Source: an optimization exercise on an open RTL-to-GDS flow (aim: small area, a short achievable clock period and few clock cycles per item). Production flows keep margins and buffers that such runs may drop. At most, simulation tests tie the RTL to the original design; equivalence was not proved. The series may have gaps, and a smaller design here may also do less where the tests do not look. Only the layout flow was run in runs 2, 4, 5 and 9; the RTL was not checked for function there.

Fig. 1: run 1, floorplan with the power grid
Scale: 1 px per um. Pins as bars on the die edge. Tap cells in grey.
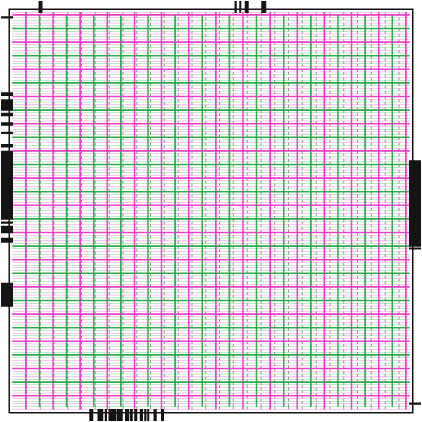
Fig. 2: run 1, placed cells, one colour a class
Scale: 1.5 px per um. Fill, decap, tap and diode cells in grey.
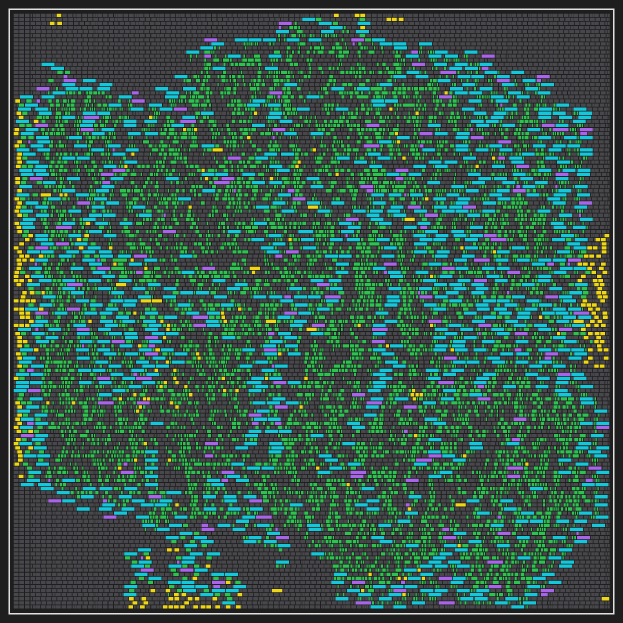
Fig. 3: run 1, clock distribution
Scale: 1 px per um.
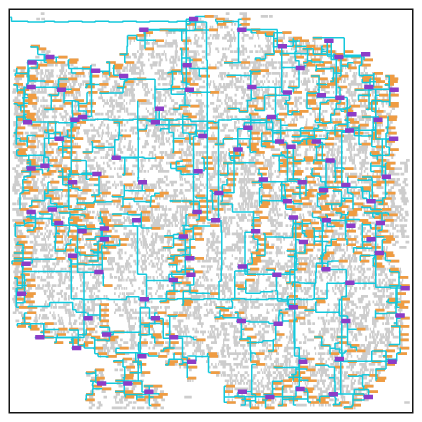
File: design.v
module mul_unit #(
  parameter XLEN = 64
)(
  input  wire                clk,
  input  wire                reset_n,
  input  wire                start,         
  input  wire  [1:0]         mul_op,        
  input  wire                is_word_op,    
  input  wire  [XLEN-1:0]    operand_a,     
  input  wire  [XLEN-1:0]    operand_b,     
  output reg   [XLEN-1:0]    result,        
  output wire                busy,          
  output reg                 ready          
);
  localparam MUL    = 2'b00;   
  localparam MULH   = 2'b01;   
  localparam MULHSU = 2'b10;   
  localparam MULHU  = 2'b11;   
  localparam IDLE      = 2'b00;
  localparam COMPUTE   = 2'b01;
  localparam DONE      = 2'b10;
  reg [1:0] state, state_next;
  wire [6:0] op_width;
  assign op_width = (XLEN == 64 && is_word_op) ? 7'd32 : XLEN[6:0];
  wire op_a_signed, op_b_signed;
  assign op_a_signed = (mul_op == MULH) || (mul_op == MULHSU);
  assign op_b_signed = (mul_op == MULH);
  wire [XLEN-1:0] abs_a, abs_b;
  wire sign_a, sign_b;
  generate
    if (XLEN == 64) begin : gen_sign_64
      assign sign_a = is_word_op ? operand_a[31] : operand_a[XLEN-1];
      assign sign_b = is_word_op ? operand_b[31] : operand_b[XLEN-1];
    end else begin : gen_sign_32
      assign sign_a = operand_a[XLEN-1];
      assign sign_b = operand_b[XLEN-1];
    end
  endgenerate
  wire negate_a = op_a_signed && sign_a;
  wire negate_b = op_b_signed && sign_b;
  wire [XLEN-1:0] masked_a, masked_b;
  generate
    if (XLEN == 64) begin : gen_mask_64
      assign masked_a = is_word_op ? {{32{operand_a[31]}}, operand_a[31:0]} : operand_a;
      assign masked_b = is_word_op ? {{32{operand_b[31]}}, operand_b[31:0]} : operand_b;
    end else begin : gen_mask_32
      assign masked_a = operand_a;
      assign masked_b = operand_b;
    end
  endgenerate
  assign abs_a = negate_a ? (~masked_a + 1'b1) : masked_a;
  assign abs_b = negate_b ? (~masked_b + 1'b1) : masked_b;
  reg [2*XLEN-1:0] product;
  reg [2*XLEN-1:0] multiplicand;
  reg [XLEN-1:0]   multiplier;
  reg [6:0] cycle_count;
  reg result_negative;
  reg [1:0] op_reg;
  reg       word_op_reg;
  reg [XLEN-1:0] extracted_result;
  always @(posedge clk or negedge reset_n) begin
    if (!reset_n) begin
      state <= IDLE;
    end else begin
      state <= state_next;
    end
  end
  always @(*) begin
    state_next = state;
    case (state)
      IDLE: begin
        if (start) state_next = COMPUTE;
      end
      COMPUTE: begin
        if (cycle_count >= op_width) state_next = DONE;
      end
      DONE: begin
        state_next = IDLE;
      end
      default: state_next = IDLE;
    endcase
  end
  always @(posedge clk or negedge reset_n) begin
    if (!reset_n) begin
      product         <= {(2*XLEN){1'b0}};
      multiplicand    <= {(2*XLEN){1'b0}};
      multiplier      <= {XLEN{1'b0}};
      cycle_count     <= 7'd0;
      ready           <= 1'b0;
      result          <= {XLEN{1'b0}};
      result_negative <= 1'b0;
      op_reg          <= 2'b00;
      word_op_reg     <= 1'b0;
    end else begin
      case (state)
        IDLE: begin
          ready <= 1'b0;
          if (start) begin
            product         <= {(2*XLEN){1'b0}};
            multiplicand    <= {{XLEN{1'b0}}, abs_a};
            multiplier      <= abs_b;
            cycle_count     <= 7'd0;
            result_negative <= negate_a ^ negate_b;   
            op_reg          <= mul_op;
            word_op_reg     <= is_word_op;
          end
        end
        COMPUTE: begin
          if (multiplier[0]) begin
            product <= product + multiplicand;
          end
          multiplicand <= multiplicand << 1;
          multiplier   <= multiplier >> 1;
          cycle_count  <= cycle_count + 1;
        end
        DONE: begin
          ready <= 1'b1;
          case (op_reg)
            MUL: begin
              if (result_negative) begin
                extracted_result = ~product[XLEN-1:0] + 1'b1;
              end else begin
                extracted_result = product[XLEN-1:0];
              end
            end
            MULH, MULHSU, MULHU: begin
              if (result_negative && op_reg != MULHU) begin
                reg [2*XLEN-1:0] neg_product;
                neg_product = ~product + 1'b1;
                extracted_result = neg_product[2*XLEN-1:XLEN];
              end else begin
                extracted_result = product[2*XLEN-1:XLEN];
              end
            end
            default: extracted_result = product[XLEN-1:0];
          endcase
          if (XLEN == 64 && word_op_reg) begin
            result <= {{32{extracted_result[31]}}, extracted_result[31:0]};
          end else begin
            result <= extracted_result;
          end
        end
        default: begin
          ready <= 1'b0;
        end
      endcase
    end
  end
  assign busy = (state != IDLE);
endmodule
module div_unit #(
  parameter XLEN = 64
)(
  input  wire                clk,
  input  wire                reset_n,
  input  wire                start,         
  input  wire  [1:0]         div_op,        
  input  wire                is_word_op,    
  input  wire  [XLEN-1:0]    dividend,      
  input  wire  [XLEN-1:0]    divisor,       
  output reg   [XLEN-1:0]    result,        
  output wire                busy,          
  output reg                 ready          
);
  localparam DIV  = 2'b00;   
  localparam DIVU = 2'b01;   
  localparam REM  = 2'b10;   
  localparam REMU = 2'b11;   
  wire is_signed_op;
  assign is_signed_op = (div_op == DIV) || (div_op == REM);
  wire sign_dividend, sign_divisor;
  generate
    if (XLEN == 64) begin : gen_sign_64
      assign sign_dividend = is_word_op ? dividend[31] : dividend[XLEN-1];
      assign sign_divisor  = is_word_op ? divisor[31] : divisor[XLEN-1];
    end else begin : gen_sign_32
      assign sign_dividend = dividend[XLEN-1];
      assign sign_divisor  = divisor[XLEN-1];
    end
  endgenerate
  wire negate_dividend = is_signed_op && sign_dividend;
  wire negate_divisor  = is_signed_op && sign_divisor;
  wire [XLEN-1:0] masked_dividend, masked_divisor;
  generate
    if (XLEN == 64) begin : gen_mask_64
      assign masked_dividend = is_word_op ?
                              (is_signed_op ? {{32{dividend[31]}}, dividend[31:0]} : {{32{1'b0}}, dividend[31:0]}) :
                              dividend;
      assign masked_divisor  = is_word_op ?
                              (is_signed_op ? {{32{divisor[31]}}, divisor[31:0]} : {{32{1'b0}}, divisor[31:0]}) :
                              divisor;
    end else begin : gen_mask_32
      assign masked_dividend = dividend;
      assign masked_divisor  = divisor;
    end
  endgenerate
  wire [XLEN-1:0] abs_dividend = negate_dividend ? (~masked_dividend + 1'b1) : masked_dividend;
  wire [XLEN-1:0] abs_divisor  = negate_divisor  ? (~masked_divisor + 1'b1)  : masked_divisor;
  reg [XLEN-1:0]     dividend_reg;    
  reg [2*XLEN-2:0]   divisor_reg;     
  reg [XLEN-1:0]     quotient;
  reg [XLEN-1:0]     quotient_msk;    
  reg [1:0] op_reg;
  reg       word_op_reg;
  reg       outsign;                
  reg       running;
  reg [XLEN-1:0] extracted_result;
  assign busy = running;
  always @(posedge clk or negedge reset_n) begin
    if (!reset_n) begin
      dividend_reg  <= {XLEN{1'b0}};
      divisor_reg   <= {(2*XLEN-1){1'b0}};
      quotient      <= {XLEN{1'b0}};
      quotient_msk  <= {XLEN{1'b0}};
      ready         <= 1'b0;
      result        <= {XLEN{1'b0}};
      op_reg        <= 2'b00;
      word_op_reg   <= 1'b0;
      outsign       <= 1'b0;
      running       <= 1'b0;
    end else begin
      ready <= 1'b0;
      if (start && !running) begin
        running      <= 1'b1;
        op_reg       <= div_op;
        word_op_reg  <= is_word_op;
        dividend_reg <= abs_dividend;
        divisor_reg  <= abs_divisor << (XLEN - 1);   
        quotient     <= {XLEN{1'b0}};
        quotient_msk <= {1'b1, {(XLEN-1){1'b0}}};   
        if (div_op == DIV)
          outsign <= (sign_dividend != sign_divisor) && (masked_divisor != {XLEN{1'b0}});
        else if (div_op == REM)
          outsign <= sign_dividend;
        else
          outsign <= 1'b0;   
      end
      else if (quotient_msk != {XLEN{1'b0}} && running) begin
        if (divisor_reg <= dividend_reg) begin
          dividend_reg <= dividend_reg - divisor_reg[XLEN-1:0];
          quotient     <= quotient | quotient_msk;
        end else begin
        end
        divisor_reg  <= divisor_reg >> 1;
        quotient_msk <= quotient_msk >> 1;
      end
      else if (quotient_msk == {XLEN{1'b0}} && running) begin
        running <= 1'b0;
        ready   <= 1'b1;
        case (op_reg)
          DIV, DIVU: begin
            extracted_result = outsign ? (~quotient + 1'b1) : quotient;
          end
          REM, REMU: begin
            extracted_result = outsign ? (~dividend_reg + 1'b1) : dividend_reg;
          end
        endcase
        if (XLEN == 64 && word_op_reg) begin
          result <= {{32{extracted_result[31]}}, extracted_result[31:0]};
        end else begin
          result <= extracted_result;
        end
      end
    end
  end
endmodule
module mul_div_unit #(
  parameter XLEN = 64
)(
  input  wire                clk,
  input  wire                reset_n,
  input  wire                start,         
  input  wire  [3:0]         operation,     
  input  wire                is_word_op,    
  input  wire  [XLEN-1:0]    operand_a,
  input  wire  [XLEN-1:0]    operand_b,
  output wire  [XLEN-1:0]    result,
  output wire                busy,          
  output wire                ready          
);
  localparam OP_MUL    = 4'b0000;   
  localparam OP_MULH   = 4'b0001;   
  localparam OP_MULHSU = 4'b0010;   
  localparam OP_MULHU  = 4'b0011;   
  localparam OP_DIV    = 4'b0100;   
  localparam OP_DIVU   = 4'b0101;   
  localparam OP_REM    = 4'b0110;   
  localparam OP_REMU   = 4'b0111;   
  reg [XLEN-1:0] operand_a_reg;
  reg [XLEN-1:0] operand_b_reg;
  reg [3:0]      operation_reg;
  reg            is_word_op_reg;
  reg start_delayed;
  wire is_mul = (operation_reg[3:2] == 2'b00);   
  wire is_div = (operation_reg[3:2] == 2'b01);   
  always @(posedge clk or negedge reset_n) begin
    if (!reset_n) begin
      operand_a_reg <= {XLEN{1'b0}};
      operand_b_reg <= {XLEN{1'b0}};
      operation_reg <= 4'b0000;
      is_word_op_reg <= 1'b0;
      start_delayed <= 1'b0;
    end else begin
      if (start && !busy) begin
        operand_a_reg <= operand_a;
        operand_b_reg <= operand_b;
        operation_reg <= operation;
        is_word_op_reg <= is_word_op;
        start_delayed <= 1'b1;
      end else begin
        start_delayed <= 1'b0;
      end
    end
  end
  wire start_to_units = start_delayed;
  wire [XLEN-1:0] operand_a_to_unit = operand_a_reg;
  wire [XLEN-1:0] operand_b_to_unit = operand_b_reg;
  wire        mul_start;
  wire [1:0]  mul_op;
  wire [XLEN-1:0] mul_result;
  wire        mul_busy;
  wire        mul_ready;
  assign mul_start = start_to_units && is_mul;
  assign mul_op    = operation_reg[1:0];
  mul_unit #(
    .XLEN(XLEN)
  ) mul_inst (
    .clk(clk),
    .reset_n(reset_n),
    .start(mul_start),
    .mul_op(mul_op),
    .is_word_op(is_word_op_reg),
    .operand_a(operand_a_to_unit),
    .operand_b(operand_b_to_unit),
    .result(mul_result),
    .busy(mul_busy),
    .ready(mul_ready)
  );
  wire        div_start;
  wire [1:0]  div_op;
  wire [XLEN-1:0] div_result;
  wire        div_busy;
  wire        div_ready;
  assign div_start = start_to_units && is_div;
  assign div_op    = operation_reg[1:0];
  div_unit #(
    .XLEN(XLEN)
  ) div_inst (
    .clk(clk),
    .reset_n(reset_n),
    .start(div_start),
    .div_op(div_op),
    .is_word_op(is_word_op_reg),
    .dividend(operand_a_to_unit),
    .divisor(operand_b_to_unit),
    .result(div_result),
    .busy(div_busy),
    .ready(div_ready)
  );
  assign result = is_mul ? mul_result : div_result;
  assign busy   = mul_busy || div_busy;
  assign ready  = mul_ready || div_ready;
endmodule
File: constraint.sdc
create_clock -name core_clock -period 6.0 [get_ports {clk}]
set_input_delay 1.2000 -clock core_clock [delete_from_list [all_inputs] [get_ports {clk}]]
set_output_delay 1.2000 -clock core_clock [all_outputs]
set_load 0.01 [all_outputs]
File: run.sh
#!/bin/bash
# synth_recipe.tcl (not shown) runs the flow's synth.tcl, then flattens the netlist and writes it again
# the make line also repeats each setting of config.mk as NAME=value (left out here)
make -C /OpenROAD-flow-scripts/flow DESIGN_CONFIG=/design/flow/config.mk WORK_HOME=/design/flow/orfs CLKGATE_MAP_FILE= SYNTH_SCRIPT=/design/flow/synth_recipe.tcl finish
File: config.mk
export PLATFORM = sky130hd
export DESIGN_NAME = mul_div_unit
export DESIGN_NICKNAME = mul_div_unit
export VERILOG_FILES = /design/flow/design.v
export SDC_FILE = /design/flow/constraint.sdc
export NUM_CORES = 4
export LEC_CHECK = 0
export CAP_MARGIN = 20
export CORE_MARGIN = 2
export CORE_UTILIZATION = 40
export SLEW_MARGIN = 20
==> flow_summary.toml, run 1 <==
[logic_synthesis]
async_flop_share_pct = 100
synth_edf_count = 0
synth_nets = 8232
seq_area_frac_synth_pct = 36.3
synth_cell_type_count = 92
post-synth-top-area-cell = "dfrtp_1"
synth_top_area_share_pct = 36.3
synth_seq_cells = 920
syn_area_um2 = 63400

[place]
io_buffers = 201
pre_cts_slack_ps = 1080
dpl.hpwl_mm = 185

[global_routing]
use_met1_pct = 40.5
grt-ovfl-total = 0
grt_util_met3_pct = 5.74
grt_pass1_wl_mm = 367
antenna_found_initial = 13
grt_usage_pct = 29.6

[route]
drt-pass1-iter-count = 6
wl_per_cell_um = 24.7
vias_per_cell = 6.01
totalWireLength_mm = 245

[worst_hold_path]
worstHoldPathType = "reg2reg"
min_from = "div_inst.result[42]"

[timing]
worstMarginPinSlew_ps = 1190
period_minus_slack_ps = 5050
max_freq_ghz = 0.198
relSlewSlack_pct = 20.3
rsz0062_at_grt = "no"
tns_ps = 0
hold_violations = 0

[die]
start_util_pct = 40.2
io_pins = 202

[worst_setup_path]
critPathLaunch = "operand_a_reg[0]"
crit_end = "mul_inst.multiplicand[62]"
worstPathCellList = "inv_1, ha_1, or3b_1, nor3_2, nand2_1, or3_1, or4_1, nor4_2, o211ai_1, nor3_2, a21oi_1, xor2_1, o21ai_0"
cp.depth = 13
critical_path_buf_inv_count = 1
startpoint_type = "flip-flop"
crit_path_frequent_cell = "nor3_2"

[status]
status = "finished clean"

[power]
Testbench counts for the RTL of run 1, summed over its fixed seeds: cycles 204,900, ops 3,200.
-- Fig. 1 (at the start) --
legend:
  VSS:
    colour: magenta
  VDD:
    colour: green
rows: 146
signal pins: 202
met1 rails: 147
Die W: 402 um
Die H: 402 um

-- Fig. 2 (at the start) --
legend:
  flops:
    colour: cyan
    cells: 920
  clock drivers and dummy loads:
    colour: purple
    cells: 208
  other buffers and delay cells:
    colour: yellow
    cells: 319
  combinational and other logic:
    colour: green
    cells: 6392
sequential share of cell area: 32.2%
Final Cell Area: 71500 um2
utilization after layout: 45.3%
core area: 158000 um2

-- Fig. 3 (at the start) --
legend:
  flip-flops:
    colour: orange
    count: 920
  clock wires:
    colour: cyan
    length: 14800 um
  clock drivers:
    colour: purple
    count: 110
flops lie: widely spread
clk_skew: 26.0 ps
clock latency (worst-skew pair): 780 ps

## run 1: through the flow
step                      instances  hold WS [ps]  area, um2  utilization [%]
after floorplan                7828           435      63400                -
after global placement         9702           450      67200             42.6
after detailed placement       9703           456      67300             42.6
after CTS                      9911           470      71400             45.3
after global routing           9912           496      71500             45.3
final                          9915           470      71500             45.3
## run 1: cells in the mapped netlist, drive strengths merged (19+ instances only)
master and n:
nand4 107, o211ai 28, o41ai 37, nor2b 38
and3 45, o31ai 89, or2 27, a211oi 47
nand2b 32, mux2i 42, a21o 168, and2 19
or3 85, a22oi 127, or4 39, o22ai 31
o21a 42, nand2 1208, dfrtp 920, nor4 92
clkbuf 475, mux2 190, xnor2 346, buf 41
a31oi 107, a21oi 735, o21ai 894, nor2 568
nor3 141, ha 266, a21boi 24, nand3 106
o21bai 48, inv 228, xor2 281
## run 1: tightest hold or removal path: cells and delay by family, from the launching register on
family	cells	cell delay (ps)
DFF	1	340
and+or+nand+nor	2	100
## run 1: cell families (layout without fill, tap and decap cells)
group | after synthesis | in the layout | share of synthesized area [%]
AOI/OAI and AO/OA | 2471 | 2471 | 22.9
xor gates and xnor gates | 627 | 627 | 8.67
adders and majority gates | 268 | 268 | 5.32
buffers and inverters | 745 | 756 | 4.43
DFF | 920 | 920 | 36.3
muxes | 236 | 236 | 4.18
other | 0 | 4 | 0
and+or+nand+nor | 2561 | 2561 | 18.1
## run 1: cell type report
class	count	area, um2
antenna	4	10.0
clock buffer	146	3170
clock inverter	62	1030
fill	15800	86400
inverter	229	860
multi-input combinational	6163	37700
sequential	920	23000
tap	2072	2590
timing repair buffer	319	3070
## run 1: routing by layer
layer  up-vias  part of all wire (%)
met5         -                 0.027
met4        10                   4.7
met3       461                   7.9
met2      2415                    44
met1     29200                    43
li1      27500                     -
## run 1: worst min-delay path by stage
stage	cells after the start	to	slack, ps
after global placement	2	mul_inst.ready	450
after floorplan	2	div_inst.result[42]	430
after global routing	2	mul_inst.result[7]	500
after CTS	2	div_inst.result[42]	470
after detailed placement	2	div_inst.result[42]	460
final	2	div_inst.result[42]	470
Fig. 4: run 1, wiring by layer
Scale: 1 px per um. Two of the layers only.
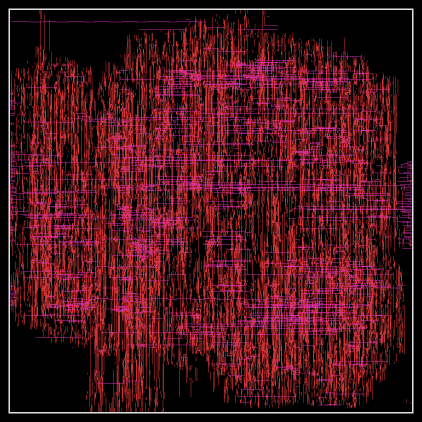

## Run 2: files that changed since run 1, shown whole
==> design.v <==
module mdu_chunks (
  input  wire [63:0] v,
  input  wire        e,
  output wire [2:0]  m
);
  wire f1 = (v[63:15] == {49{e}});
  wire f2 = (v[63:31] == {33{e}});
  wire f3 = (v[63:47] == {17{e}});
  wire f4 = (v[63]    == e);
  assign m = f1 ? 3'd1 : f2 ? 3'd2 : f3 ? 3'd3 : f4 ? 3'd4 : 3'd5;
endmodule
module mdu_lzc64 (
  input  wire [63:0] v,
  output wire [6:0]  lz
);
  wire [31:0] z1;
  wire [31:0] c1;
  genvar g;
  generate
    for (g = 0; g < 32; g = g + 1) begin : l1
      assign z1[g] = ~(v[2*g+1] | v[2*g]);
      assign c1[g] = ~v[2*g+1];
    end
  endgenerate
  wire [15:0] z2;
  wire [31:0] c2;
  generate
    for (g = 0; g < 16; g = g + 1) begin : l2
      assign z2[g] = z1[2*g+1] & z1[2*g];
      assign c2[2*g+1:2*g] = z1[2*g+1] ? {1'b1, c1[2*g]} : {1'b0, c1[2*g+1]};
    end
  endgenerate
  wire [7:0]  z3;
  wire [23:0] c3;
  generate
    for (g = 0; g < 8; g = g + 1) begin : l3
      assign z3[g] = z2[2*g+1] & z2[2*g];
      assign c3[3*g+2:3*g] = z2[2*g+1] ? {1'b1, c2[4*g+1:4*g]} : {1'b0, c2[4*g+3:4*g+2]};
    end
  endgenerate
  wire [3:0]  z4;
  wire [15:0] c4;
  generate
    for (g = 0; g < 4; g = g + 1) begin : l4
      assign z4[g] = z3[2*g+1] & z3[2*g];
      assign c4[4*g+3:4*g] = z3[2*g+1] ? {1'b1, c3[6*g+2:6*g]} : {1'b0, c3[6*g+5:6*g+3]};
    end
  endgenerate
  wire [1:0]  z5;
  wire [9:0]  c5;
  generate
    for (g = 0; g < 2; g = g + 1) begin : l5
      assign z5[g] = z4[2*g+1] & z4[2*g];
      assign c5[5*g+4:5*g] = z4[2*g+1] ? {1'b1, c4[8*g+3:8*g]} : {1'b0, c4[8*g+7:8*g+4]};
    end
  endgenerate
  assign lz = (z5[1] & z5[0]) ? 7'd64 :
              z5[1] ? {2'b01, c5[4:0]} : {2'b00, c5[9:5]};
endmodule
module mul_div_unit #(
  parameter XLEN = 64
)(
  input  wire                clk,
  input  wire                reset_n,
  input  wire                start,
  input  wire  [3:0]         operation,
  input  wire                is_word_op,
  input  wire  [XLEN-1:0]    operand_a,
  input  wire  [XLEN-1:0]    operand_b,
  output wire  [XLEN-1:0]    result,
  output wire                busy,
  output wire                ready
);
  localparam S_IDLE  = 0;
  localparam S_MPREP = 1;
  localparam S_MIT   = 2;
  localparam S_MEXT  = 3;
  localparam S_DPREP = 4;
  localparam S_ABSB  = 5;
  localparam S_NORM  = 6;
  localparam S_DIT   = 7;
  localparam S_FIN   = 8;
  reg [8:0]  st;
  reg        rdy;
  reg        bsy;
  reg [65:0] ra;
  reg [63:0] rx;
  reg [63:0] rl;
  reg        xs;         
  reg        yb;         
  reg        sel1, sel2, bneg;    
  reg [5:0]  cnt;
  reg [1:0]  mc;         
  reg        e5;         
  reg [2:0]  opr;
  reg        wr;
  reg        sn, sd;     
  reg        negq;       
  wire is_div = opr[2];
  wire hi     = ~opr[2] & (opr[1] | opr[0]);
  wire m_sa   = ~(opr[1] & opr[0]);           
  wire m_sb   = ~opr[1];                      
  wire d_sg   = ~opr[0];                      
  wire d_rem  = opr[1];
  wire wsx = ~(operation[2] & operation[0]);
  wire [63:0] a_in = is_word_op ? {{32{wsx & operand_a[31]}}, operand_a[31:0]} : operand_a;
  wire [63:0] b_in = is_word_op ? {{32{wsx & operand_b[31]}}, operand_b[31:0]} : operand_b;
  wire neg_n = d_sg & ra[63];
  wire neg_d = d_sg & rx[63];
  reg  [66:0] add_a;
  always @(*) begin
    add_a = 67'd0;
    if (st[S_MIT] | st[S_MEXT])
      add_a = {ra[65], ra};
    else if (st[S_DIT])
      add_a = {3'b000, ra[63:0]};
    else if (st[S_DPREP])
      add_a = {3'b000, ~ra[63:0]};
    else if (st[S_FIN] & d_rem)
      add_a = {3'b000, ra[63:0] ^ {64{negq}}};
  end
  wire [66:0] x67  = {xs, xs, xs, rx};
  wire [66:0] x267 = {xs, xs, rx, 1'b0};
  wire [66:0] pp   = ((sel1 ? x67 : 67'd0) | (sel2 ? x267 : 67'd0)) ^ {67{bneg}};
  wire [66:0] qterm = (st[S_FIN] & ~d_rem) ? {3'b000, rl ^ {64{negq}}} : 67'd0;
  wire [66:0] add_b = pp | qterm;
  wire        cin   = bneg | (st[S_DPREP] & neg_n) | (st[S_FIN] & negq);
  wire [66:0] sum   = add_a + add_b + {66'd0, cin};
  wire xa = m_sa & ra[63];
  wire xb = m_sb & rx[63];
  wire [2:0] ma, mb;
  mdu_chunks cha (.v(ra[63:0]), .e(xa), .m(ma));
  mdu_chunks chb (.v(rx),       .e(xb), .m(mb));
  wire swap = (ma < mb);
  wire [63:0] mplier = swap ? ra[63:0] : rx;
  wire [63:0] mcand  = swap ? rx : ra[63:0];
  wire        mcx    = swap ? xb : xa;
  wire [2:0]  mm     = swap ? ma : mb;
  function [2:0] booth;    
    input [2:0] y;
    begin
      booth[2] = y[1] ^ y[0];
      booth[1] = (y == 3'b011) | (y == 3'b100);
      booth[0] = y[2] & ~(y[1] & y[0]);
    end
  endfunction
  wire [6:0] lzn, lzd;
  mdu_lzc64 lz_n (.v(ra[63:0]), .lz(lzn));
  mdu_lzc64 lz_d (.v(rx),       .lz(lzd));
  wire [7:0] sdiff = {1'b0, lzd} - {1'b0, lzn};
  wire       dz    = lzd[6];
  wire       qz    = sdiff[7];            
  wire [63:0] dsh  = rx << sdiff[5:0];
  wire [127:0] win = hi ? {{62{ra[65]}}, ra} : {ra[63:0], rl};
  reg  [63:0] mres;
  always @(*) begin
    case (mc)
      2'd0: mres = win[111:48];
      2'd1: mres = win[95:32];
      2'd2: mres = win[79:16];
      default: mres = win[63:0];
    endcase
  end
  wire [63:0] fres  = is_div ? sum[63:0] : mres;
  wire [63:0] fresw = wr ? {{32{fres[31]}}, fres[31:0]} : fres;
  always @(posedge clk or negedge reset_n) begin
    if (!reset_n) begin
      st  <= 9'd1 << S_IDLE;
      rdy <= 1'b0;
      bsy <= 1'b0;
    end else begin
      rdy <= 1'b0;
      st  <= 9'd0;
      case (1'b1)
        st[S_IDLE]: begin
          if (start) begin
            bsy <= 1'b1;
            st[operation[2] ? S_DPREP : S_MPREP] <= 1'b1;
          end else begin
            st[S_IDLE] <= 1'b1;
          end
        end
        st[S_MPREP]: st[S_MIT] <= 1'b1;
        st[S_MIT]:   if (cnt == 6'd0) st[e5 ? S_MEXT : S_FIN] <= 1'b1;
                     else st[S_MIT] <= 1'b1;
        st[S_MEXT]:  st[S_FIN] <= 1'b1;
        st[S_DPREP]: begin
          if (neg_d) st[S_ABSB] <= 1'b1;
          else if (neg_n) st[S_NORM] <= 1'b1;
          else if (dz | qz) st[S_FIN] <= 1'b1;
          else st[S_DIT] <= 1'b1;
        end
        st[S_ABSB]:  st[S_NORM] <= 1'b1;
        st[S_NORM]: begin
          if (dz | qz) st[S_FIN] <= 1'b1;
          else st[S_DIT] <= 1'b1;
        end
        st[S_DIT]:   if (cnt == 6'd0) st[S_FIN] <= 1'b1;
                     else st[S_DIT] <= 1'b1;
        st[S_FIN]: begin
          st[S_IDLE] <= 1'b1;
          rdy <= 1'b1;
          bsy <= 1'b0;
        end
        default: st[S_IDLE] <= 1'b1;
      endcase
    end
  end
  wire do_norm = st[S_NORM] | (st[S_DPREP] & ~neg_n & ~neg_d);
  always @(posedge clk) begin
    case (1'b1)
      st[S_IDLE]: begin
        ra   <= {2'b00, a_in};
        rx   <= b_in;
        opr  <= operation[2:0];
        wr   <= is_word_op;
        sel1 <= 1'b0;
        sel2 <= 1'b0;
        bneg <= 1'b0;
        xs   <= 1'b0;
      end
      st[S_MPREP]: begin
        ra   <= 66'd0;
        rl   <= mplier;
        rx   <= mcand;
        xs   <= mcx;
        yb   <= 1'b0;
        {sel1, sel2, bneg} <= booth({mplier[1:0], 1'b0});
        e5   <= (mm == 3'd5);
        mc   <= (mm == 3'd5) ? 2'd3 : mm[1:0] - 2'd1;
        cnt  <= (mm == 3'd5) ? 6'd31 : {mm[1:0] - 2'd1, 3'b111};
      end
      st[S_MIT]: begin
        ra  <= {sum[66], sum[66:2]};
        rl  <= {sum[1:0], rl[63:2]};
        yb  <= rl[1];
        cnt <= cnt - 6'd1;
        if (cnt == 6'd0)
          {sel1, sel2, bneg} <= 3'b100;       
        else
          {sel1, sel2, bneg} <= booth({rl[3:2], rl[1]});
      end
      st[S_MEXT]: begin
        ra <= sum[65:0];
      end
      st[S_DPREP]: begin
        sn <= neg_n;
        sd <= neg_d;
        if (neg_n)
          ra <= {2'b00, sum[63:0]};
        if (neg_d) begin
          sel1 <= 1'b1;
          bneg <= 1'b1;
        end
      end
      st[S_ABSB]: begin
        rx   <= sum[63:0];
        sel1 <= 1'b0;
        bneg <= 1'b0;
      end
      st[S_DIT]: begin
        if (~sum[66])
          ra <= {2'b00, sum[63:0]};
        rl  <= {rl[62:0], ~sum[66]};
        rx  <= {1'b0, rx[63:1]};
        cnt <= cnt - 6'd1;
        if (cnt == 6'd0) begin
          sel1 <= 1'b0;
          bneg <= 1'b0;
        end
      end
      st[S_FIN]: begin
        rx <= fresw;
      end
      default: ;
    endcase
    if (do_norm) begin
      negq <= d_rem ? (st[S_NORM] ? sn : neg_n)
                    : ((st[S_NORM] ? (sn ^ sd) : (neg_n ^ neg_d)) & ~dz);
      cnt  <= sdiff[5:0];
      if (dz) begin
        rl <= {64{1'b1}};
      end else if (qz) begin
        rl <= 64'd0;
      end else begin
        rl   <= 64'd0;
        rx   <= dsh;
        sel1 <= 1'b1;
        bneg <= 1'b1;
      end
    end
  end
  assign result = rx;
  assign busy   = bsy;
  assign ready  = rdy;
endmodule
Fig. 5: run 2, wiring by layer
Scale: 1.5 px per um. Two of the layers only.
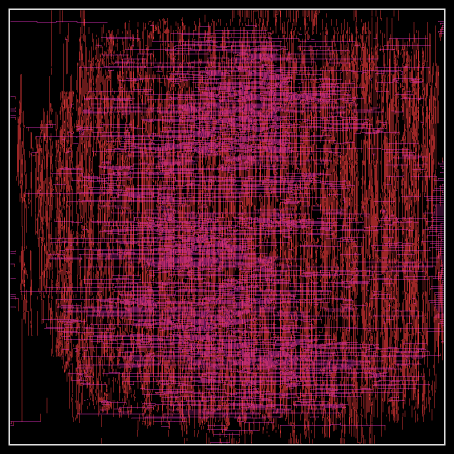
legend:
  metal 3:
    colour: magenta
    wire_length: 28.2 mm
  metal 2:
    colour: red
    wire_length: 77.1 mm
wirelength, routed: 193 mm
overall routing resource usage: 44.5%

==> run 2 against run 1 <==
Against the previous run: synthesized area shrank 49%; still clean; hold slack improved by 52 ps; design area is 45% lower; first-iteration DRC count is 9.7% higher; worst setup slack lost 800 ps; highest routed layer unchanged; sequential cell count shrank 695; clock skew rose by 18 ps; wire length shrank 21%; register-to-register slack worse by 800 ps; critical path type unchanged; critical endpoint is now rx[54].
==> flow_summary.toml, run 2 <==
[status]
status = "finished clean"

[logic_synthesis]
synth_nets = 4599
seq_area_frac_synth_pct = 18.5
synthXorXnorAreaFrac_pct = 7.15
synth-simple-area-share_pct = 16.7
synthMostInstantiatedCell = "o21ai_0"
synth_cell_type_count = 95
async_flop_share_pct = 4.89
synth_seq_cells = 225
synth_common_cells = "487 x o21ai_0, 442 x a21oi_1, 400 x nor2_1"
synthAdderAreaFrac_pct = 3.26
synth_top_family_by_area = "compound AO/OA/AOI/OAI gates"

[layout]
fin_area_um2 = 39300

[place]
pre_cts_slack_ps = -341
io_buffers = 200
placed_area_um2 = 38100
dpl.hpwl_mm = 147

[die]
io_pins = 202
die_h_um = 289

[route]
drt-pass1-iter-count = 9
wl_per_cell_um = 33.8

[worst_setup_path]
startpoint_type = "flip-flop"

[timing]
hold_violations = 0
hold-worst-slack_ps = 522
period_minus_slack_ps = 5850
rsz0062_at_grt = "no"
relSlewSlack_pct = 24.5

[global_routing]
grt_pass1_wl_mm = 269
Fig. 6: run 2, clock distribution
Scale: 1.5 px per um.
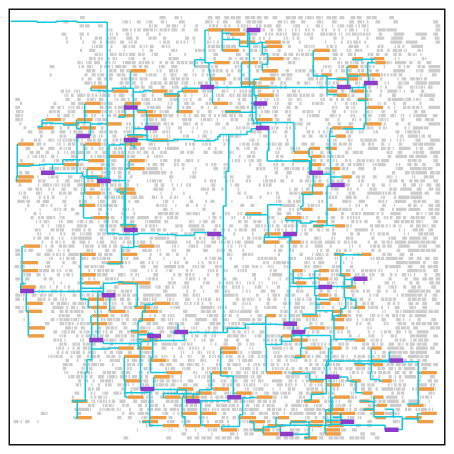
legend:
  flip-flops:
    colour: orange
    count: 225
  clock wires:
    colour: cyan
    length: 4550 um
  clock drivers:
    colour: purple
    count: 34
routed clock nets: 35
clk_skew: 44.1 ps
clock latency (worst-skew pair): 580 ps

[run 2: cell types whose count changed after synthesis, sizes merged, moves of 130 or more]
cell / delta
mux2i: +255
xor2: -251
edfxtp: +146
inv: -130
nor2: -167
a21oi: -293
o21ai: -406
nand2: -819
ha: -186
dfrtp: -910
[run 2: cells by family (layout without fill, tap and decap cells)]
group	count (synthesis)	in the layout
buffers and inverters	586	848
and+or+nand+nor	1197	1197
DFF	225	225
xor gates and xnor gates	266	266
muxes	459	459
other	0	3
adders and majority gates	83	83
AOI/OAI and AO/OA	1564	1564
[run 2: worst min-delay path, cell delays in order, from the launching register on]
cell,delay (ps)
dfrtp_1,360
a21oi_1,50
nor2_1,80
[run 2: layout make-up]
class | count | area [um2]
Antenna cell | 3 | 7.51
Clock buffer | 44 | 971
Clock inverter | 16 | 148
Fill cell | 8153 | 41300
Inverter | 101 | 383
Multi-Input combinational cell | 3569 | 24500
Sequential cell | 225 | 6040
Tap cell | 1060 | 1330
Timing Repair Buffer | 687 | 5950
[run 2: final timing paths]
kind | start | to | slack [ps] | depth (start not counted)
worst max-delay path | ra[27] | rx[54] | 150 | 20
worst min-delay path | bsy | bsy | 520 | 2
worst max register to register | ra[27] | rx[54] | 150 | 20
worst min register to register | bsy | bsy | 520 | 2
max in group asynchronous | reset_n | st[1] | 4670 | 1
min in group asynchronous | reset_n | st[2] | 950 | 1
[run 2: stage by stage]
step,setup TNS (ps),utilization [%],instances
2_1_floorplan,0,-,4380
3_3_place_gp,-1880,47.3,5642
3_5_place_dp,-550,47.3,5642
4_1_cts,0,48.7,5702
5_1_grt,0,48.8,5703
6_report,0,48.8,5705
[run 2: repair_timing]
| item | CTS | global route |
|---|---|---|
| resized for setup | 3 | 8 |
| gates cloned | 0 | 0 |
| setup endpoints to repair | 4 | 11 |
| hold endpoints to repair | 0 | 0 |
[run 2: per-layer routing]
metal / vias to the layer above / GRT usage, % / routed length [um]
met5: - / 1.25 / 161
met3: 694 / 16.6 / 28200
met1: 18800 / 57.6 / 73200
li1: 16800 / - / -
met4: 4 / 25.9 / 14100
met2: 3176 / 62.9 / 77100
Fig. 7: run 2, placed cells, one colour a class
Scale: 2 px per um. Fill, decap, tap and diode cells in grey.
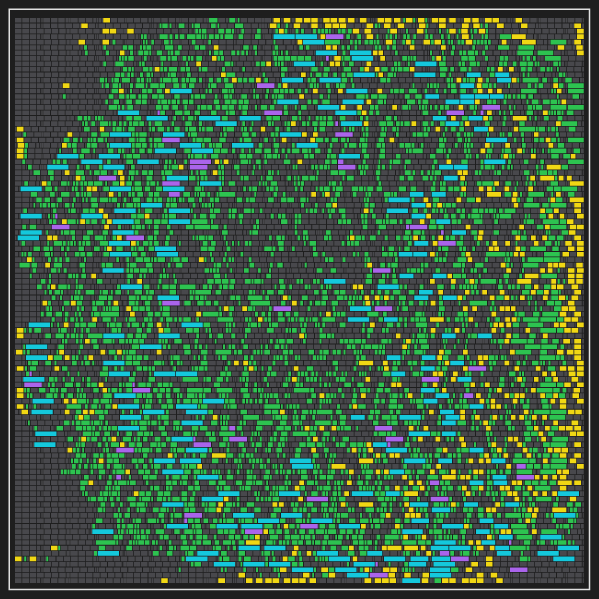

==> run 3: a larger rewrite; changed files in full <==
==> design.v <==
module mdu_chunks (
  input  wire [63:0] v,
  input  wire        e,
  output wire [2:0]  m
);
  wire f1 = (v[63:15] == {49{e}});
  wire f2 = (v[63:31] == {33{e}});
  wire f3 = (v[63:47] == {17{e}});
  wire f4 = (v[63]    == e);
  assign m = f1 ? 3'd1 : f2 ? 3'd2 : f3 ? 3'd3 : f4 ? 3'd4 : 3'd5;
endmodule
module mdu_add69 (
  input  wire [68:0] a,
  input  wire [68:0] b,
  input  wire        cin,
  output wire [68:0] s
);
  localparam N = 70;    
  wire [N-1:0] g0 = {a & b, cin};
  wire [N-1:0] p0 = {a ^ b, 1'b0};
  wire [N-1:0] g [0:7];
  wire [N-1:0] p [0:7];
  assign g[0] = g0;
  assign p[0] = p0;
  genvar l, i;
  generate
    for (l = 0; l < 7; l = l + 1) begin : lv
      for (i = 0; i < N; i = i + 1) begin : bt
        if (i >= (1 << l)) begin : op
          assign g[l+1][i] = g[l][i] | (p[l][i] & g[l][i - (1 << l)]);
          assign p[l+1][i] = p[l][i] & p[l][i - (1 << l)];
        end else begin : pass
          assign g[l+1][i] = g[l][i];
          assign p[l+1][i] = p[l][i];
        end
      end
    end
  endgenerate
  assign s = p0[N-1:1] ^ g[7][N-2:0];
endmodule
module mdu_lzc64 (
  input  wire [63:0] v,
  output wire [6:0]  lz
);
  wire [31:0] z1;
  wire [31:0] c1;
  genvar g;
  generate
    for (g = 0; g < 32; g = g + 1) begin : l1
      assign z1[g] = ~(v[2*g+1] | v[2*g]);
      assign c1[g] = ~v[2*g+1];
    end
  endgenerate
  wire [15:0] z2;
  wire [31:0] c2;
  generate
    for (g = 0; g < 16; g = g + 1) begin : l2
      assign z2[g] = z1[2*g+1] & z1[2*g];
      assign c2[2*g+1:2*g] = z1[2*g+1] ? {1'b1, c1[2*g]} : {1'b0, c1[2*g+1]};
    end
  endgenerate
  wire [7:0]  z3;
  wire [23:0] c3;
  generate
    for (g = 0; g < 8; g = g + 1) begin : l3
      assign z3[g] = z2[2*g+1] & z2[2*g];
      assign c3[3*g+2:3*g] = z2[2*g+1] ? {1'b1, c2[4*g+1:4*g]} : {1'b0, c2[4*g+3:4*g+2]};
    end
  endgenerate
  wire [3:0]  z4;
  wire [15:0] c4;
  generate
    for (g = 0; g < 4; g = g + 1) begin : l4
      assign z4[g] = z3[2*g+1] & z3[2*g];
      assign c4[4*g+3:4*g] = z3[2*g+1] ? {1'b1, c3[6*g+2:6*g]} : {1'b0, c3[6*g+5:6*g+3]};
    end
  endgenerate
  wire [1:0]  z5;
  wire [9:0]  c5;
  generate
    for (g = 0; g < 2; g = g + 1) begin : l5
      assign z5[g] = z4[2*g+1] & z4[2*g];
      assign c5[5*g+4:5*g] = z4[2*g+1] ? {1'b1, c4[8*g+3:8*g]} : {1'b0, c4[8*g+7:8*g+4]};
    end
  endgenerate
  assign lz = (z5[1] & z5[0]) ? 7'd64 :
              z5[1] ? {2'b01, c5[4:0]} : {2'b00, c5[9:5]};
endmodule
module mul_div_unit #(
  parameter XLEN = 64
)(
  input  wire                clk,
  input  wire                reset_n,
  input  wire                start,
  input  wire  [3:0]         operation,
  input  wire                is_word_op,
  input  wire  [XLEN-1:0]    operand_a,
  input  wire  [XLEN-1:0]    operand_b,
  output wire  [XLEN-1:0]    result,
  output wire                busy,
  output wire                ready
);
  localparam S_IDLE  = 0;
  localparam S_MPREP = 1;
  localparam S_MIT   = 2;
  localparam S_MEXT  = 3;
  localparam S_SKIP  = 4;
  localparam S_DPREP = 5;
  localparam S_ABSB  = 6;
  localparam S_LZ    = 7;
  localparam S_SHIFT = 8;
  localparam S_DIT   = 9;
  localparam S_CORR  = 10;
  localparam S_FIN   = 11;
  localparam NS      = 12;
  reg [NS-1:0] st;
  reg          rdy;
  reg          bsy;
  reg [65:0] ra;
  reg [63:0] rx;
  reg [63:0] rl;
  reg [5:0]  cnt;
  reg [1:0]  mc;         
  reg        e5;         
  reg [2:0]  opr;
  reg        wr;
  reg        sn, sd;     
  reg        negq;       
  reg [6:0]  lzn_r, lzd_r;
  reg        osel;       
  reg        a_sx, a_en, a_inv;     
  reg        sel1, sel2, bneg;      
  reg        tsel1, tsel2, tneg;    
  reg        b_q;                   
  reg        cx;                    
  reg        xs;                    
  wire hi     = ~opr[2] & (opr[1] | opr[0]);
  wire m_sa   = ~(opr[1] & opr[0]);           
  wire m_sb   = ~opr[1];                      
  wire d_sg   = ~opr[0];                      
  wire d_rem  = opr[1];
  wire wsx = ~(operation[2] & operation[0]);
  wire [63:0] a_in = is_word_op ? {{32{wsx & operand_a[31]}}, operand_a[31:0]} : operand_a;
  wire [63:0] b_in = is_word_op ? {{32{wsx & operand_b[31]}}, operand_b[31:0]} : operand_b;
  wire [68:0] add_a = {a_sx ? {{3{ra[65]}}, ra[65:64]} : 5'b00000,
                       (ra[63:0] & {64{a_en}}) ^ {64{a_inv}}};
  wire [68:0] x69   = {{5{xs}}, rx};
  wire [68:0] x269  = {{4{xs}}, rx, 1'b0};
  wire [68:0] x469  = {{3{xs}}, rx, 2'b00};
  wire [68:0] x869  = {{2{xs}}, rx, 3'b000};
  wire [68:0] pp0   = ((sel1 ? x69 : 69'd0) | (sel2 ? x269 : 69'd0) |
                       (b_q ? {5'b00000, rl} : 69'd0)) ^ {69{bneg}};
  wire [68:0] pp1   = ((tsel1 ? x469 : 69'd0) | (tsel2 ? x869 : 69'd0)) ^ {69{tneg}};
  wire [68:0] csa_s = add_a ^ pp0 ^ pp1;
  wire [68:0] csa_c = {(add_a[67:0] & pp0[67:0]) | (add_a[67:0] & pp1[67:0]) |
                       (pp0[67:0] & pp1[67:0]), bneg};
  wire [68:0] sum;
  mdu_add69 add (.a(csa_s), .b(csa_c), .cin(tneg | cx), .s(sum));
  wire xa = m_sa & ra[63];
  wire xb = m_sb & rx[63];
  wire [2:0] ma, mb;
  mdu_chunks cha (.v(ra[63:0]), .e(xa), .m(ma));
  mdu_chunks chb (.v(rx),       .e(xb), .m(mb));
  wire swap = (mb < ma);                      
  wire [3:0] y0 = swap ? rx[3:0] : rl[3:0];
  wire [2:0] mm = swap ? mb : ma;
  function [2:0] booth;    
    input [2:0] y;
    begin
      booth[2] = y[1] ^ y[0];
      booth[1] = (y == 3'b011) | (y == 3'b100);
      booth[0] = y[2] & ~(y[1] & y[0]);
    end
  endfunction
  wire [6:0] lzn, lzd;
  mdu_lzc64 lz_n (.v(ra[63:0]), .lz(lzn));
  mdu_lzc64 lz_d (.v(rx),       .lz(lzd));
  wire [7:0] sdiff = {1'b0, lzd_r} - {1'b0, lzn_r};
  wire       dz    = lzd_r[6];
  wire       qz    = sdiff[7];            
  wire       neg_n = d_sg & ra[63];
  wire       neg_d = d_sg & rx[63];
  wire       c_neg = d_rem ? sn : ((sn ^ sd) & ~dz);
  reg [NS-1:0] st_n;
  reg          done;
  reg          osel_n;
  reg          negq_n;
  always @(*) begin
    st_n   = {NS{1'b0}};
    done   = 1'b0;
    osel_n = osel;
    negq_n = negq;
    case (1'b1)
      st[S_IDLE]: begin
        if (start) st_n[operation[2] ? S_DPREP : S_MPREP] = 1'b1;
        else st_n[S_IDLE] = 1'b1;
      end
      st[S_MPREP]: st_n[S_MIT] = 1'b1;
      st[S_MIT]: begin
        osel_n = ~hi;
        if (cnt != 6'd0) st_n[S_MIT] = 1'b1;
        else if (mc != 2'd3) st_n[S_SKIP] = 1'b1;
        else if (e5) st_n[S_MEXT] = 1'b1;
        else done = 1'b1;
      end
      st[S_MEXT]: done = 1'b1;
      st[S_SKIP]: begin
        if (cnt != 6'd0) st_n[S_SKIP] = 1'b1;
        else done = 1'b1;
      end
      st[S_DPREP]: begin
        if (neg_d) st_n[S_ABSB] = 1'b1;
        else if (neg_n) st_n[S_LZ] = 1'b1;
        else st_n[S_SHIFT] = 1'b1;
      end
      st[S_ABSB]:  st_n[S_LZ] = 1'b1;
      st[S_LZ]:    st_n[S_SHIFT] = 1'b1;
      st[S_SHIFT]: begin
        negq_n = c_neg;
        if (dz | qz) begin
          osel_n = ~d_rem;
          if (d_rem & sn) st_n[S_FIN] = 1'b1;
          else done = 1'b1;
        end else st_n[S_DIT] = 1'b1;
      end
      st[S_DIT]: begin
        if (cnt != 6'd0) st_n[S_DIT] = 1'b1;
        else begin
          osel_n = ~d_rem;
          if (d_rem & sum[68]) st_n[S_CORR] = 1'b1;
          else if (negq) st_n[S_FIN] = 1'b1;
          else done = 1'b1;
        end
      end
      st[S_CORR]: begin
        if (negq) st_n[S_FIN] = 1'b1;
        else done = 1'b1;
      end
      st[S_FIN]: begin
        osel_n = 1'b0;
        done = 1'b1;
      end
      default: ;
    endcase
    if (done) st_n[S_IDLE] = 1'b1;
  end
  always @(posedge clk or negedge reset_n) begin
    if (!reset_n) begin
      st  <= {{(NS-1){1'b0}}, 1'b1};
      rdy <= 1'b0;
      bsy <= 1'b0;
    end else begin
      st  <= st_n;
      rdy <= done;
      if (st[S_IDLE]) bsy <= start;
      else if (done) bsy <= 1'b0;
    end
  end
  wire fin_rem  = st_n[S_FIN] & d_rem;
  wire fin_quot = st_n[S_FIN] & ~d_rem;
  reg [2:0] bd0_n, bd1_n;
  always @(*) begin
    bd0_n = 3'b000;
    bd1_n = 3'b000;
    if (st[S_MPREP]) begin
      bd0_n = booth({y0[1:0], 1'b0});
      bd1_n = booth(y0[3:1]);
    end else if (st_n[S_MIT]) begin
      bd0_n = booth(rl[5:3]);
      bd1_n = booth(rl[7:5]);
    end else if (st_n[S_MEXT]) begin
      bd0_n = 3'b100;                         
    end else if (st_n[S_ABSB] | (st[S_SHIFT] & st_n[S_DIT])) begin
      bd0_n = 3'b101;                         
    end else if (st[S_DIT] & (st_n[S_DIT] | st_n[S_CORR])) begin
      bd0_n = {1'b1, 1'b0, ~sum[68]};         
    end else if (fin_quot) begin
      bd0_n = {2'b00, negq_n};
    end
  end
  always @(posedge clk) begin
    a_sx  <= st_n[S_MIT] | st_n[S_MEXT] | st_n[S_DIT] | st_n[S_CORR];
    a_en  <= st_n[S_MIT] | st_n[S_MEXT] | st_n[S_DIT] | st_n[S_CORR] |
             st_n[S_DPREP] | fin_rem;
    a_inv <= st_n[S_DPREP] | (fin_rem & negq_n);
    cx    <= st_n[S_DPREP] | (fin_rem & negq_n);
    b_q   <= fin_quot;
    {sel1, sel2, bneg}    <= bd0_n;
    {tsel1, tsel2, tneg}  <= bd1_n;
    osel  <= osel_n;
    negq  <= negq_n;
    lzn_r <= lzn;
    lzd_r <= lzd;
  end
  always @(posedge clk) begin
    case (1'b1)
      st[S_IDLE]: begin
        ra  <= {2'b00, a_in};
        rl  <= a_in;
        rx  <= b_in;
        opr <= operation[2:0];
        wr  <= is_word_op;
        xs  <= 1'b0;
      end
      st[S_MPREP]: begin
        ra <= 66'd0;
        if (swap) begin
          rl <= rx;
          rx <= ra[63:0];
        end
        xs  <= swap ? xa : xb;
        e5  <= (mm == 3'd5);
        mc  <= (mm == 3'd5) ? 2'd3 : mm[1:0] - 2'd1;
        cnt <= (mm == 3'd5) ? 6'd15 : {2'b00, mm[1:0] - 2'd1, 2'b11};
      end
      st[S_MIT]: begin
        ra  <= {sum[68], sum[68:4]};
        rl  <= {sum[3:0], rl[63:4]};
        cnt <= (cnt == 6'd0) ? {4'd0, 2'd2 - mc} : cnt - 6'd1;
      end
      st[S_MEXT]: begin
        ra <= sum[65:0];
      end
      st[S_SKIP]: begin
        ra  <= {{16{ra[65]}}, ra[65:16]};
        rl  <= {ra[15:0], rl[63:16]};
        cnt <= cnt - 6'd1;
      end
      st[S_DPREP]: begin
        sn <= neg_n;
        sd <= neg_d;
        if (neg_n)
          ra <= {2'b00, sum[63:0]};
      end
      st[S_ABSB]: begin
        rx <= sum[63:0];
      end
      st[S_SHIFT]: begin
        rl <= {64{dz}};
        if (~(dz | qz)) begin
          rx  <= rx << sdiff[5:0];
          cnt <= sdiff[5:0];
        end
      end
      st[S_DIT]: begin
        ra  <= sum[65:0];
        rl  <= {rl[62:0], ~sum[68]};
        if (cnt != 6'd0)
          rx <= {1'b0, rx[63:1]};
        cnt <= cnt - 6'd1;
      end
      st[S_CORR]: begin
        ra <= sum[65:0];
      end
      st[S_FIN]: begin
        ra <= {2'b00, sum[63:0]};
      end
      default: ;
    endcase
  end
  wire [63:0] rv = osel ? rl : ra[63:0];
  assign result = wr ? {{32{rv[31]}}, rv[31:0]} : rv;
  assign busy   = bsy;
  assign ready  = rdy;
endmodule
==> config.mk <==
export PLATFORM = sky130hd
export DESIGN_NAME = mul_div_unit
export DESIGN_NICKNAME = mul_div_unit
export VERILOG_FILES = /design/flow/design.v
export SDC_FILE = /design/flow/constraint.sdc
export NUM_CORES = 4
export LEC_CHECK = 0
export CAP_MARGIN = 20
export CORE_MARGIN = 2
export CORE_UTILIZATION = 35
export SETUP_SLACK_MARGIN = 1.5
export SLEW_MARGIN = 20
Fig. 8: run 3, placed cells, one colour a class
Scale: 2 px per um. Fill, decap, tap and diode cells in grey.
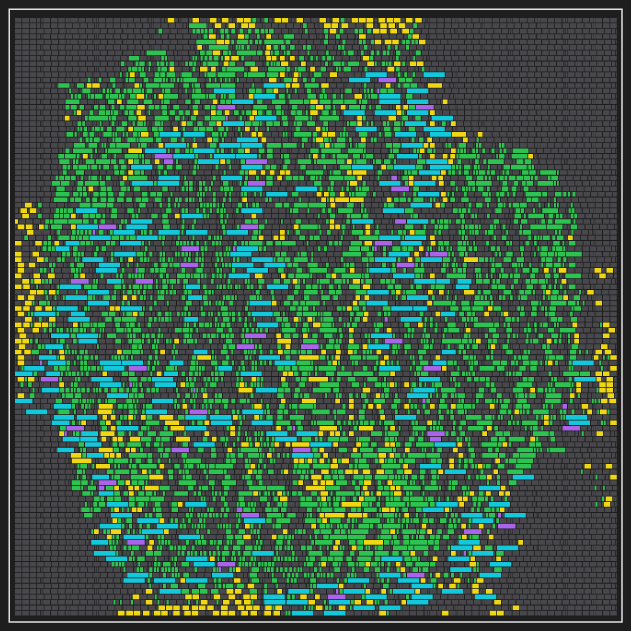
legend:
  flops:
    colour: cyan
    cells: 250
  other buffers and delay cells:
    colour: yellow
    cells: 673
  clock drivers and dummy loads:
    colour: purple
    cells: 62
  combinational and other logic:
    colour: green
    cells: 3536
Site Rows: 110
Final Cell Area: 41200 um2
utilization after layout: 45.7%
sequential share of cell area: 17.5%

Fig. 9: run 3, CTS result over the die
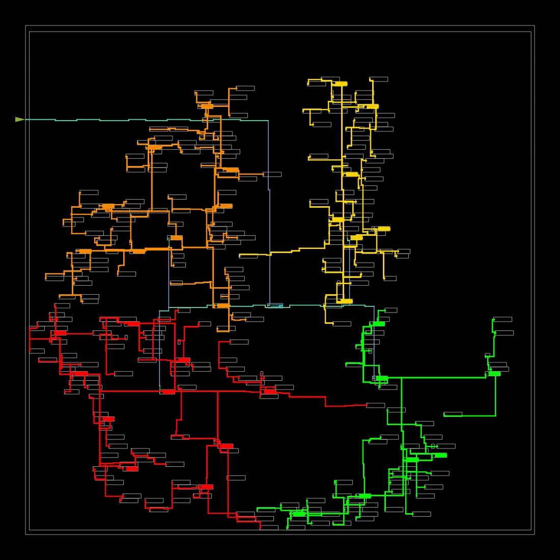
CTS Buf Count: 34
clock sinks: 250

==> run 3 against run 2 <==
Against the previous run: first-iteration DRC count up 0.52%; largest cell class unchanged; register-to-register slack improved by 930 ps; global-route usage fell by 7.2 points; critical endpoint is now a_en; still clean on timing, DRC and antenna.
==> flow_summary.toml, run 3 <==
[status]
status = "finished clean"

[timing]
rsz0062_at_grt = "yes"
hold-worst-slack_ps = 535
hold_violations = 0
finClkSkew_ps = 53.8
tns_ps = 0
relSlewSlack_pct = 14.5
period_minus_slack_ps = 4920

[cts]
clockBufferDepth = 3
cts.clk_slew.worst_paths_ps = 60
clk_latency_ps = 600

[layout]
fill_cells = 8907
final_cells = 5702

[place]
dp_cells = 5406
pre_cts_slack_ps = 574
placed_area_um2 = 35800
io_buffers = 200
dpl.hpwl_mm = 135

[route]
wl_per_cell_um = 32.4
drt-pass1-iter-count = 10
totalWireLength_mm = 185

[die]
die_w_um = 306
die_h_um = 306
io_pins = 202

[logic_synthesis]
synth_cells = 4209
synth_common_cells = "538 x a21oi_1, 519 x nand2_1, 340 x nor2_1"
synthTopCellsByArea = "edfxtp_1 20%, a21oi_1 8.5%, nand2_1 6.1%"
synth_seq_cells = 250
async_flop_share_pct = 5.60
seq_area_frac_synth_pct = 22.5
synth_nets = 4502
synth_cell_type_count = 95
synthMostInstantiatedCell = "a21oi_1"
synth_edf_count = 208

[worst_setup_path]
cp_max_fo = 7
reg2reg_depth = 16
r2r_slack_ps = 1080
startpoint_type = "flip-flop"

[run]
max_cap_violations = 0

[global_routing]
grt_pass1_vias = 34500
grt_usage_pct = 37.4
grt_pass1_wl_mm = 253

[worst_hold_path]
hold_depth = 2

[power]
Testbench counts for the RTL of run 3, summed over its fixed seeds: cycles 39,070, ops 3,200.
-- run 3: cell types whose count changed after synthesis, moves of 49 or more --
| cell | change |
|---|---|
| a222oi_1 | +61 |
| mux2i_1 | -151 |
| inv_1 | +111 |
| nand2_1 | +130 |
| edfxtp_1 | +62 |
| xnor2_1 | -166 |
| fa_1 | +67 |
| clkbuf_1 | -49 |
| xor2_1 | +171 |
| a21oi_1 | +96 |
| nor2_1 | -60 |
| o21ai_0 | -173 |
-- run 3: final timing paths --
| check | start | end |
|---|---|---|
| min reg2reg | negq | negq |
| max in group asynchronous | reset_n | st[4] |
| max | rl[34] | a_en |
| min | negq | negq |
| min in group asynchronous | reset_n | st[8] |
| max reg2reg | rl[34] | a_en |
-- run 3: cells by family after synthesis --
| group | Yosys count | synth area share (%) |
|---|---|---|
| compound gates | 1397 | 27.6 |
| simple gates | 1256 | 17.6 |
| buf+inv | 636 | 7.77 |
| xor+xnor | 272 | 7.50 |
| flops | 250 | 22.5 |
| mux | 241 | 9.26 |
| fa+ha+maj | 157 | 7.82 |
-- run 3: area by class of cell --
type                    count  area (um2)  share of cell area [%]
well taps                1176        1470                    3.57
repair buffers            673        6240                    15.1
flip-flops and latches    250        7210                    17.5
inverters                 211         792                    1.92
diodes                      5        12.5                  0.0304
clock buffers              43         916                    2.22
multi-input cells        3325       24400                    59.2
clock inverters            19         171                   0.416
-- run 3: what timing repair did --
| action | CTS | global route |
|---|---|---|
| setup buffers | 134 | 83 |
| setup endpoints to repair | 283 | 211 |
| pin swaps | 70 | 165 |
| cloned | 7 | 5 |
| gates resized for setup | 244 | 236 |
-- run 3: critical path, delay by kind of cell, from the launching register on --
kind | cells | cell delay, ps
AOI/OAI and AO/OA | 5 | 1320
xor gates and xnor gates | 2 | 350
adders and majority gates | 2 | 980
buffers and inverters | 2 | 210
DFF | 1 | 620
and+or+nand+nor | 5 | 1300
-- run 3: routing by layer --
layer	vias to the layer above	track usage, %	wire length [um]
met5	-	0	32
met4	4	19.9	13400
met3	695	12.4	28300
met2	3172	54.3	75100
met1	18100	48.9	68100
li1	15800	-	-
Fig. 10: run 3, wiring by layer
Scale: 1.5 px per um. Two of the layers only.
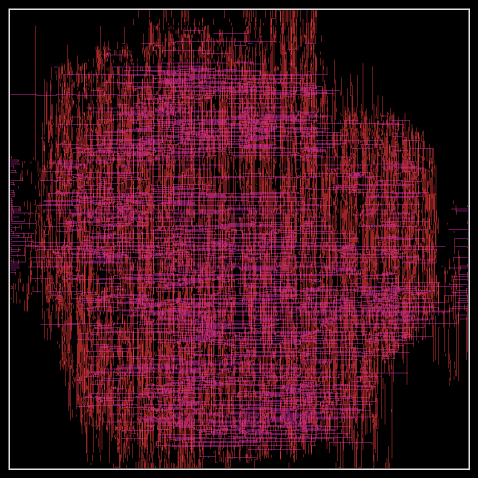

## Run 4: what changed since run 3
--- a/design.v
+++ b/design.v
@@ -102,16 +102,15 @@
 );
   localparam S_IDLE  = 0;
-  localparam S_MPREP = 1;
-  localparam S_MIT   = 2;
-  localparam S_MEXT  = 3;
-  localparam S_SKIP  = 4;
-  localparam S_DPREP = 5;
-  localparam S_ABSB  = 6;
-  localparam S_LZ    = 7;
-  localparam S_SHIFT = 8;
-  localparam S_DIT   = 9;
-  localparam S_CORR  = 10;
-  localparam S_FIN   = 11;
-  localparam NS      = 12;
+  localparam S_MIT   = 1;
+  localparam S_MEXT  = 2;
+  localparam S_SKIP  = 3;
+  localparam S_DPREP = 4;
+  localparam S_ABSB  = 5;
+  localparam S_LZ    = 6;
+  localparam S_SHIFT = 7;
+  localparam S_DIT   = 8;
+  localparam S_CORR  = 9;
+  localparam S_FIN   = 10;
+  localparam NS      = 11;
   reg [NS-1:0] st;
   reg          rdy;
@@ -136,6 +135,4 @@
   reg        xs;                    
   wire hi     = ~opr[2] & (opr[1] | opr[0]);
-  wire m_sa   = ~(opr[1] & opr[0]);           
-  wire m_sb   = ~opr[1];                      
   wire d_sg   = ~opr[0];                      
   wire d_rem  = opr[1];
@@ -157,11 +154,13 @@
   wire [68:0] sum;
   mdu_add69 add (.a(csa_s), .b(csa_c), .cin(tneg | cx), .s(sum));
-  wire xa = m_sa & ra[63];
-  wire xb = m_sb & rx[63];
+  wire i_sa = ~(operation[1] & operation[0]);    
+  wire i_sb = ~operation[1];                     
+  wire xa = i_sa & a_in[63];
+  wire xb = i_sb & b_in[63];
   wire [2:0] ma, mb;
-  mdu_chunks cha (.v(ra[63:0]), .e(xa), .m(ma));
-  mdu_chunks chb (.v(rx),       .e(xb), .m(mb));
+  mdu_chunks cha (.v(a_in), .e(xa), .m(ma));
+  mdu_chunks chb (.v(b_in), .e(xb), .m(mb));
   wire swap = (mb < ma);                      
-  wire [3:0] y0 = swap ? rx[3:0] : rl[3:0];
+  wire [3:0] y0 = swap ? b_in[3:0] : a_in[3:0];
   wire [2:0] mm = swap ? mb : ma;
   function [2:0] booth;    
@@ -193,8 +192,7 @@
     case (1'b1)
       st[S_IDLE]: begin
-        if (start) st_n[operation[2] ? S_DPREP : S_MPREP] = 1'b1;
+        if (start) st_n[operation[2] ? S_DPREP : S_MIT] = 1'b1;
         else st_n[S_IDLE] = 1'b1;
       end
-      st[S_MPREP]: st_n[S_MIT] = 1'b1;
       st[S_MIT]: begin
         osel_n = ~hi;
@@ -263,5 +261,5 @@
     bd0_n = 3'b000;
     bd1_n = 3'b000;
-    if (st[S_MPREP]) begin
+    if (st[S_IDLE] & st_n[S_MIT]) begin
       bd0_n = booth({y0[1:0], 1'b0});
       bd1_n = booth(y0[3:1]);
@@ -296,18 +294,16 @@
     case (1'b1)
       st[S_IDLE]: begin
-        ra  <= {2'b00, a_in};
-        rl  <= a_in;
-        rx  <= b_in;
         opr <= operation[2:0];
         wr  <= is_word_op;
-        xs  <= 1'b0;
-      end
-      st[S_MPREP]: begin
-        ra <= 66'd0;
-        if (swap) begin
-          rl <= rx;
-          rx <= ra[63:0];
+        if (operation[2]) begin
+          ra <= {2'b00, a_in};
+          rx <= b_in;
+          xs <= 1'b0;
+        end else begin
+          ra <= 66'd0;
+          rl <= swap ? b_in : a_in;
+          rx <= swap ? a_in : b_in;
+          xs <= swap ? xa : xb;
         end
-        xs  <= swap ? xa : xb;
         e5  <= (mm == 3'd5);
         mc  <= (mm == 3'd5) ? 2'd3 : mm[1:0] - 2'd1;
--- a/config.mk
+++ b/config.mk
@@ -9,4 +9,5 @@
 export CORE_MARGIN = 2
 export CORE_UTILIZATION = 35
+export PLACE_DENSITY = 0.5
 export SETUP_SLACK_MARGIN = 1.5
 export SLEW_MARGIN = 20
Fig. 11: run 4, wiring by layer
Scale: 1.5 px per um. Two of the layers only.
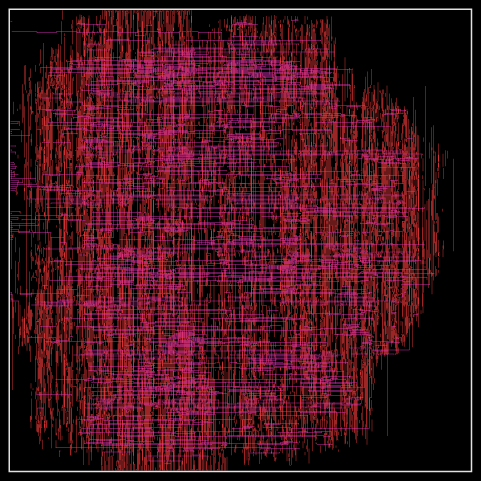
legend:
  metal 3:
    colour: magenta
    wire_length: 25.9 mm
  metal 2:
    colour: red
    wire_length: 76.9 mm
WL/cell: 33.5 um
wirelength, routed: 184 mm
overall routing resource usage: 37.4%

==> run 4 against run 3 <==
Against the previous run: sequential share of layout area fell by 0.19 points; sequential cell count decreased by 1; die area up 1.0%; worst setup slack improved by 50 ps; hold slack improved by 6.7 ps; register-to-register slack better by 50 ps; core utilization decreased by 0.11 points; design area rose by 1.1%; critical path type unchanged; critical endpoint is now rx[62]; largest cell class unchanged; highest routed layer unchanged.
==> flow_summary.toml, run 4 <==
[status]
status = "finished clean"

[route]
vias_per_cell = 6.59
drt-pass1-iter-count = 10

[layout]
final_cells = 5499
final_common_cell = "nand2_1"
fin_area_um2 = 41700

[logic_synthesis]
synthMostInstantiatedCell = "nand2_1"
synth_nets = 4320
synth_top_area_share_pct = 19.7
seq_area_frac_synth_pct = 22.3
synth_cells = 4027
synth_edf_count = 211
synth_common_cells = "524 x nand2_1, 465 x a21oi_1, 285 x nor2_1"
synthTopCellsByArea = "edfxtp_1 20%, a21oi_1 7.2%, mux2i_1 6.2%"
async_flop_share_pct = 5.22
synth_seq_cells = 249
synth_cell_type_count = 106
yosysWarnings = 2

[die]
io_pins = 202
die_h_um = 307
num_rows = 111
die_w_um = 307

[run]
max_cap_violations = 0

[cts]
clock_sinks = 249
clockBufferDepth = 3
h-tree-depth = 2
clk_latency_ps = 590
cts.clk_slew.worst_paths_ps = 60
cts_made_buffers = 36

[worst_setup_path]
cp_max_fo = 7
r2r_slack_ps = 1130
startpoint_type = "flip-flop"

[timing]
rsz0062_at_grt = "yes"
period_minus_slack_ps = 4870
finClkSkew_ps = 15.9
hold_violations = 0
relSlewSlack_pct = 16.0
tns_ps = 0

[place]
io_buffers = 200
placed_area_um2 = 36000
dpl.hpwl_mm = 137
dp_cells = 5243

[global_routing]
grt_pass1_vias = 33700
grt_max_degree = 82
grt_pass1_wl_mm = 254

[power]
Fig. 12: run 4, placed cells, one colour a class
Scale: 2 px per um. Fill, decap, tap and diode cells in grey.
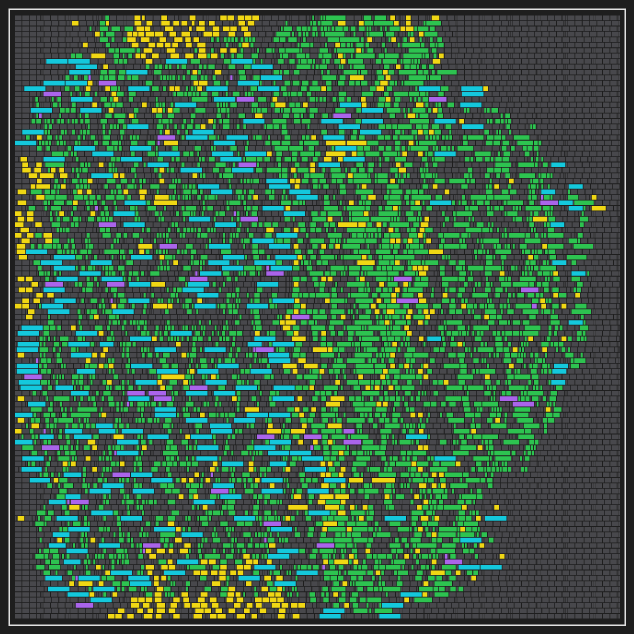
legend:
  clock drivers and dummy loads:
    colour: purple
    cells: 64
  flops:
    colour: cyan
    cells: 249
  combinational and other logic:
    colour: green
    cells: 3389
  other buffers and delay cells:
    colour: yellow
    cells: 609
core area: 91400 um2
utilization after layout: 45.6%
sequential share of cell area: 17.3%

## run 4: worst paths after layout
kind / startpoint / endpoint / cells past startpoint
setup / recovery: sel2 / rx[62] / 17
hold / removal: negq / negq / 2
setup reg to reg: sel2 / rx[62] / 17
hold reg to reg: negq / negq / 2
max in group asynchronous: reset_n / st[1] / 1
min in group asynchronous: reset_n / st[6] / 1
## run 4: worst max-delay path, cell delays in order, from the launching register on
cell and delay [ps]:
dfxtp_4 430, buf_6 170, a222oi_1 560, xnor2_1 220, fa_1 490, ha_4 300, nand4_1 190, nor3_2 240
buf_4 180, nand2_4 50, nand3_4 120, a31oi_4 140, o41ai_4 330, buf_4 200, a311oi_4 140, o41ai_4 300
xor2_2 190, a211o_1 350
## run 4: area by class of cell
cell class              instances  area (um2)
diodes                          2        5.00
clock buffers                  49         971
clock inverters                15         133
fillers                      9050       49700
inverters                     200         759
multi-input cells            3189       25300
flip-flops and latches        249        7210
well taps                    1186        1480
repair buffers                609        5830
## run 4: metrics by stage
stage / hold slack, ps / setup slack (ps)
after floorplan: 491 / 1500
after global placement: 522 / 348
after detailed placement: 529 / 232
after CTS: 537 / 1290
after global routing: 586 / 1110
final: 542 / 1130
## run 4: cell families after synthesis
group	share of synthesized area, %
muxes	12.6
DFF	22.3
xor gates and xnor gates	7.45
AOI/OAI and AO/OA	26.5
and+or+nand+nor	15.9
buffers and inverters	7.52
adders and majority gates	7.74
## run 4: what timing repair did
action | in CTS | in global routing
gates resized for setup | 347 | 277
setup buffers | 118 | 61
gates cloned | 10 | 1
endpoints found under the setup margin | 177 | 169
hold endpoints to repair | 0 | 0
pin swaps | 157 | 124
## run 4: per-layer routing
| layer | GRT usage (%) | vias to the layer above | share of wire (%) |
|---|---|---|---|
| li1 | - | 15400 | - |
| met1 | 50.8 | 17700 | 38 |
| met2 | 55.0 | 2697 | 42 |
| met3 | 10.5 | 491 | 14 |
| met4 | 16.5 | 2 | 5.7 |
| met5 | 0 | - | 0.0087 |
Fig. 13: run 4, CTS result over the die
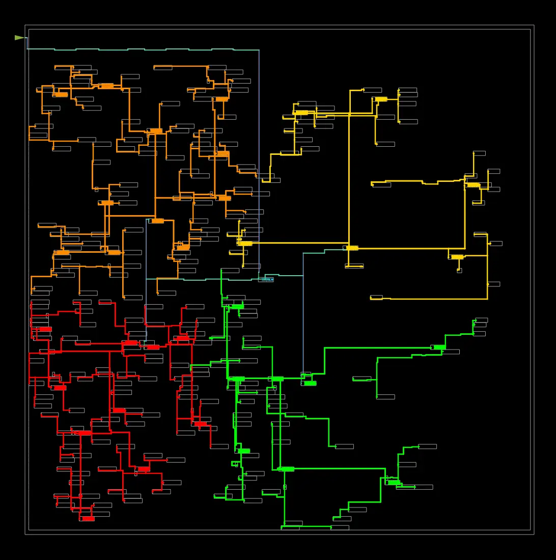

## Run 5: what changed since run 4
--- a/design.v
+++ b/design.v
@@ -128,8 +128,9 @@
   reg [6:0]  lzn_r, lzd_r;
   reg        osel;       
+  reg        ohi;        
   reg        a_sx, a_en, a_inv;     
   reg        sel1, sel2, bneg;      
   reg        tsel1, tsel2, tneg;    
-  reg        b_q;                   
+  reg        a_q;                   
   reg        cx;                    
   reg        xs;                    
@@ -141,11 +142,10 @@
   wire [63:0] b_in = is_word_op ? {{32{wsx & operand_b[31]}}, operand_b[31:0]} : operand_b;
   wire [68:0] add_a = {a_sx ? {{3{ra[65]}}, ra[65:64]} : 5'b00000,
-                       (ra[63:0] & {64{a_en}}) ^ {64{a_inv}}};
+                       ((ra[63:0] & {64{a_en}}) | (rl & {64{a_q}})) ^ {64{a_inv}}};
   wire [68:0] x69   = {{5{xs}}, rx};
   wire [68:0] x269  = {{4{xs}}, rx, 1'b0};
   wire [68:0] x469  = {{3{xs}}, rx, 2'b00};
   wire [68:0] x869  = {{2{xs}}, rx, 3'b000};
-  wire [68:0] pp0   = ((sel1 ? x69 : 69'd0) | (sel2 ? x269 : 69'd0) |
-                       (b_q ? {5'b00000, rl} : 69'd0)) ^ {69{bneg}};
+  wire [68:0] pp0   = ((sel1 ? x69 : 69'd0) | (sel2 ? x269 : 69'd0)) ^ {69{bneg}};
   wire [68:0] pp1   = ((tsel1 ? x469 : 69'd0) | (tsel2 ? x869 : 69'd0)) ^ {69{tneg}};
   wire [68:0] csa_s = add_a ^ pp0 ^ pp1;
@@ -198,5 +198,5 @@
         osel_n = ~hi;
         if (cnt != 6'd0) st_n[S_MIT] = 1'b1;
-        else if (mc != 2'd3) st_n[S_SKIP] = 1'b1;
+        else if (mc != (wr ? 2'd1 : 2'd3)) st_n[S_SKIP] = 1'b1;
         else if (e5) st_n[S_MEXT] = 1'b1;
         else done = 1'b1;
@@ -273,6 +273,4 @@
     end else if (st[S_DIT] & (st_n[S_DIT] | st_n[S_CORR])) begin
       bd0_n = {1'b1, 1'b0, ~sum[68]};         
-    end else if (fin_quot) begin
-      bd0_n = {2'b00, negq_n};
     end
   end
@@ -281,10 +279,11 @@
     a_en  <= st_n[S_MIT] | st_n[S_MEXT] | st_n[S_DIT] | st_n[S_CORR] |
              st_n[S_DPREP] | fin_rem;
-    a_inv <= st_n[S_DPREP] | (fin_rem & negq_n);
-    cx    <= st_n[S_DPREP] | (fin_rem & negq_n);
-    b_q   <= fin_quot;
+    a_inv <= st_n[S_DPREP] | (st_n[S_FIN] & negq_n);
+    cx    <= st_n[S_DPREP] | (st_n[S_FIN] & negq_n);
+    a_q   <= fin_quot;
     {sel1, sel2, bneg}    <= bd0_n;
     {tsel1, tsel2, tneg}  <= bd1_n;
     osel  <= osel_n;
+    ohi   <= st[S_IDLE] ? (is_word_op & ~operation[2]) : ohi;
     negq  <= negq_n;
     lzn_r <= lzn;
@@ -313,5 +312,5 @@
         ra  <= {sum[68], sum[68:4]};
         rl  <= {sum[3:0], rl[63:4]};
-        cnt <= (cnt == 6'd0) ? {4'd0, 2'd2 - mc} : cnt - 6'd1;
+        cnt <= (cnt == 6'd0) ? {4'd0, (wr ? 2'd0 : 2'd2) - mc} : cnt - 6'd1;
       end
       st[S_MEXT]: begin
@@ -356,5 +355,6 @@
   end
   wire [63:0] rv = osel ? rl : ra[63:0];
-  assign result = wr ? {{32{rv[31]}}, rv[31:0]} : rv;
+  wire [31:0] rw = ohi ? rl[63:32] : rv[31:0];
+  assign result = wr ? {{32{rw[31]}}, rw} : rv;
   assign busy   = bsy;
   assign ready  = rdy;
--- a/config.mk
+++ b/config.mk
@@ -8,6 +8,6 @@
 export CAP_MARGIN = 20
 export CORE_MARGIN = 2
-export CORE_UTILIZATION = 35
-export PLACE_DENSITY = 0.5
+export CORE_UTILIZATION = 45
 export SETUP_SLACK_MARGIN = 1.5
 export SLEW_MARGIN = 20
+export TNS_END_PERCENT = 10
Fig. 14: run 5, CTS result over the die
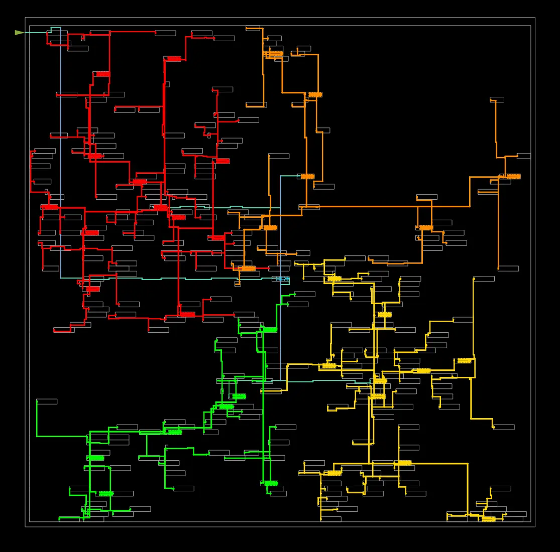
CTS Buf Count: 37
seq_cells: 250
Root Buffer: clkbuf_16
H-tree levels: 2

Fig. 15: run 5, placed cells, one colour a class
Scale: 2 px per um. Fill, decap, tap and diode cells in grey.
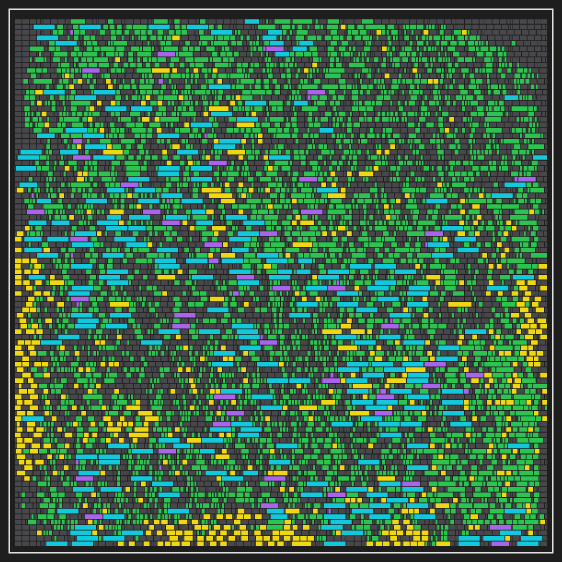
legend:
  other buffers and delay cells:
    colour: yellow
    cells: 598
  clock drivers and dummy loads:
    colour: purple
    cells: 67
  flops:
    colour: cyan
    cells: 250
  combinational and other logic:
    colour: green
    cells: 3619
Site Rows: 97
core area: 70300 um2
sequential share of cell area: 17.8%
utilization after layout: 57.8%

==> run 5 against run 4 <==
Against the previous run: still clean on timing, DRC and antenna; clock-buffer cell count is 1 lower; core utilization is 12 points higher.
==> flow_summary.toml, run 5 <==
[timing]
hold-worst-slack_ps = 530
fin_ws_ps = 1000
hold_violations = 0
tns_ps = 0
relSlewSlack_pct = 11.2

[logic_synthesis]
synth_edf_count = 212
synth_cells = 4271
synth_common_cells = "546 x nand2_1, 507 x a21oi_1, 328 x nor2_1"
yosysWarnings = 2
synth_seq_cells = 250
synth_nets = 4563
synthMostInstantiatedCell = "nand2_1"
synthTopCellsByArea = "edfxtp_1 20%, a21oi_1 7.9%, mux2i_1 7.5%"
synth_top_area_share_pct = 19.9
async_flop_share_pct = 5.20
seq_area_frac_synth_pct = 22.4
synth_cell_type_count = 83

[worst_setup_path]
startpoint_type = "flip-flop"
crit_family = "compound AO/OA/AOI/OAI gates"
max_stage_delay_ps = 590
cp.depth = 22

[global_routing]
grt_usage_pct = 46.9
grt_pass1_vias = 34400
grt_pass1_wl_mm = 251

[route]
totalWireLength_mm = 181
vias_per_cell = 6.89
drt-pass1-iter-count = 7

[place]
pre_cts_slack_ps = 367
dpl.hpwl_mm = 133
io_buffers = 200
dp_cells = 5311

[layout]
fill_cells = 6666
final_cells = 5476
final_common_cell = "nand2_1"

[status]
status = "finished clean"

[cts]
clk_latency_ps = 610
clock_sinks = 250

[die]
io_pins = 202
==> run 5: final timing paths <==
check	endpoint	start	slack, ps
worst min-delay path	bsy	bsy	530
max in group asynchronous	st[3]	reset_n	4390
min in group asynchronous	st[6]	reset_n	1040
worst max-delay path	ra[59]	a_en	1000
worst max register to register	ra[59]	a_en	1000
worst min register to register	bsy	bsy	530
==> run 5: repair_timing <==
item	4_1_cts	5_1_grt
setup buffers	47	32
pin swaps	107	79
setup endpoints to repair	185	252
hold endpoints to repair	0	0
gates resized for setup	266	177
gates cloned	10	7
==> run 5: layer usage <==
layer	wire, um	share of wire (%)	track usage (%)	up-vias
li1	-	-	-	16000
met1	67200	37	62.1	18100
met2	73400	41	67.4	2985
met3	23500	13	10.4	638
met4	16800	9.3	33.0	2
met5	12	0.0066	0	-
==> run 5: cell families (layout without fill, tap and decap cells) <==
kind of cell,count (synthesis),in the layout,share of synthesized area [%]
XOR/XNOR,275,275,7.51
AND/OR/NAND/NOR,1207,1207,16.5
multiplexers,281,281,9.39
other,0,2,0
adder cells (fa/ha/maj),156,156,7.72
flip-flops,250,250,22.4
buffers and inverters,591,854,7.06
AO/OA/AOI/OAI,1511,1511,29.4
==> run 5: through the flow <==
stage,cell area (um2)
3_5_place_dp,36300
5_1_grt,40600
3_3_place_gp,36300
4_1_cts,39400
6_report,40600
2_1_floorplan,32100
==> run 5: cell type report <==
cell class              instances  area, um2  share of cell area [%]
clock inverters                19        253                   0.623
diodes                          2       5.00                  0.0123
flip-flops and latches        250       7230                    17.8
repair buffers                598       5860                    14.4
inverters                     189        713                    1.76
clock buffers                  48        987                    2.43
well taps                     940       1180                    2.90
multi-input cells            3430      24400                    60.0
Fig. 16: run 5, floorplan with the power grid
Scale: 1.5 px per um. Pins as bars on the die edge. Tap cells in grey.
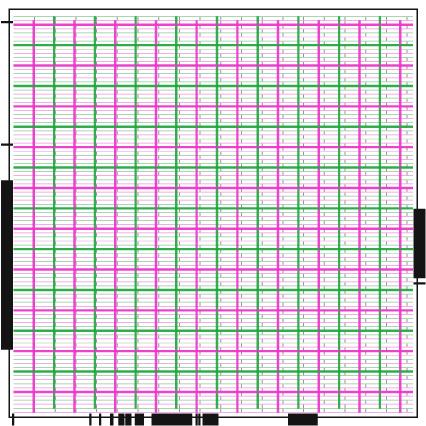

## Run 6: what changed since run 5
--- a/design.v
+++ b/design.v
@@ -210,5 +210,8 @@
         if (neg_d) st_n[S_ABSB] = 1'b1;
         else if (neg_n) st_n[S_LZ] = 1'b1;
-        else st_n[S_SHIFT] = 1'b1;
+        else if (sum[68]) begin
+          osel_n = ~d_rem;
+          done = 1'b1;
+        end else st_n[S_SHIFT] = 1'b1;
       end
       st[S_ABSB]:  st_n[S_LZ] = 1'b1;
@@ -255,4 +258,7 @@
     end
   end
+  wire i_negn   = ~operation[0] & a_in[63];
+  wire dp_neg   = st_n[S_DPREP] & i_negn;
+  wire dp_cmp   = st_n[S_DPREP] & ~i_negn;
   wire fin_rem  = st_n[S_FIN] & d_rem;
   wire fin_quot = st_n[S_FIN] & ~d_rem;
@@ -269,5 +275,5 @@
     end else if (st_n[S_MEXT]) begin
       bd0_n = 3'b100;                         
-    end else if (st_n[S_ABSB] | (st[S_SHIFT] & st_n[S_DIT])) begin
+    end else if (st_n[S_ABSB] | (st[S_SHIFT] & st_n[S_DIT]) | dp_cmp) begin
       bd0_n = 3'b101;                         
     end else if (st[S_DIT] & (st_n[S_DIT] | st_n[S_CORR])) begin
@@ -279,6 +285,6 @@
     a_en  <= st_n[S_MIT] | st_n[S_MEXT] | st_n[S_DIT] | st_n[S_CORR] |
              st_n[S_DPREP] | fin_rem;
-    a_inv <= st_n[S_DPREP] | (st_n[S_FIN] & negq_n);
-    cx    <= st_n[S_DPREP] | (st_n[S_FIN] & negq_n);
+    a_inv <= dp_neg | (st_n[S_FIN] & negq_n);
+    cx    <= dp_neg | (st_n[S_FIN] & negq_n);
     a_q   <= fin_quot;
     {sel1, sel2, bneg}    <= bd0_n;
@@ -325,4 +331,5 @@
         sn <= neg_n;
         sd <= neg_d;
+        rl <= 64'd0;
         if (neg_n)
           ra <= {2'b00, sum[63:0]};
--- a/config.mk
+++ b/config.mk
@@ -8,6 +8,5 @@
 export CAP_MARGIN = 20
 export CORE_MARGIN = 2
-export CORE_UTILIZATION = 45
+export CORE_UTILIZATION = 40
 export SETUP_SLACK_MARGIN = 1.5
 export SLEW_MARGIN = 20
-export TNS_END_PERCENT = 10
Fig. 17: run 6, floorplan with the power grid
Scale: 1.5 px per um. Pins as bars on the die edge. Tap cells in grey.
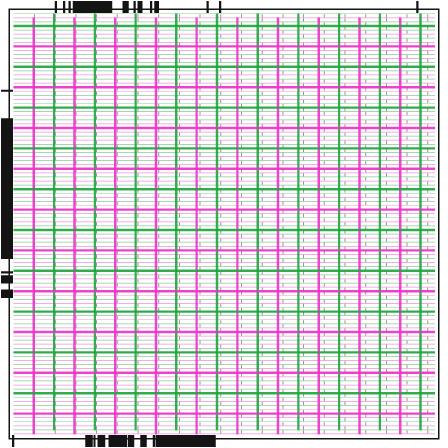
legend:
  VSS:
    colour: magenta
  VDD:
    colour: green
rows: 103
signal pins: 202
met4 straps: 20
Die W: 285 um
core area: 78700 um2

==> run 6 against run 5 <==
Against the previous run: non-clock buffer count fell by 3; core utilization fell by 4.9 points; synthesized cell count fell by 5.6%; fmax fell by 0.82%; cell count fell by 1.9%; die area rose by 11%; design area rose by 2.6%; largest cell class unchanged.
==> flow_summary.toml, run 6 <==
[logic_synthesis]
synth_edf_count = 212
seq_area_frac_synth_pct = 22.7
yosysWarnings = 2
async_flop_share_pct = 5.20
synth_common_cells = "493 x nand2_1, 355 x a21oi_1, 281 x o21ai_0"
synthTopCellsByArea = "edfxtp_1 20%, mux2i_1 8.0%, a22oi_1 5.9%"
synthMostInstantiatedCell = "nand2_1"
synth_cells = 4032
synth_nets = 4324
synth_top_area_share_pct = 20.1

[worst_setup_path]
crit_family = "compound AO/OA/AOI/OAI gates"
r2r_start = "a_q"
critPathLaunch = "a_q"
cp.depth = 20
startpoint_type = "flip-flop"

[timing]
tns_ps = 0
hold_violations = 0

[status]
status = "finished clean"

[route]
totalWireLength_mm = 180
vias_per_cell = 6.84
drt-pass1-iter-count = 7

[layout]
final_common_cell = "nand2_1"
post-route-util_pct = 52.9

[cts]
h-tree-depth = 2
clock_sinks = 250
clk_latency_ps = 600
cts_root_buffer = "clkbuf_16"

[die]
num_rows = 103
io_pins = 202

[global_routing]
grt_usage_pct = 42.1
grt_pass1_vias = 33800
grt_pass1_wl_mm = 249

[place]
dpl.hpwl_mm = 134
io_buffers = 200

[worst_hold_path]
min_from = "st[6]"
Testbench counts for the RTL of run 6, summed over its fixed seeds: cycles 36,069, ops 3,200.
Fig. 18: run 6, CTS result over the die
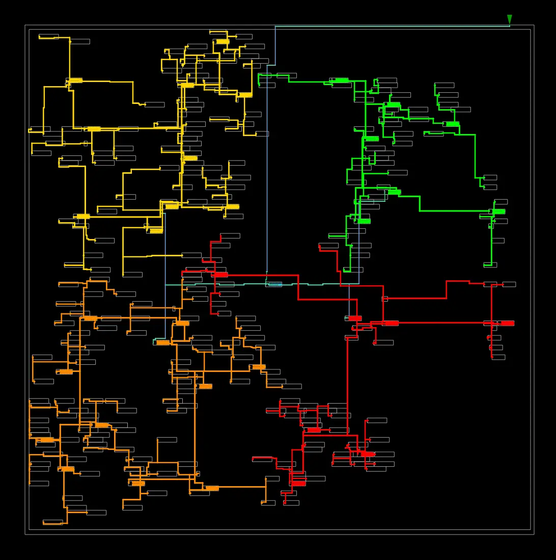
CTS Buf Count: 36

run 6: per-layer routing:
layer	part of all wire (%)	GRT usage (%)
met3	15	15.0
met5	0.027	0
met2	40	60.0
met1	38	56.5
met4	6.6	19.8
run 6: cell type report:
| cell class | count | area (um2) |
|---|---|---|
| antenna | 6 | 15.0 |
| clock buffer | 46 | 1010 |
| clock inverter | 18 | 178 |
| fill | 7402 | 37100 |
| inverter | 175 | 659 |
| multi-input combinational | 3234 | 25300 |
| sequential | 250 | 7220 |
| tap | 1050 | 1310 |
| timing repair buffer | 595 | 5920 |
run 6: what timing repair did:
item | in CTS | in global routing
setup endpoints to repair | 203 | 191
pin swaps | 104 | 138
endpoints found under the hold margin | 0 | 0
resized for setup | 334 | 402
hold buffers | 0 | 0
gates cloned | 9 | 3
buffers inserted | 49 | 56
run 6: tightest hold or removal path, stage by stage (launching register included):
cell and delay, ps:
dfrtp_1 350, a21oi_1 70, nor2_1 70
run 6: logic make-up after synthesis:
logic type | after synthesis | share of synthesized area [%]
buf+inv | 548 | 6.83
fa+ha+maj | 156 | 7.82
simple gates | 1170 | 16.7
mux | 304 | 10.9
compound gates | 1333 | 27.5
flops | 250 | 22.7
xor+xnor | 271 | 7.50
run 6: path summary, 6_finish.rpt:
path / slack (ps) / end
max reg2reg: 960 / ra[60]
min: 520 / st[7]
min in group asynchronous: 1020 / st[5]
max in group asynchronous: 4520 / st[7]
min reg2reg: 520 / st[7]
max: 960 / ra[60]
run 6: stage by stage:
stage / instance area, um2 / setup slack (ps) / cells / hold slack, ps
finish: 41700 / 960 / 5374 / 524
global route: 41600 / 874 / 5368 / 570
CTS: 39500 / 1140 / 5309 / 515
detailed placement: 36000 / 254 / 5187 / 502
global placement: 36000 / 323 / 5187 / 494
floorplan: 31800 / 1180 / 4032 / 474
Fig. 19: run 6, wiring by layer
Scale: 1.5 px per um. Two of the layers only.
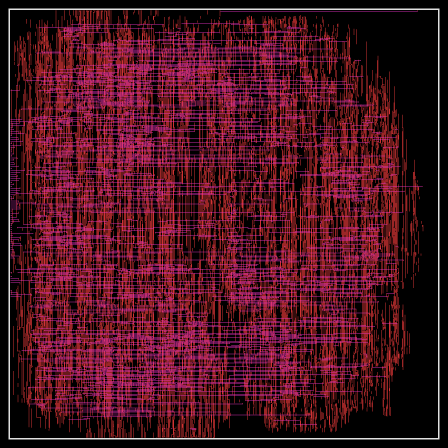

## Run 7: what changed since run 6
--- a/design.v
+++ b/design.v
@@ -128,5 +128,5 @@
   reg [6:0]  lzn_r, lzd_r;
   reg        osel;       
-  reg        ohi;        
+  reg        o32;        
   reg        a_sx, a_en, a_inv;     
   reg        sel1, sel2, bneg;      
@@ -198,13 +198,10 @@
         osel_n = ~hi;
         if (cnt != 6'd0) st_n[S_MIT] = 1'b1;
-        else if (mc != (wr ? 2'd1 : 2'd3)) st_n[S_SKIP] = 1'b1;
+        else if (~mc[0]) st_n[S_SKIP] = 1'b1;
         else if (e5) st_n[S_MEXT] = 1'b1;
         else done = 1'b1;
       end
       st[S_MEXT]: done = 1'b1;
-      st[S_SKIP]: begin
-        if (cnt != 6'd0) st_n[S_SKIP] = 1'b1;
-        else done = 1'b1;
-      end
+      st[S_SKIP]: done = 1'b1;
       st[S_DPREP]: begin
         if (neg_d) st_n[S_ABSB] = 1'b1;
@@ -291,5 +288,5 @@
     {tsel1, tsel2, tneg}  <= bd1_n;
     osel  <= osel_n;
-    ohi   <= st[S_IDLE] ? (is_word_op & ~operation[2]) : ohi;
+    o32   <= st[S_MIT] ? ~mc[1] : (st[S_IDLE] ? 1'b0 : o32);
     negq  <= negq_n;
     lzn_r <= lzn;
@@ -318,5 +315,5 @@
         ra  <= {sum[68], sum[68:4]};
         rl  <= {sum[3:0], rl[63:4]};
-        cnt <= (cnt == 6'd0) ? {4'd0, (wr ? 2'd0 : 2'd2) - mc} : cnt - 6'd1;
+        cnt <= cnt - 6'd1;
       end
       st[S_MEXT]: begin
@@ -326,5 +323,4 @@
         ra  <= {{16{ra[65]}}, ra[65:16]};
         rl  <= {ra[15:0], rl[63:16]};
-        cnt <= cnt - 6'd1;
       end
       st[S_DPREP]: begin
@@ -361,7 +357,7 @@
     endcase
   end
-  wire [63:0] rv = osel ? rl : ra[63:0];
-  wire [31:0] rw = ohi ? rl[63:32] : rv[31:0];
-  assign result = wr ? {{32{rw[31]}}, rw} : rv;
+  wire [63:0] rv = o32 ? (osel ? {ra[31:0], rl[63:32]} : {{30{ra[65]}}, ra[65:32]})
+                      : (osel ? rl : ra[63:0]);
+  assign result = wr ? {{32{rv[31]}}, rv[31:0]} : rv;
   assign busy   = bsy;
   assign ready  = rdy;
Fig. 20: run 7, wiring by layer
Scale: 1.5 px per um. Two of the layers only.
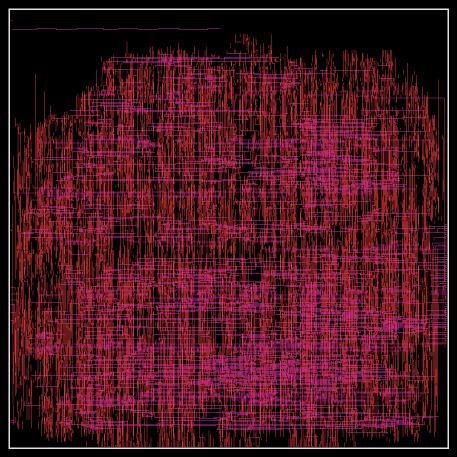
legend:
  metal 3:
    colour: magenta
    wire_length: 24.8 mm
  metal 2:
    colour: red
    wire_length: 77.8 mm
wirelength, routed: 187 mm
overall routing resource usage: 42.0%

Fig. 21: run 7, placed cells, one colour a class
Scale: 2 px per um. Fill, decap, tap and diode cells in grey.
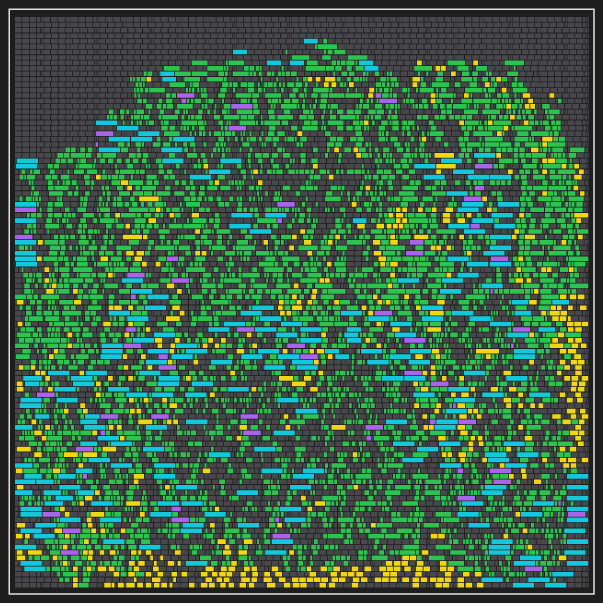
legend:
  clock drivers and dummy loads:
    colour: purple
    cells: 66
  flops:
    colour: cyan
    cells: 250
  combinational and other logic:
    colour: green
    cells: 3470
  other buffers and delay cells:
    colour: yellow
    cells: 594
utilization after layout: 51.7%
sequential share of cell area: 17.1%

==> run 7 against run 6 <==
Against the previous run: fmax up 1.5%; sequential share of layout area down 0.25 points; synthesized cell count up 2.6%; register-to-register slack better by 70 ps; core utilization down 1.2 points; cell count up 1.7%; critical path type unchanged.
==> flow_summary.toml, run 7 <==
[status]
status = "finished clean"

[logic_synthesis]
synth_cells = 4136
synth_top_area_share_pct = 19.2
seq_area_frac_synth_pct = 21.7
synth_common_cells = "408 x a21oi_1, 341 x nand2_1, 299 x clkbuf_1"
async_flop_share_pct = 5.20
synth_nets = 4428
synthTopCellsByArea = "edfxtp_1 19%, a21oi_1 6.2%, mux2i_1 6.0%"

[cts]
cts_hold_buf = 0
clock_sinks = 250

[layout]
fin_area_um2 = 42400
final_common_cell = "a21oi_1"
fill_cells = 7861
final_cells = 5465

[route]
drt-pass1-iter-count = 8

[die]
io_pins = 202
num_rows = 105
core_region_area_um2 = 82000

[timing]
hold_violations = 0
hold-worst-slack_ps = 468

[place]
dp_cells = 5236
io_buffers = 200
placed_area_um2 = 36900
dpl.hpwl_mm = 138

[worst_setup_path]
startpoint_type = "flip-flop"

[global_routing]
grt_pass1_vias = 34700
grt_pass1_wl_mm = 259
Testbench counts for the RTL of run 7, summed over its fixed seeds: cycles 34,161, ops 3,200.
==> run 7: changes by cell type after synthesis, sizes merged, moves of 35 or more <==
cell    previous run  this run
a21oi            361       408
a211oi            45        83
inv              174       243
nand2            494       341
a221oi            26        95
mux2i            252       198
o21ai            290       241
mux4              31        66
==> run 7: path summary, 6_finish.rpt <==
check,from,end,slack (ps),cells past startpoint
max,a_en,ra[52],1030,18
min,mc[0],st[3],470,1
max reg2reg,a_en,ra[52],1030,18
min reg2reg,mc[0],st[3],470,1
max in group asynchronous,reset_n,st[1],4460,1
min in group asynchronous,reset_n,st[5],1030,1
==> run 7: worst register-to-register path: cells and delay by family, from the launching register on <==
family	cells	cell delay (ps)
simple gates	4	770
fa+ha+maj	2	1010
compound gates	5	1400
buf+inv	5	770
flops	1	420
xor+xnor	2	340
==> run 7: logic make-up (layout without fill, tap and decap cells) <==
family,after synthesis,in the layout,synth area share (%)
buf+inv,661,904,7.79
xor+xnor,271,271,7.17
fa+ha+maj,156,156,7.49
compound gates,1459,1460,29.4
simple gates,1038,1038,14.6
flops,250,250,21.7
mux,301,301,11.7
other cells,0,15,0
==> run 7: metal layers <==
| layer | part of all wire (%) | wire length (um) | vias up | track usage [%] |
|---|---|---|---|---|
| met5 | 0.0086 | 16 | - | 0 |
| met4 | 8.5 | 15900 | 2 | 28.7 |
| met3 | 13 | 24800 | 714 | 12.6 |
| met2 | 42 | 77800 | 2940 | 61.0 |
| met1 | 37 | 68500 | 18300 | 53.5 |
| li1 | - | - | 15900 | - |
==> run 7: what timing repair did <==
action,in CTS,in global routing
buffers inserted,80,62
setup endpoints to repair,183,161
gates cloned,6,0
gates resized for setup,400,317
pin swaps,90,128
==> run 7: layout make-up <==
| class | instances | area, um2 | area share [%] |
|---|---|---|---|
| antenna | 15 | 37.5 | 0.0886 |
| clock buffer | 47 | 1030 | 2.44 |
| clock inverter | 19 | 246 | 0.582 |
| inverter | 244 | 931 | 2.20 |
| multi-input combinational | 3226 | 26000 | 61.5 |
| sequential | 250 | 7240 | 17.1 |
| tap | 1070 | 1340 | 3.16 |
| timing repair buffer | 594 | 5500 | 13.0 |
Fig. 22: run 7, clock distribution
Scale: 1.5 px per um.
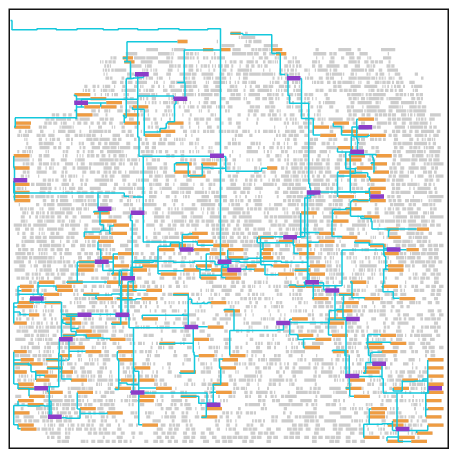

## Run 8: what changed since run 7
--- a/design.v
+++ b/design.v
@@ -27,7 +27,7 @@
     for (l = 0; l < 7; l = l + 1) begin : lv
       for (i = 0; i < N; i = i + 1) begin : bt
-        if (i >= (1 << l)) begin : op
-          assign g[l+1][i] = g[l][i] | (p[l][i] & g[l][i - (1 << l)]);
-          assign p[l+1][i] = p[l][i] & p[l][i - (1 << l)];
+        if (((i >> l) & 1) == 1) begin : op
+          assign g[l+1][i] = g[l][i] | (p[l][i] & g[l][((i >> l) << l) - 1]);
+          assign p[l+1][i] = p[l][i] & p[l][((i >> l) << l) - 1];
         end else begin : pass
           assign g[l+1][i] = g[l][i];
Fig. 23: run 8, clock distribution
Scale: 1.5 px per um.
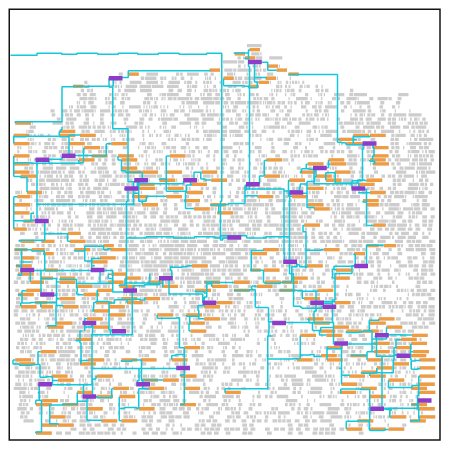
legend:
  flip-flops:
    colour: orange
    count: 250
  clock wires:
    colour: cyan
    length: 4870 um
  clock drivers:
    colour: purple
    count: 36
routed clock nets: 37
clk_skew: 47.3 ps
clock latency (worst-skew pair): 610 ps

==> run 8 against run 7 <==
Against the previous run: design area decreased by 5.3%; clock skew increased by 22 ps; wire length decreased by 8.0%; largest cell class unchanged.
==> flow_summary.toml, run 8 <==
[status]
status = "finished clean"

[worst_setup_path]
reg2reg_depth = 18
r2r_start = "a_q"
crit_end = "sel1"
critPathLaunch = "a_q"
reg2reg_to = "sel1"

[layout]
fill_cells = 7538
final_common_cell = "a21oi_1"
final_cells = 5100

[logic_synthesis]
async_flop_share_pct = 5.20
synth_common_cells = "363 x a21oi_1, 286 x nor2_1, 270 x clkbuf_1"
synth_top_area_share_pct = 20.0

[global_routing]
grt_pass1_vias = 32600
grt_usage_pct = 40.1
grt_pass1_wl_mm = 238

[route]
met3_length_mm = 24.9
highest_layer = "met5"
drt-pass1-iter-count = 8
m1WireLength_mm = 62.0
totalWireLength_mm = 172
met2_length_mm = 71.4

[die]
core_region_area_um2 = 78900
num_rows = 103
io_pins = 202

[place]
dp_cells = 4894
io_buffers = 200
dpl.hpwl_mm = 126

[cts]
clock_sinks = 250

[worst_hold_path]
min_from = "mc[0]"
Testbench counts for the RTL of run 8, summed over its fixed seeds: cycles 34,161, ops 3,200.
Fig. 24: run 8, CTS result over the die
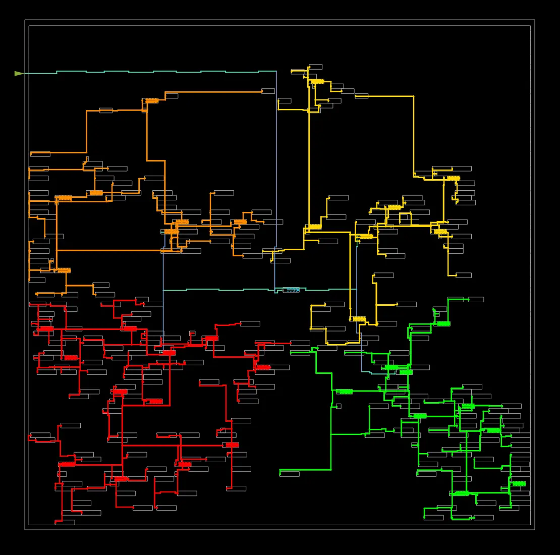

## run 8: cell types whose count changed after synthesis, sizes merged, moves of 15 or more
cell,change
nand2,-88
a21oi,-43
o21ai,-43
mux2i,+30
clkbuf,-29
nand3,-29
a21o,-28
o221ai,+28
a31oi,-20
and3,-16
buf,-16
a221oi,-15
## run 8: cell families after synthesis
logic type / Yosys count / synth area share [%]
xor gates and xnor gates: 259 / 7.12
adders and majority gates: 161 / 8.11
buffers and inverters: 621 / 7.56
AOI/OAI and AO/OA: 1329 / 28.3
DFF: 250 / 22.6
muxes: 335 / 13.4
and+or+nand+nor: 877 / 12.8
## run 8: timing repair
item / 4_1_cts / 5_1_grt
cloned: 3 / 1
setup buffers: 77 / 50
pin swaps: 108 / 140
gates resized for setup: 320 / 244
setup endpoints to repair: 201 / 190
## run 8: final cells by class
class | count | area [um2] | share of cell area [%]
Antenna cell | 10 | 25.0 | 0.0624
Clock buffer | 45 | 955 | 2.38
Clock inverter | 20 | 183 | 0.456
Inverter | 249 | 941 | 2.35
Multi-Input combinational cell | 2962 | 24500 | 61.0
Sequential cell | 250 | 7230 | 18.0
Tap cell | 1050 | 1310 | 3.28
Timing Repair Buffer | 514 | 4990 | 12.4
## run 8: worst max-delay path, stage by stage, from the launching register on
cell	delay [ps]
dfxtp_4	430
buf_12	190
a22oi_2	390
xor2_2	220
fa_1	540
inv_2	50
ha_4	290
nand4_4	90
or4_4	480
a211oi_2	200
buf_4	190
o2111a_2	320
o211a_4	230
buf_6	110
o21bai_4	70
a31o_4	260
mux2i_2	210
nand3b_1	390
o211a_1	270
## run 8: through the flow
step,hold slack [ps],instance area [um2],util [%],setup WS (ps)
finish,482,40100,50.8,886
global route,518,40100,50.8,801
CTS,477,38700,49.1,1020
detailed placement,467,35400,44.8,257
global placement,452,35400,44.8,290
floorplan,439,32000,-,1490
## run 8: routing by layer
| metal | vias to the layer above | global-route usage [%] |
|---|---|---|
| met5 | - | 0.523 |
| met4 | 12 | 25.0 |
| met3 | 679 | 12.8 |
| met2 | 2952 | 58.1 |
| met1 | 17100 | 51.5 |
| li1 | 14700 | - |
## run 8: how the worst min path moves through the flow
stage / to / slack (ps) / cells past startpoint
3_5_place_dp: st[3] / 470 / 1
5_1_grt: st[3] / 520 / 1
2_1_floorplan: st[3] / 440 / 1
6_report: st[3] / 480 / 1
3_3_place_gp: st[3] / 450 / 1
4_1_cts: st[3] / 480 / 1
Fig. 25: run 8, placed cells, one colour a class
Scale: 2 px per um. Fill, decap, tap and diode cells in grey.
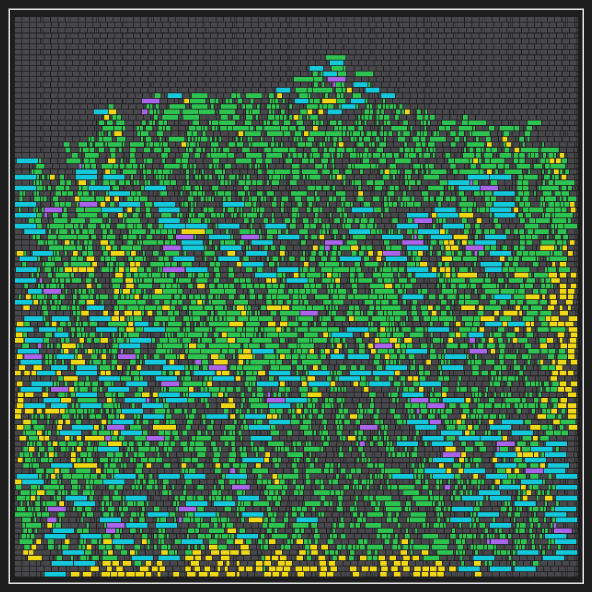

## Run 9: what changed since run 8
--- a/design.v
+++ b/design.v
@@ -27,7 +27,7 @@
     for (l = 0; l < 7; l = l + 1) begin : lv
       for (i = 0; i < N; i = i + 1) begin : bt
-        if (((i >> l) & 1) == 1) begin : op
-          assign g[l+1][i] = g[l][i] | (p[l][i] & g[l][((i >> l) << l) - 1]);
-          assign p[l+1][i] = p[l][i] & p[l][((i >> l) << l) - 1];
+        if (i >= (1 << l)) begin : op
+          assign g[l+1][i] = g[l][i] | (p[l][i] & g[l][i - (1 << l)]);
+          assign p[l+1][i] = p[l][i] & p[l][i - (1 << l)];
         end else begin : pass
           assign g[l+1][i] = g[l][i];
@@ -108,9 +108,8 @@
   localparam S_ABSB  = 5;
   localparam S_LZ    = 6;
-  localparam S_SHIFT = 7;
-  localparam S_DIT   = 8;
-  localparam S_CORR  = 9;
-  localparam S_FIN   = 10;
-  localparam NS      = 11;
+  localparam S_DIT   = 7;
+  localparam S_CORR  = 8;
+  localparam S_FIN   = 9;
+  localparam NS      = 10;
   reg [NS-1:0] st;
   reg          rdy;
@@ -126,5 +125,4 @@
   reg        sn, sd;     
   reg        negq;       
-  reg [6:0]  lzn_r, lzd_r;
   reg        osel;       
   reg        o32;        
@@ -175,10 +173,12 @@
   mdu_lzc64 lz_n (.v(ra[63:0]), .lz(lzn));
   mdu_lzc64 lz_d (.v(rx),       .lz(lzd));
-  wire [7:0] sdiff = {1'b0, lzd_r} - {1'b0, lzn_r};
-  wire       dz    = lzd_r[6];
+  wire [7:0] sdiff = {1'b0, lzd} - {1'b0, lzn};
+  wire       dz    = lzd[6];
   wire       qz    = sdiff[7];            
   wire       neg_n = d_sg & ra[63];
   wire       neg_d = d_sg & rx[63];
-  wire       c_neg = d_rem ? sn : ((sn ^ sd) & ~dz);
+  wire       c_sn  = st[S_LZ] & sn;
+  wire       c_neg = d_rem ? c_sn : ((c_sn ^ (st[S_LZ] & sd)) & ~dz);
+  wire       norm  = st[S_LZ] | (st[S_DPREP] & ~neg_n & ~neg_d);
   reg [NS-1:0] st_n;
   reg          done;
@@ -204,22 +204,20 @@
       st[S_MEXT]: done = 1'b1;
       st[S_SKIP]: done = 1'b1;
-      st[S_DPREP]: begin
-        if (neg_d) st_n[S_ABSB] = 1'b1;
-        else if (neg_n) st_n[S_LZ] = 1'b1;
-        else if (sum[68]) begin
+      st[S_DPREP], st[S_LZ]: begin
+        if (st[S_DPREP] & neg_d) st_n[S_ABSB] = 1'b1;
+        else if (st[S_DPREP] & neg_n) st_n[S_LZ] = 1'b1;
+        else if (st[S_DPREP] & sum[68]) begin
           osel_n = ~d_rem;
           done = 1'b1;
-        end else st_n[S_SHIFT] = 1'b1;
+        end else begin
+          negq_n = c_neg;
+          if (dz | qz) begin
+            osel_n = ~d_rem;
+            if (d_rem & c_sn) st_n[S_FIN] = 1'b1;
+            else done = 1'b1;
+          end else st_n[S_DIT] = 1'b1;
+        end
       end
       st[S_ABSB]:  st_n[S_LZ] = 1'b1;
-      st[S_LZ]:    st_n[S_SHIFT] = 1'b1;
-      st[S_SHIFT]: begin
-        negq_n = c_neg;
-        if (dz | qz) begin
-          osel_n = ~d_rem;
-          if (d_rem & sn) st_n[S_FIN] = 1'b1;
-          else done = 1'b1;
-        end else st_n[S_DIT] = 1'b1;
-      end
       st[S_DIT]: begin
         if (cnt != 6'd0) st_n[S_DIT] = 1'b1;
@@ -272,5 +270,5 @@
     end else if (st_n[S_MEXT]) begin
       bd0_n = 3'b100;                         
-    end else if (st_n[S_ABSB] | (st[S_SHIFT] & st_n[S_DIT]) | dp_cmp) begin
+    end else if (st_n[S_ABSB] | (norm & st_n[S_DIT]) | dp_cmp) begin
       bd0_n = 3'b101;                         
     end else if (st[S_DIT] & (st_n[S_DIT] | st_n[S_CORR])) begin
@@ -290,6 +288,4 @@
     o32   <= st[S_MIT] ? ~mc[1] : (st[S_IDLE] ? 1'b0 : o32);
     negq  <= negq_n;
-    lzn_r <= lzn;
-    lzd_r <= lzd;
   end
   always @(posedge clk) begin
@@ -334,11 +330,4 @@
         rx <= sum[63:0];
       end
-      st[S_SHIFT]: begin
-        rl <= {64{dz}};
-        if (~(dz | qz)) begin
-          rx  <= rx << sdiff[5:0];
-          cnt <= sdiff[5:0];
-        end
-      end
       st[S_DIT]: begin
         ra  <= sum[65:0];
@@ -356,4 +345,11 @@
       default: ;
     endcase
+    if (norm) begin
+      rl <= {64{dz}};
+      if (~(dz | qz)) begin
+        rx  <= rx << sdiff[5:0];
+        cnt <= sdiff[5:0];
+      end
+    end
   end
   wire [63:0] rv = o32 ? (osel ? {ra[31:0], rl[63:32]} : {{30{ra[65]}}, ra[65:32]})
Fig. 26: run 9, placed cells, one colour a class
Scale: 2 px per um. Fill, decap, tap and diode cells in grey.
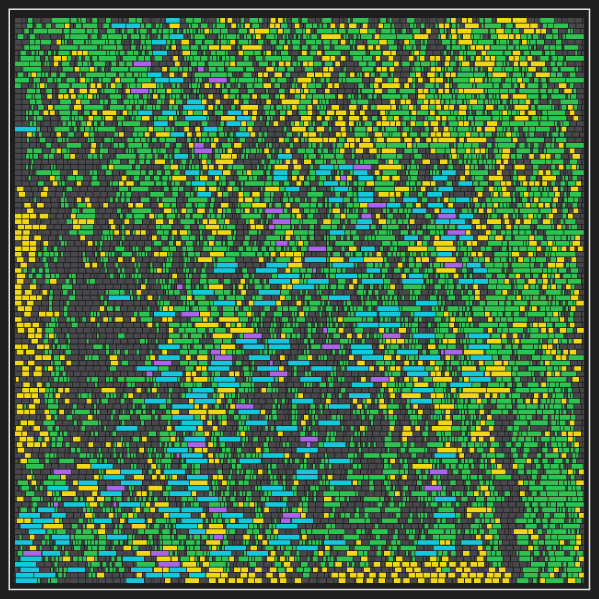
legend:
  other buffers and delay cells:
    colour: yellow
    cells: 1255
  clock drivers and dummy loads:
    colour: purple
    cells: 52
  flops:
    colour: cyan
    cells: 235
  combinational and other logic:
    colour: green
    cells: 3786
sequential share of cell area: 12.4%
Final Cell Area: 50700 um2
utilization after layout: 62.9%
core area: 80500 um2
Site Rows: 104

Fig. 27: run 9, floorplan with the power grid
Scale: 1.5 px per um. Pins as bars on the die edge. Tap cells in grey.
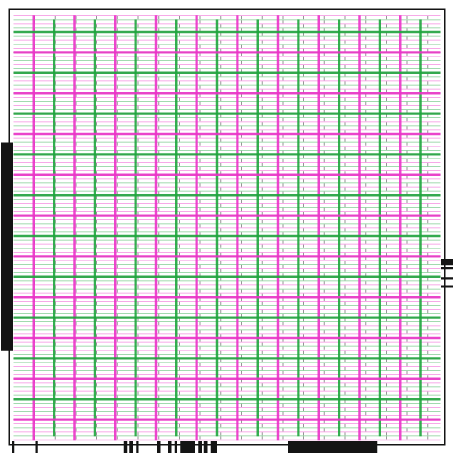
legend:
  VDD:
    colour: green
  VSS:
    colour: magenta
met5 straps: 20
tap cells: 1060
met4 straps: 20
rows: 104
met1 rails: 105
Die W: 289 um
Die H: 289 um

==> run 9 against run 8 <==
Against the previous run: still clean; die area increased by 2.2%; synthesized cell count increased by 17%; sequential share of layout area decreased by 5.7 points; register-to-register slack got worse by 130 ps.
==> flow_summary.toml, run 9 <==
[global_routing]
grt_usage_pct = 52.9
grt_pass1_vias = 40600
grt_pass1_wl_mm = 312

[layout]
drive_above_1_share_pct = 37.0
regMostFlops = "ra"
area_growth_pct = 55.6
multi_input_comb_area_um2 = 29100
regArea_um2 = 6260
final_common_cell = "buf_4"
fill_cells = 7042
largest_reg_flops = 66

[worst_setup_path]
r2r_slack_ps = 750
crit_arrival_ps = 5730
startpoint_type = "flip-flop"
cp_max_fo = 7

[logic_synthesis]
async_flop_share_pct = 5.11
synthTopCellsByArea = "edfxtp_1 13%, nand2_1 7.5%, a21oi_1 6.7%"
syn_area_um2 = 32600
synth_top_area_share_pct = 13.3
synth_edf_count = 144
synth_common_cells = "649 x nand2_1, 433 x a21oi_1, 374 x o21ai_0"
syn_avg_cell_area_um2 = 7.29
synth_cells = 4470
post-synth-top-area-cell = "edfxtp_1"
synthMostInstantiatedCell = "nand2_1"

[cts]
cts.clk_slew.worst_paths_ps = 70
clock_sinks = 235
cts_tree = "yes"
clk_latency_ps = 640
clockBufferDepth = 3

[place]
dpl.hpwl_mm = 170
io_buffers = 200
pre_cts_slack_ps = 283

[worst_hold_path]
worstHoldPathType = "reg2reg"

[timing]
fin_ws_ps = 753
slew_viol_final = 0
finClkSkew_ps = 42.4
hold_violations = 0
period_minus_slack_ps = 5250

[route]
totalWireLength_mm = 234
vias = 44900
drt-pass1-iter-count = 9

[status]
status = "finished clean"

[die]
io_pins = 202
run 9: area by class of cell:
cell class,instances,area share [%]
Clock buffer,38,1.72
Multi-Input combinational cell,3620,57.4
Tap cell,1060,2.62
Inverter,166,1.25
Antenna cell,10,0.0494
Clock inverter,14,0.257
Timing Repair Buffer,1255,24.4
Sequential cell,235,12.4
run 9: path summary, 6_finish.rpt:
kind,start,endpoint,cells past startpoint
worst max-delay path,ra[54],rx[49],23
worst min-delay path,mc[0],st[3],1
worst max register to register,ra[54],rx[49],23
worst min register to register,mc[0],st[3],1
max in group asynchronous,reset_n,st[1],1
min in group asynchronous,reset_n,bsy,1
run 9: critical path: stages, from the launching register on:
cell,delay (ps)
edfxtp_1,440
nor4_2,330
buf_4,200
nand4_1,200
nor4_2,270
nor4_1,90
nor3_1,330
o311a_1,220
a21oi_2,50
buf_6,140
fa_2,640
clkinvlp_4,150
buf_12,160
buf_6,120
nor2_1,180
a21oi_2,80
mux2i_1,190
buf_4,170
a211oi_2,90
a311oi_1,240
buf_4,170
nor3_1,60
buf_4,150
or4_1,450
run 9: what timing repair did:
item | in CTS | in global routing
resized for setup | 849 | 476
hold buffers | 0 | 0
gates cloned | 29 | 11
setup endpoints to repair | 248 | 206
buffers inserted | 179 | 97
pin swaps | 292 | 222
run 9: through the flow:
| stage | cells | hold slack, ps | area [um2] |
|---|---|---|---|
| floorplan | 4470 | 440 | 32700 |
| CTS | 6280 | 466 | 47500 |
| global placement | 6020 | 450 | 40300 |
| detailed placement | 6020 | 456 | 40300 |
| finish | 6398 | 474 | 50700 |
| global route | 6390 | 499 | 50700 |
run 9: logic make-up after synthesis:
logic type / Yosys count / share of synthesized area, %
AO/OA/AOI/OAI: 1610 / 31.8
AND/OR/NAND/NOR: 1377 / 18.9
buffers and inverters: 616 / 7.23
XOR/XNOR: 276 / 7.42
flip-flops: 235 / 19.1
multiplexers: 200 / 8.02
adder cells (fa/ha/maj): 156 / 7.60
run 9: layer usage:
metal,part of all wire [%],GRT usage (%)
met1,35,63.5
met2,39,73.6
met3,16,24.7
met4,10,38.3
met5,0.16,1.36
Fig. 28: run 9, clock distribution
Scale: 1.5 px per um.
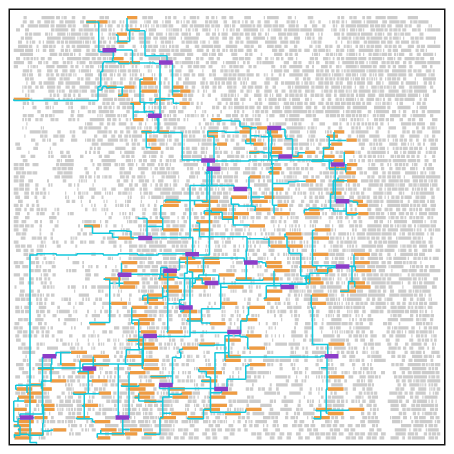

## Run 10: what changed since run 9
--- a/design.v
+++ b/design.v
@@ -27,7 +27,7 @@
     for (l = 0; l < 7; l = l + 1) begin : lv
       for (i = 0; i < N; i = i + 1) begin : bt
-        if (i >= (1 << l)) begin : op
-          assign g[l+1][i] = g[l][i] | (p[l][i] & g[l][i - (1 << l)]);
-          assign p[l+1][i] = p[l][i] & p[l][i - (1 << l)];
+        if (((i >> l) & 1) == 1) begin : op
+          assign g[l+1][i] = g[l][i] | (p[l][i] & g[l][((i >> l) << l) - 1]);
+          assign p[l+1][i] = p[l][i] & p[l][((i >> l) << l) - 1];
         end else begin : pass
           assign g[l+1][i] = g[l][i];
--- a/config.mk
+++ b/config.mk
@@ -9,4 +9,5 @@
 export CORE_MARGIN = 2
 export CORE_UTILIZATION = 40
-export SETUP_SLACK_MARGIN = 1.5
+export PLACE_DENSITY = 0.75
+export SETUP_SLACK_MARGIN = 1.0
 export SLEW_MARGIN = 20
Fig. 29: run 10, clock distribution
Scale: 1.5 px per um.
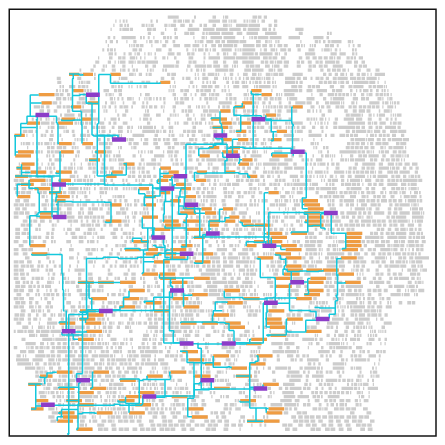
legend:
  clock wires:
    colour: cyan
    length: 4300 um
  flip-flops:
    colour: orange
    count: 235
  clock drivers:
    colour: purple
    count: 30
routed clock nets: 31
clk_skew: 32.0 ps

Fig. 30: run 10, wiring by layer
Scale: 1.5 px per um. Two of the layers only.
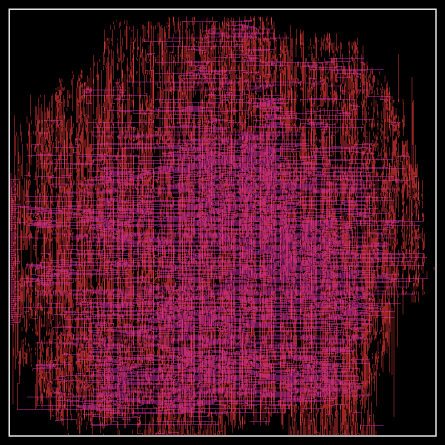
legend:
  metal 3:
    colour: magenta
    wire_length: 35.6 mm
  metal 2:
    colour: red
    wire_length: 75.0 mm
WL/cell: 35.8 um
overall routing resource usage: 46.6%
DR vias: 39900

==> run 10 against run 9 <==
Against the previous run: sequential share of layout area grew 2.7 points; fmax grew 0.33%; critical path type unchanged.
==> flow_summary.toml, run 10 <==
[status]
status = "finished clean"

[timing]
period_minus_slack_ps = 5230
hold_violations = 0

[global_routing]
grt_pass1_wl_mm = 270

[worst_setup_path]
critPathLaunch = "a_q"
crit_end = "a_en"
reg2reg_depth = 22
crit_arrival_ps = 5750
r2r_slack_ps = 770
r2r_start = "a_q"

[cts]
cts_hold_buf = 0
clk_latency_ps = 640

[logic_synthesis]
synth_top_area_share_pct = 13.8
synth_edf_count = 144
synthTopCellsByArea = "edfxtp_1 14%, mux2i_1 7.1%, a22oi_1 6.5%"
synth_cells = 4036
synth_common_cells = "414 x nand2_1, 321 x o21ai_0, 318 x clkbuf_1"

[layout]
n_all_buffers = 835
multi_input_area_share_pct = 59.5
antenna_cells = 14
fill_cells = 7348
seq_area_share_pct = 15.1
seq_cell_count = 235
largest_reg_flops = 66
drive_above_1_share_pct = 24.1
area_share_nonclk_buffers_pct = 18.5

[route]
totalWireLength_mm = 200
highest_layer = "met5"
met2_length_mm = 75.0

[die]
taps = 1040
core_region_area_um2 = 77500
die_w_um = 284
die_h_um = 284

[worst_hold_path]
worstHoldPathType = "reg2reg"
Testbench counts for the RTL of run 10, summed over its fixed seeds: cycles 33,120, ops 3,200.
-- run 10: cell count changes in the layout (fill, tap and decap cells not counted), moves of 44 or more --
cell,change
mux2i_1,+99
nand2_1,-189
buf_6,-125
ha_1,+44
buf_4,-216
a21oi_1,-54
a21oi_2,-67
-- run 10: through the flow --
stage / area [um2] / setup WS (ps) / std cells / hold slack (ps)
2_1_floorplan: 31300 / 989 / 4036 / 432
3_3_place_gp: 37400 / 214 / 5386 / 483
3_5_place_dp: 37400 / 242 / 5386 / 484
4_1_cts: 39700 / 933 / 5503 / 495
5_1_grt: 41500 / 717 / 5568 / 535
6_report: 41600 / 770 / 5580 / 499
-- run 10: layer usage --
layer | GRT usage (%) | vias up
met5 | 1.85 | -
met2 | 62.9 | 3928
li1 | - | 16000
met3 | 24.8 | 1110
met4 | 30.4 | 40
met1 | 56.8 | 18800
-- run 10: worst min path at each step --
stage	slack, ps	cells past startpoint	start	to
6_report	500	2	negq	negq
5_1_grt	530	1	mc[1]	o32
4_1_cts	490	1	mc[0]	st[3]
3_5_place_dp	480	1	mc[0]	st[3]
3_3_place_gp	480	2	negq	negq
2_1_floorplan	430	1	mc[0]	st[3]
-- run 10: cells by family after synthesis --
kind of cell / after synthesis / synth area share [%]
AOI/OAI and AO/OA: 1410 / 29.8
and+or+nand+nor: 1106 / 16.2
buffers and inverters: 565 / 6.85
muxes: 291 / 11.5
xor gates and xnor gates: 268 / 7.51
DFF: 235 / 19.9
adders and majority gates: 161 / 8.27
-- run 10: critical path: stages (launching register included) --
cell,delay [ps]
dfxtp_4,480
buf_4,200
buf_4,130
a22oi_2,50
xor2_1,160
fa_1,510
inv_1,80
ha_4,280
o21a_1,130
o211ai_1,140
a311o_1,390
buf_12,170
a2111oi_4,460
o31ai_2,100
buf_4,180
a2111oi_4,310
buf_6,200
o21a_1,170
o21ai_2,100
buf_4,170
a21o_1,160
a32o_2,260
a211o_1,260
-- run 10: repair_timing --
action | in CTS | in global routing
cloned | 6 | 8
hold endpoints to repair | 0 | 0
setup buffers | 57 | 55
pin swaps | 29 | 78
setup endpoints to repair | 128 | 178
gates resized for setup | 161 | 277
Fig. 31: run 10, floorplan with the power grid
Scale: 1.5 px per um. Pins as bars on the die edge. Tap cells in grey.
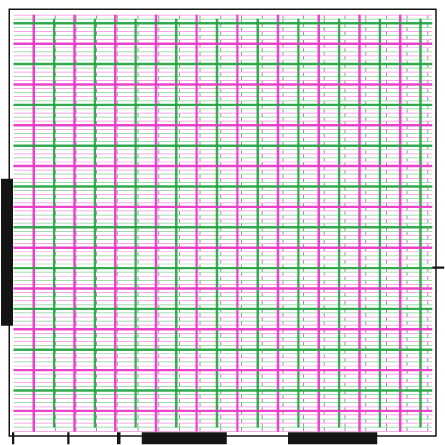

## Run 11: what changed since run 10
--- a/config.mk
+++ b/config.mk
@@ -9,5 +9,4 @@
 export CORE_MARGIN = 2
 export CORE_UTILIZATION = 40
-export PLACE_DENSITY = 0.75
 export SETUP_SLACK_MARGIN = 1.0
 export SLEW_MARGIN = 20
Fig. 32: run 11, floorplan with the power grid
Scale: 1.5 px per um. Pins as bars on the die edge. Tap cells in grey.
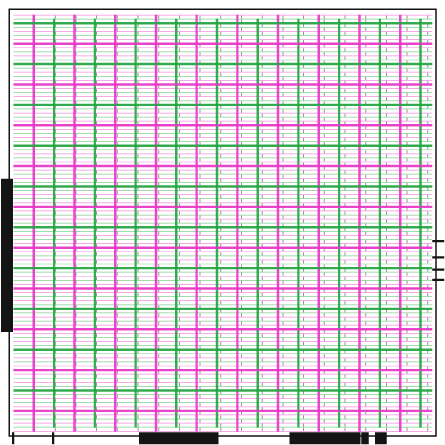
legend:
  VDD:
    colour: green
  VSS:
    colour: magenta
tap cells: 1040
rows: 102
met1 rails: 103
met5 straps: 20
signal pins: 202
core area: 77500 um2
Die H: 284 um
Die W: 284 um

==> run 11 against run 10 <==
Against the previous run: design area fell by 2.0%; sequential share of layout area rose by 0.32 points; clock-buffer cell count rose by 1; core utilization fell by 1.1 points; synthesized cell count did not move; critical endpoint unchanged.
==> flow_summary.toml, run 11 <==
[logic_synthesis]
synthXorXnorAreaFrac_pct = 7.51
synth_cells = 4036
synth-simple-area-share_pct = 16.2
synth_top_family_by_area = "compound AO/OA/AOI/OAI gates"
synth_common_cells = "414 x nand2_1, 321 x o21ai_0, 318 x clkbuf_1"
synth-compound-area-share_pct = 29.8
synthTopCellsByArea = "edfxtp_1 14%, mux2i_1 7.1%, a22oi_1 6.5%"
synthAdderAreaFrac_pct = 8.27
synth.mux.area_fraction_pct = 11.5
synth_top_area_share_pct = 13.8

[place]
dp_cells = 5288
pre_cts_slack_ps = 229

[timing]
period_minus_slack_ps = 5340
hold-worst-slack_ps = 472
hold_violations = 0

[route]
totalWireLength_mm = 204
wl_per_cell_um = 37.1
vias = 38800

[global_routing]
grt_usage_pct = 47.8
grt_pass1_wl_mm = 273
grt_util_met3_pct = 25.0
use_met1_pct = 58.9
met2_usage_pct = 65.4
busiest_layer = "met2"

[worst_setup_path]
r2r_slack_ps = 660
crit_end = "a_en"
crit_arrival_ps = 5820
critPathLaunch = "sel1"

[status]
status = "finished clean"

[cts]
cts_hold_buf = 0

[layout]
largest_reg_flops = 66
Fig. 33: run 11, placed cells, one colour a class
Scale: 2 px per um. Fill, decap, tap and diode cells in grey.
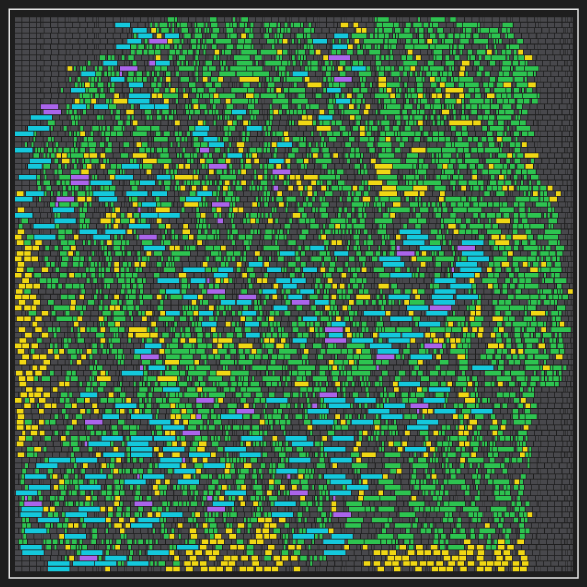
legend:
  other buffers and delay cells:
    colour: yellow
    cells: 747
  clock drivers and dummy loads:
    colour: purple
    cells: 58
  flops:
    colour: cyan
    cells: 235
  combinational and other logic:
    colour: green
    cells: 3401
utilization after layout: 52.6%
Final Cell Area: 40700 um2

## run 11: changes by cell type in the layout (fill, tap and decap cells not counted), moves of 8 or more
cell     delta
a21oi_2     -9
a21oi_1    +10
mux2i_2     -8
diode_2    +15
mux2i_1    +11
buf_6      +10
buf_4      -88
## run 11: worst min path at each step
| stage | cells after the start | slack, ps | to | startpoint |
|---|---|---|---|---|
| 5_1_grt | 1 | 510 | st[3] | mc[0] |
| 3_3_place_gp | 1 | 460 | st[3] | mc[0] |
| 6_report | 1 | 470 | st[3] | mc[0] |
| 3_5_place_dp | 1 | 470 | st[3] | mc[0] |
| 2_1_floorplan | 1 | 430 | st[3] | mc[0] |
| 4_1_cts | 1 | 470 | st[3] | mc[0] |
## run 11: logic make-up (layout without fill, tap and decap cells)
kind of cell,after synthesis,after routing
compound gates,1410,1410
buf+inv,565,970
other cells,0,29
mux,291,291
fa+ha+maj,161,161
flops,235,235
xor+xnor,268,268
simple gates,1106,1106
## run 11: area by class of cell
class / instances / area, um2 / share of cell area, %
diodes: 29 / 72.6 / 0.178
clock buffers: 40 / 862 / 2.12
clock inverters: 18 / 178 / 0.436
inverters: 165 / 629 / 1.54
multi-input cells: 3236 / 24600 / 60.4
flip-flops and latches: 235 / 6270 / 15.4
well taps: 1040 / 1300 / 3.19
repair buffers: 747 / 6810 / 16.7
## run 11: repair_timing
item	4_1_cts	5_1_grt
gates cloned	2	5
gates resized for setup	169	236
buffers inserted	70	58
setup endpoints to repair	139	158
pin swaps	28	64
## run 11: critical path, cell delays in order, from the launching register on
cell       delay [ps]
dfxtp_4           530
buf_12            210
a22oi_2           100
xnor2_1           150
fa_1              510
inv_2              50
ha_4              290
and2_4            160
o211ai_1          160
a311o_2           440
buf_12            160
a2111oi_4         280
buf_4             190
o31ai_2            70
buf_6             160
a2111oi_4         330
buf_4             210
o21a_1            190
o21ai_2           100
a21o_1            220
a32o_2            290
a211o_1           330
## run 11: layer usage
metal  vias up  wire (um)
met4        20      17100
met2      3497      78100
met3       853      35800
met1     18600      73000
li1      15800          -
met5         -        297

## re-timing with driven ports
In the flow no input, the clock included, has a driving cell. The finished layouts below were timed again as built, in two steps.
Step 1, drivers: a clkbuf_16 drives clk and a buf_2 each remaining input, both assumed.
Step 2, shift: input delay + t, output delay - t, t = (earliest + latest rising clock arrival at the registers) / 2. This alone moves slack from input paths to output paths.
Three values: no drivers, after step 1, after step 2; two values: the first two.
run	t (ns)	setup WS [ns]	clock arrival spread, ns	worst register clock-pin slew, ns
run 1	0.856	0.947 / 0.947 / 0.947	0.026 / 0.026	0.07 / 0.07
run 2	0.634	0.148 / 0.148 / 0.148	0.044 / 0.044	0.06 / 0.06
run 3	0.641	1.079 / 1.079 / 1.079	0.054 / 0.054	0.07 / 0.07
run 4	0.658	1.129 / 1.129 / 0.885	0.015 / 0.016	0.06 / 0.06
run 5	0.670	1.001 / 1.001 / 0.812	0.044 / 0.044	0.07 / 0.07
run 6	0.641	0.960 / 0.960 / 0.790	0.047 / 0.048	0.08 / 0.08
run 7	0.653	1.034 / 1.034 / 0.823	0.025 / 0.025	0.07 / 0.07
run 8	0.655	0.886 / 0.886 / 0.886	0.048 / 0.047	0.08 / 0.08
run 9	0.682	0.753 / 0.753 / 0.631	0.042 / 0.043	0.08 / 0.08
run 10	0.690	0.770 / 0.770 / 0.218	0.032 / 0.032	0.07 / 0.07
run 11	0.700	0.664 / 0.664 / 0.486	0.026 / 0.026	0.07 / 0.07
After both steps setup and hold are still met in every run listed. For run 10, which loses most, drivers alone change the setup slack by 0.000 ns; drivers and shift together by -0.552 ns.
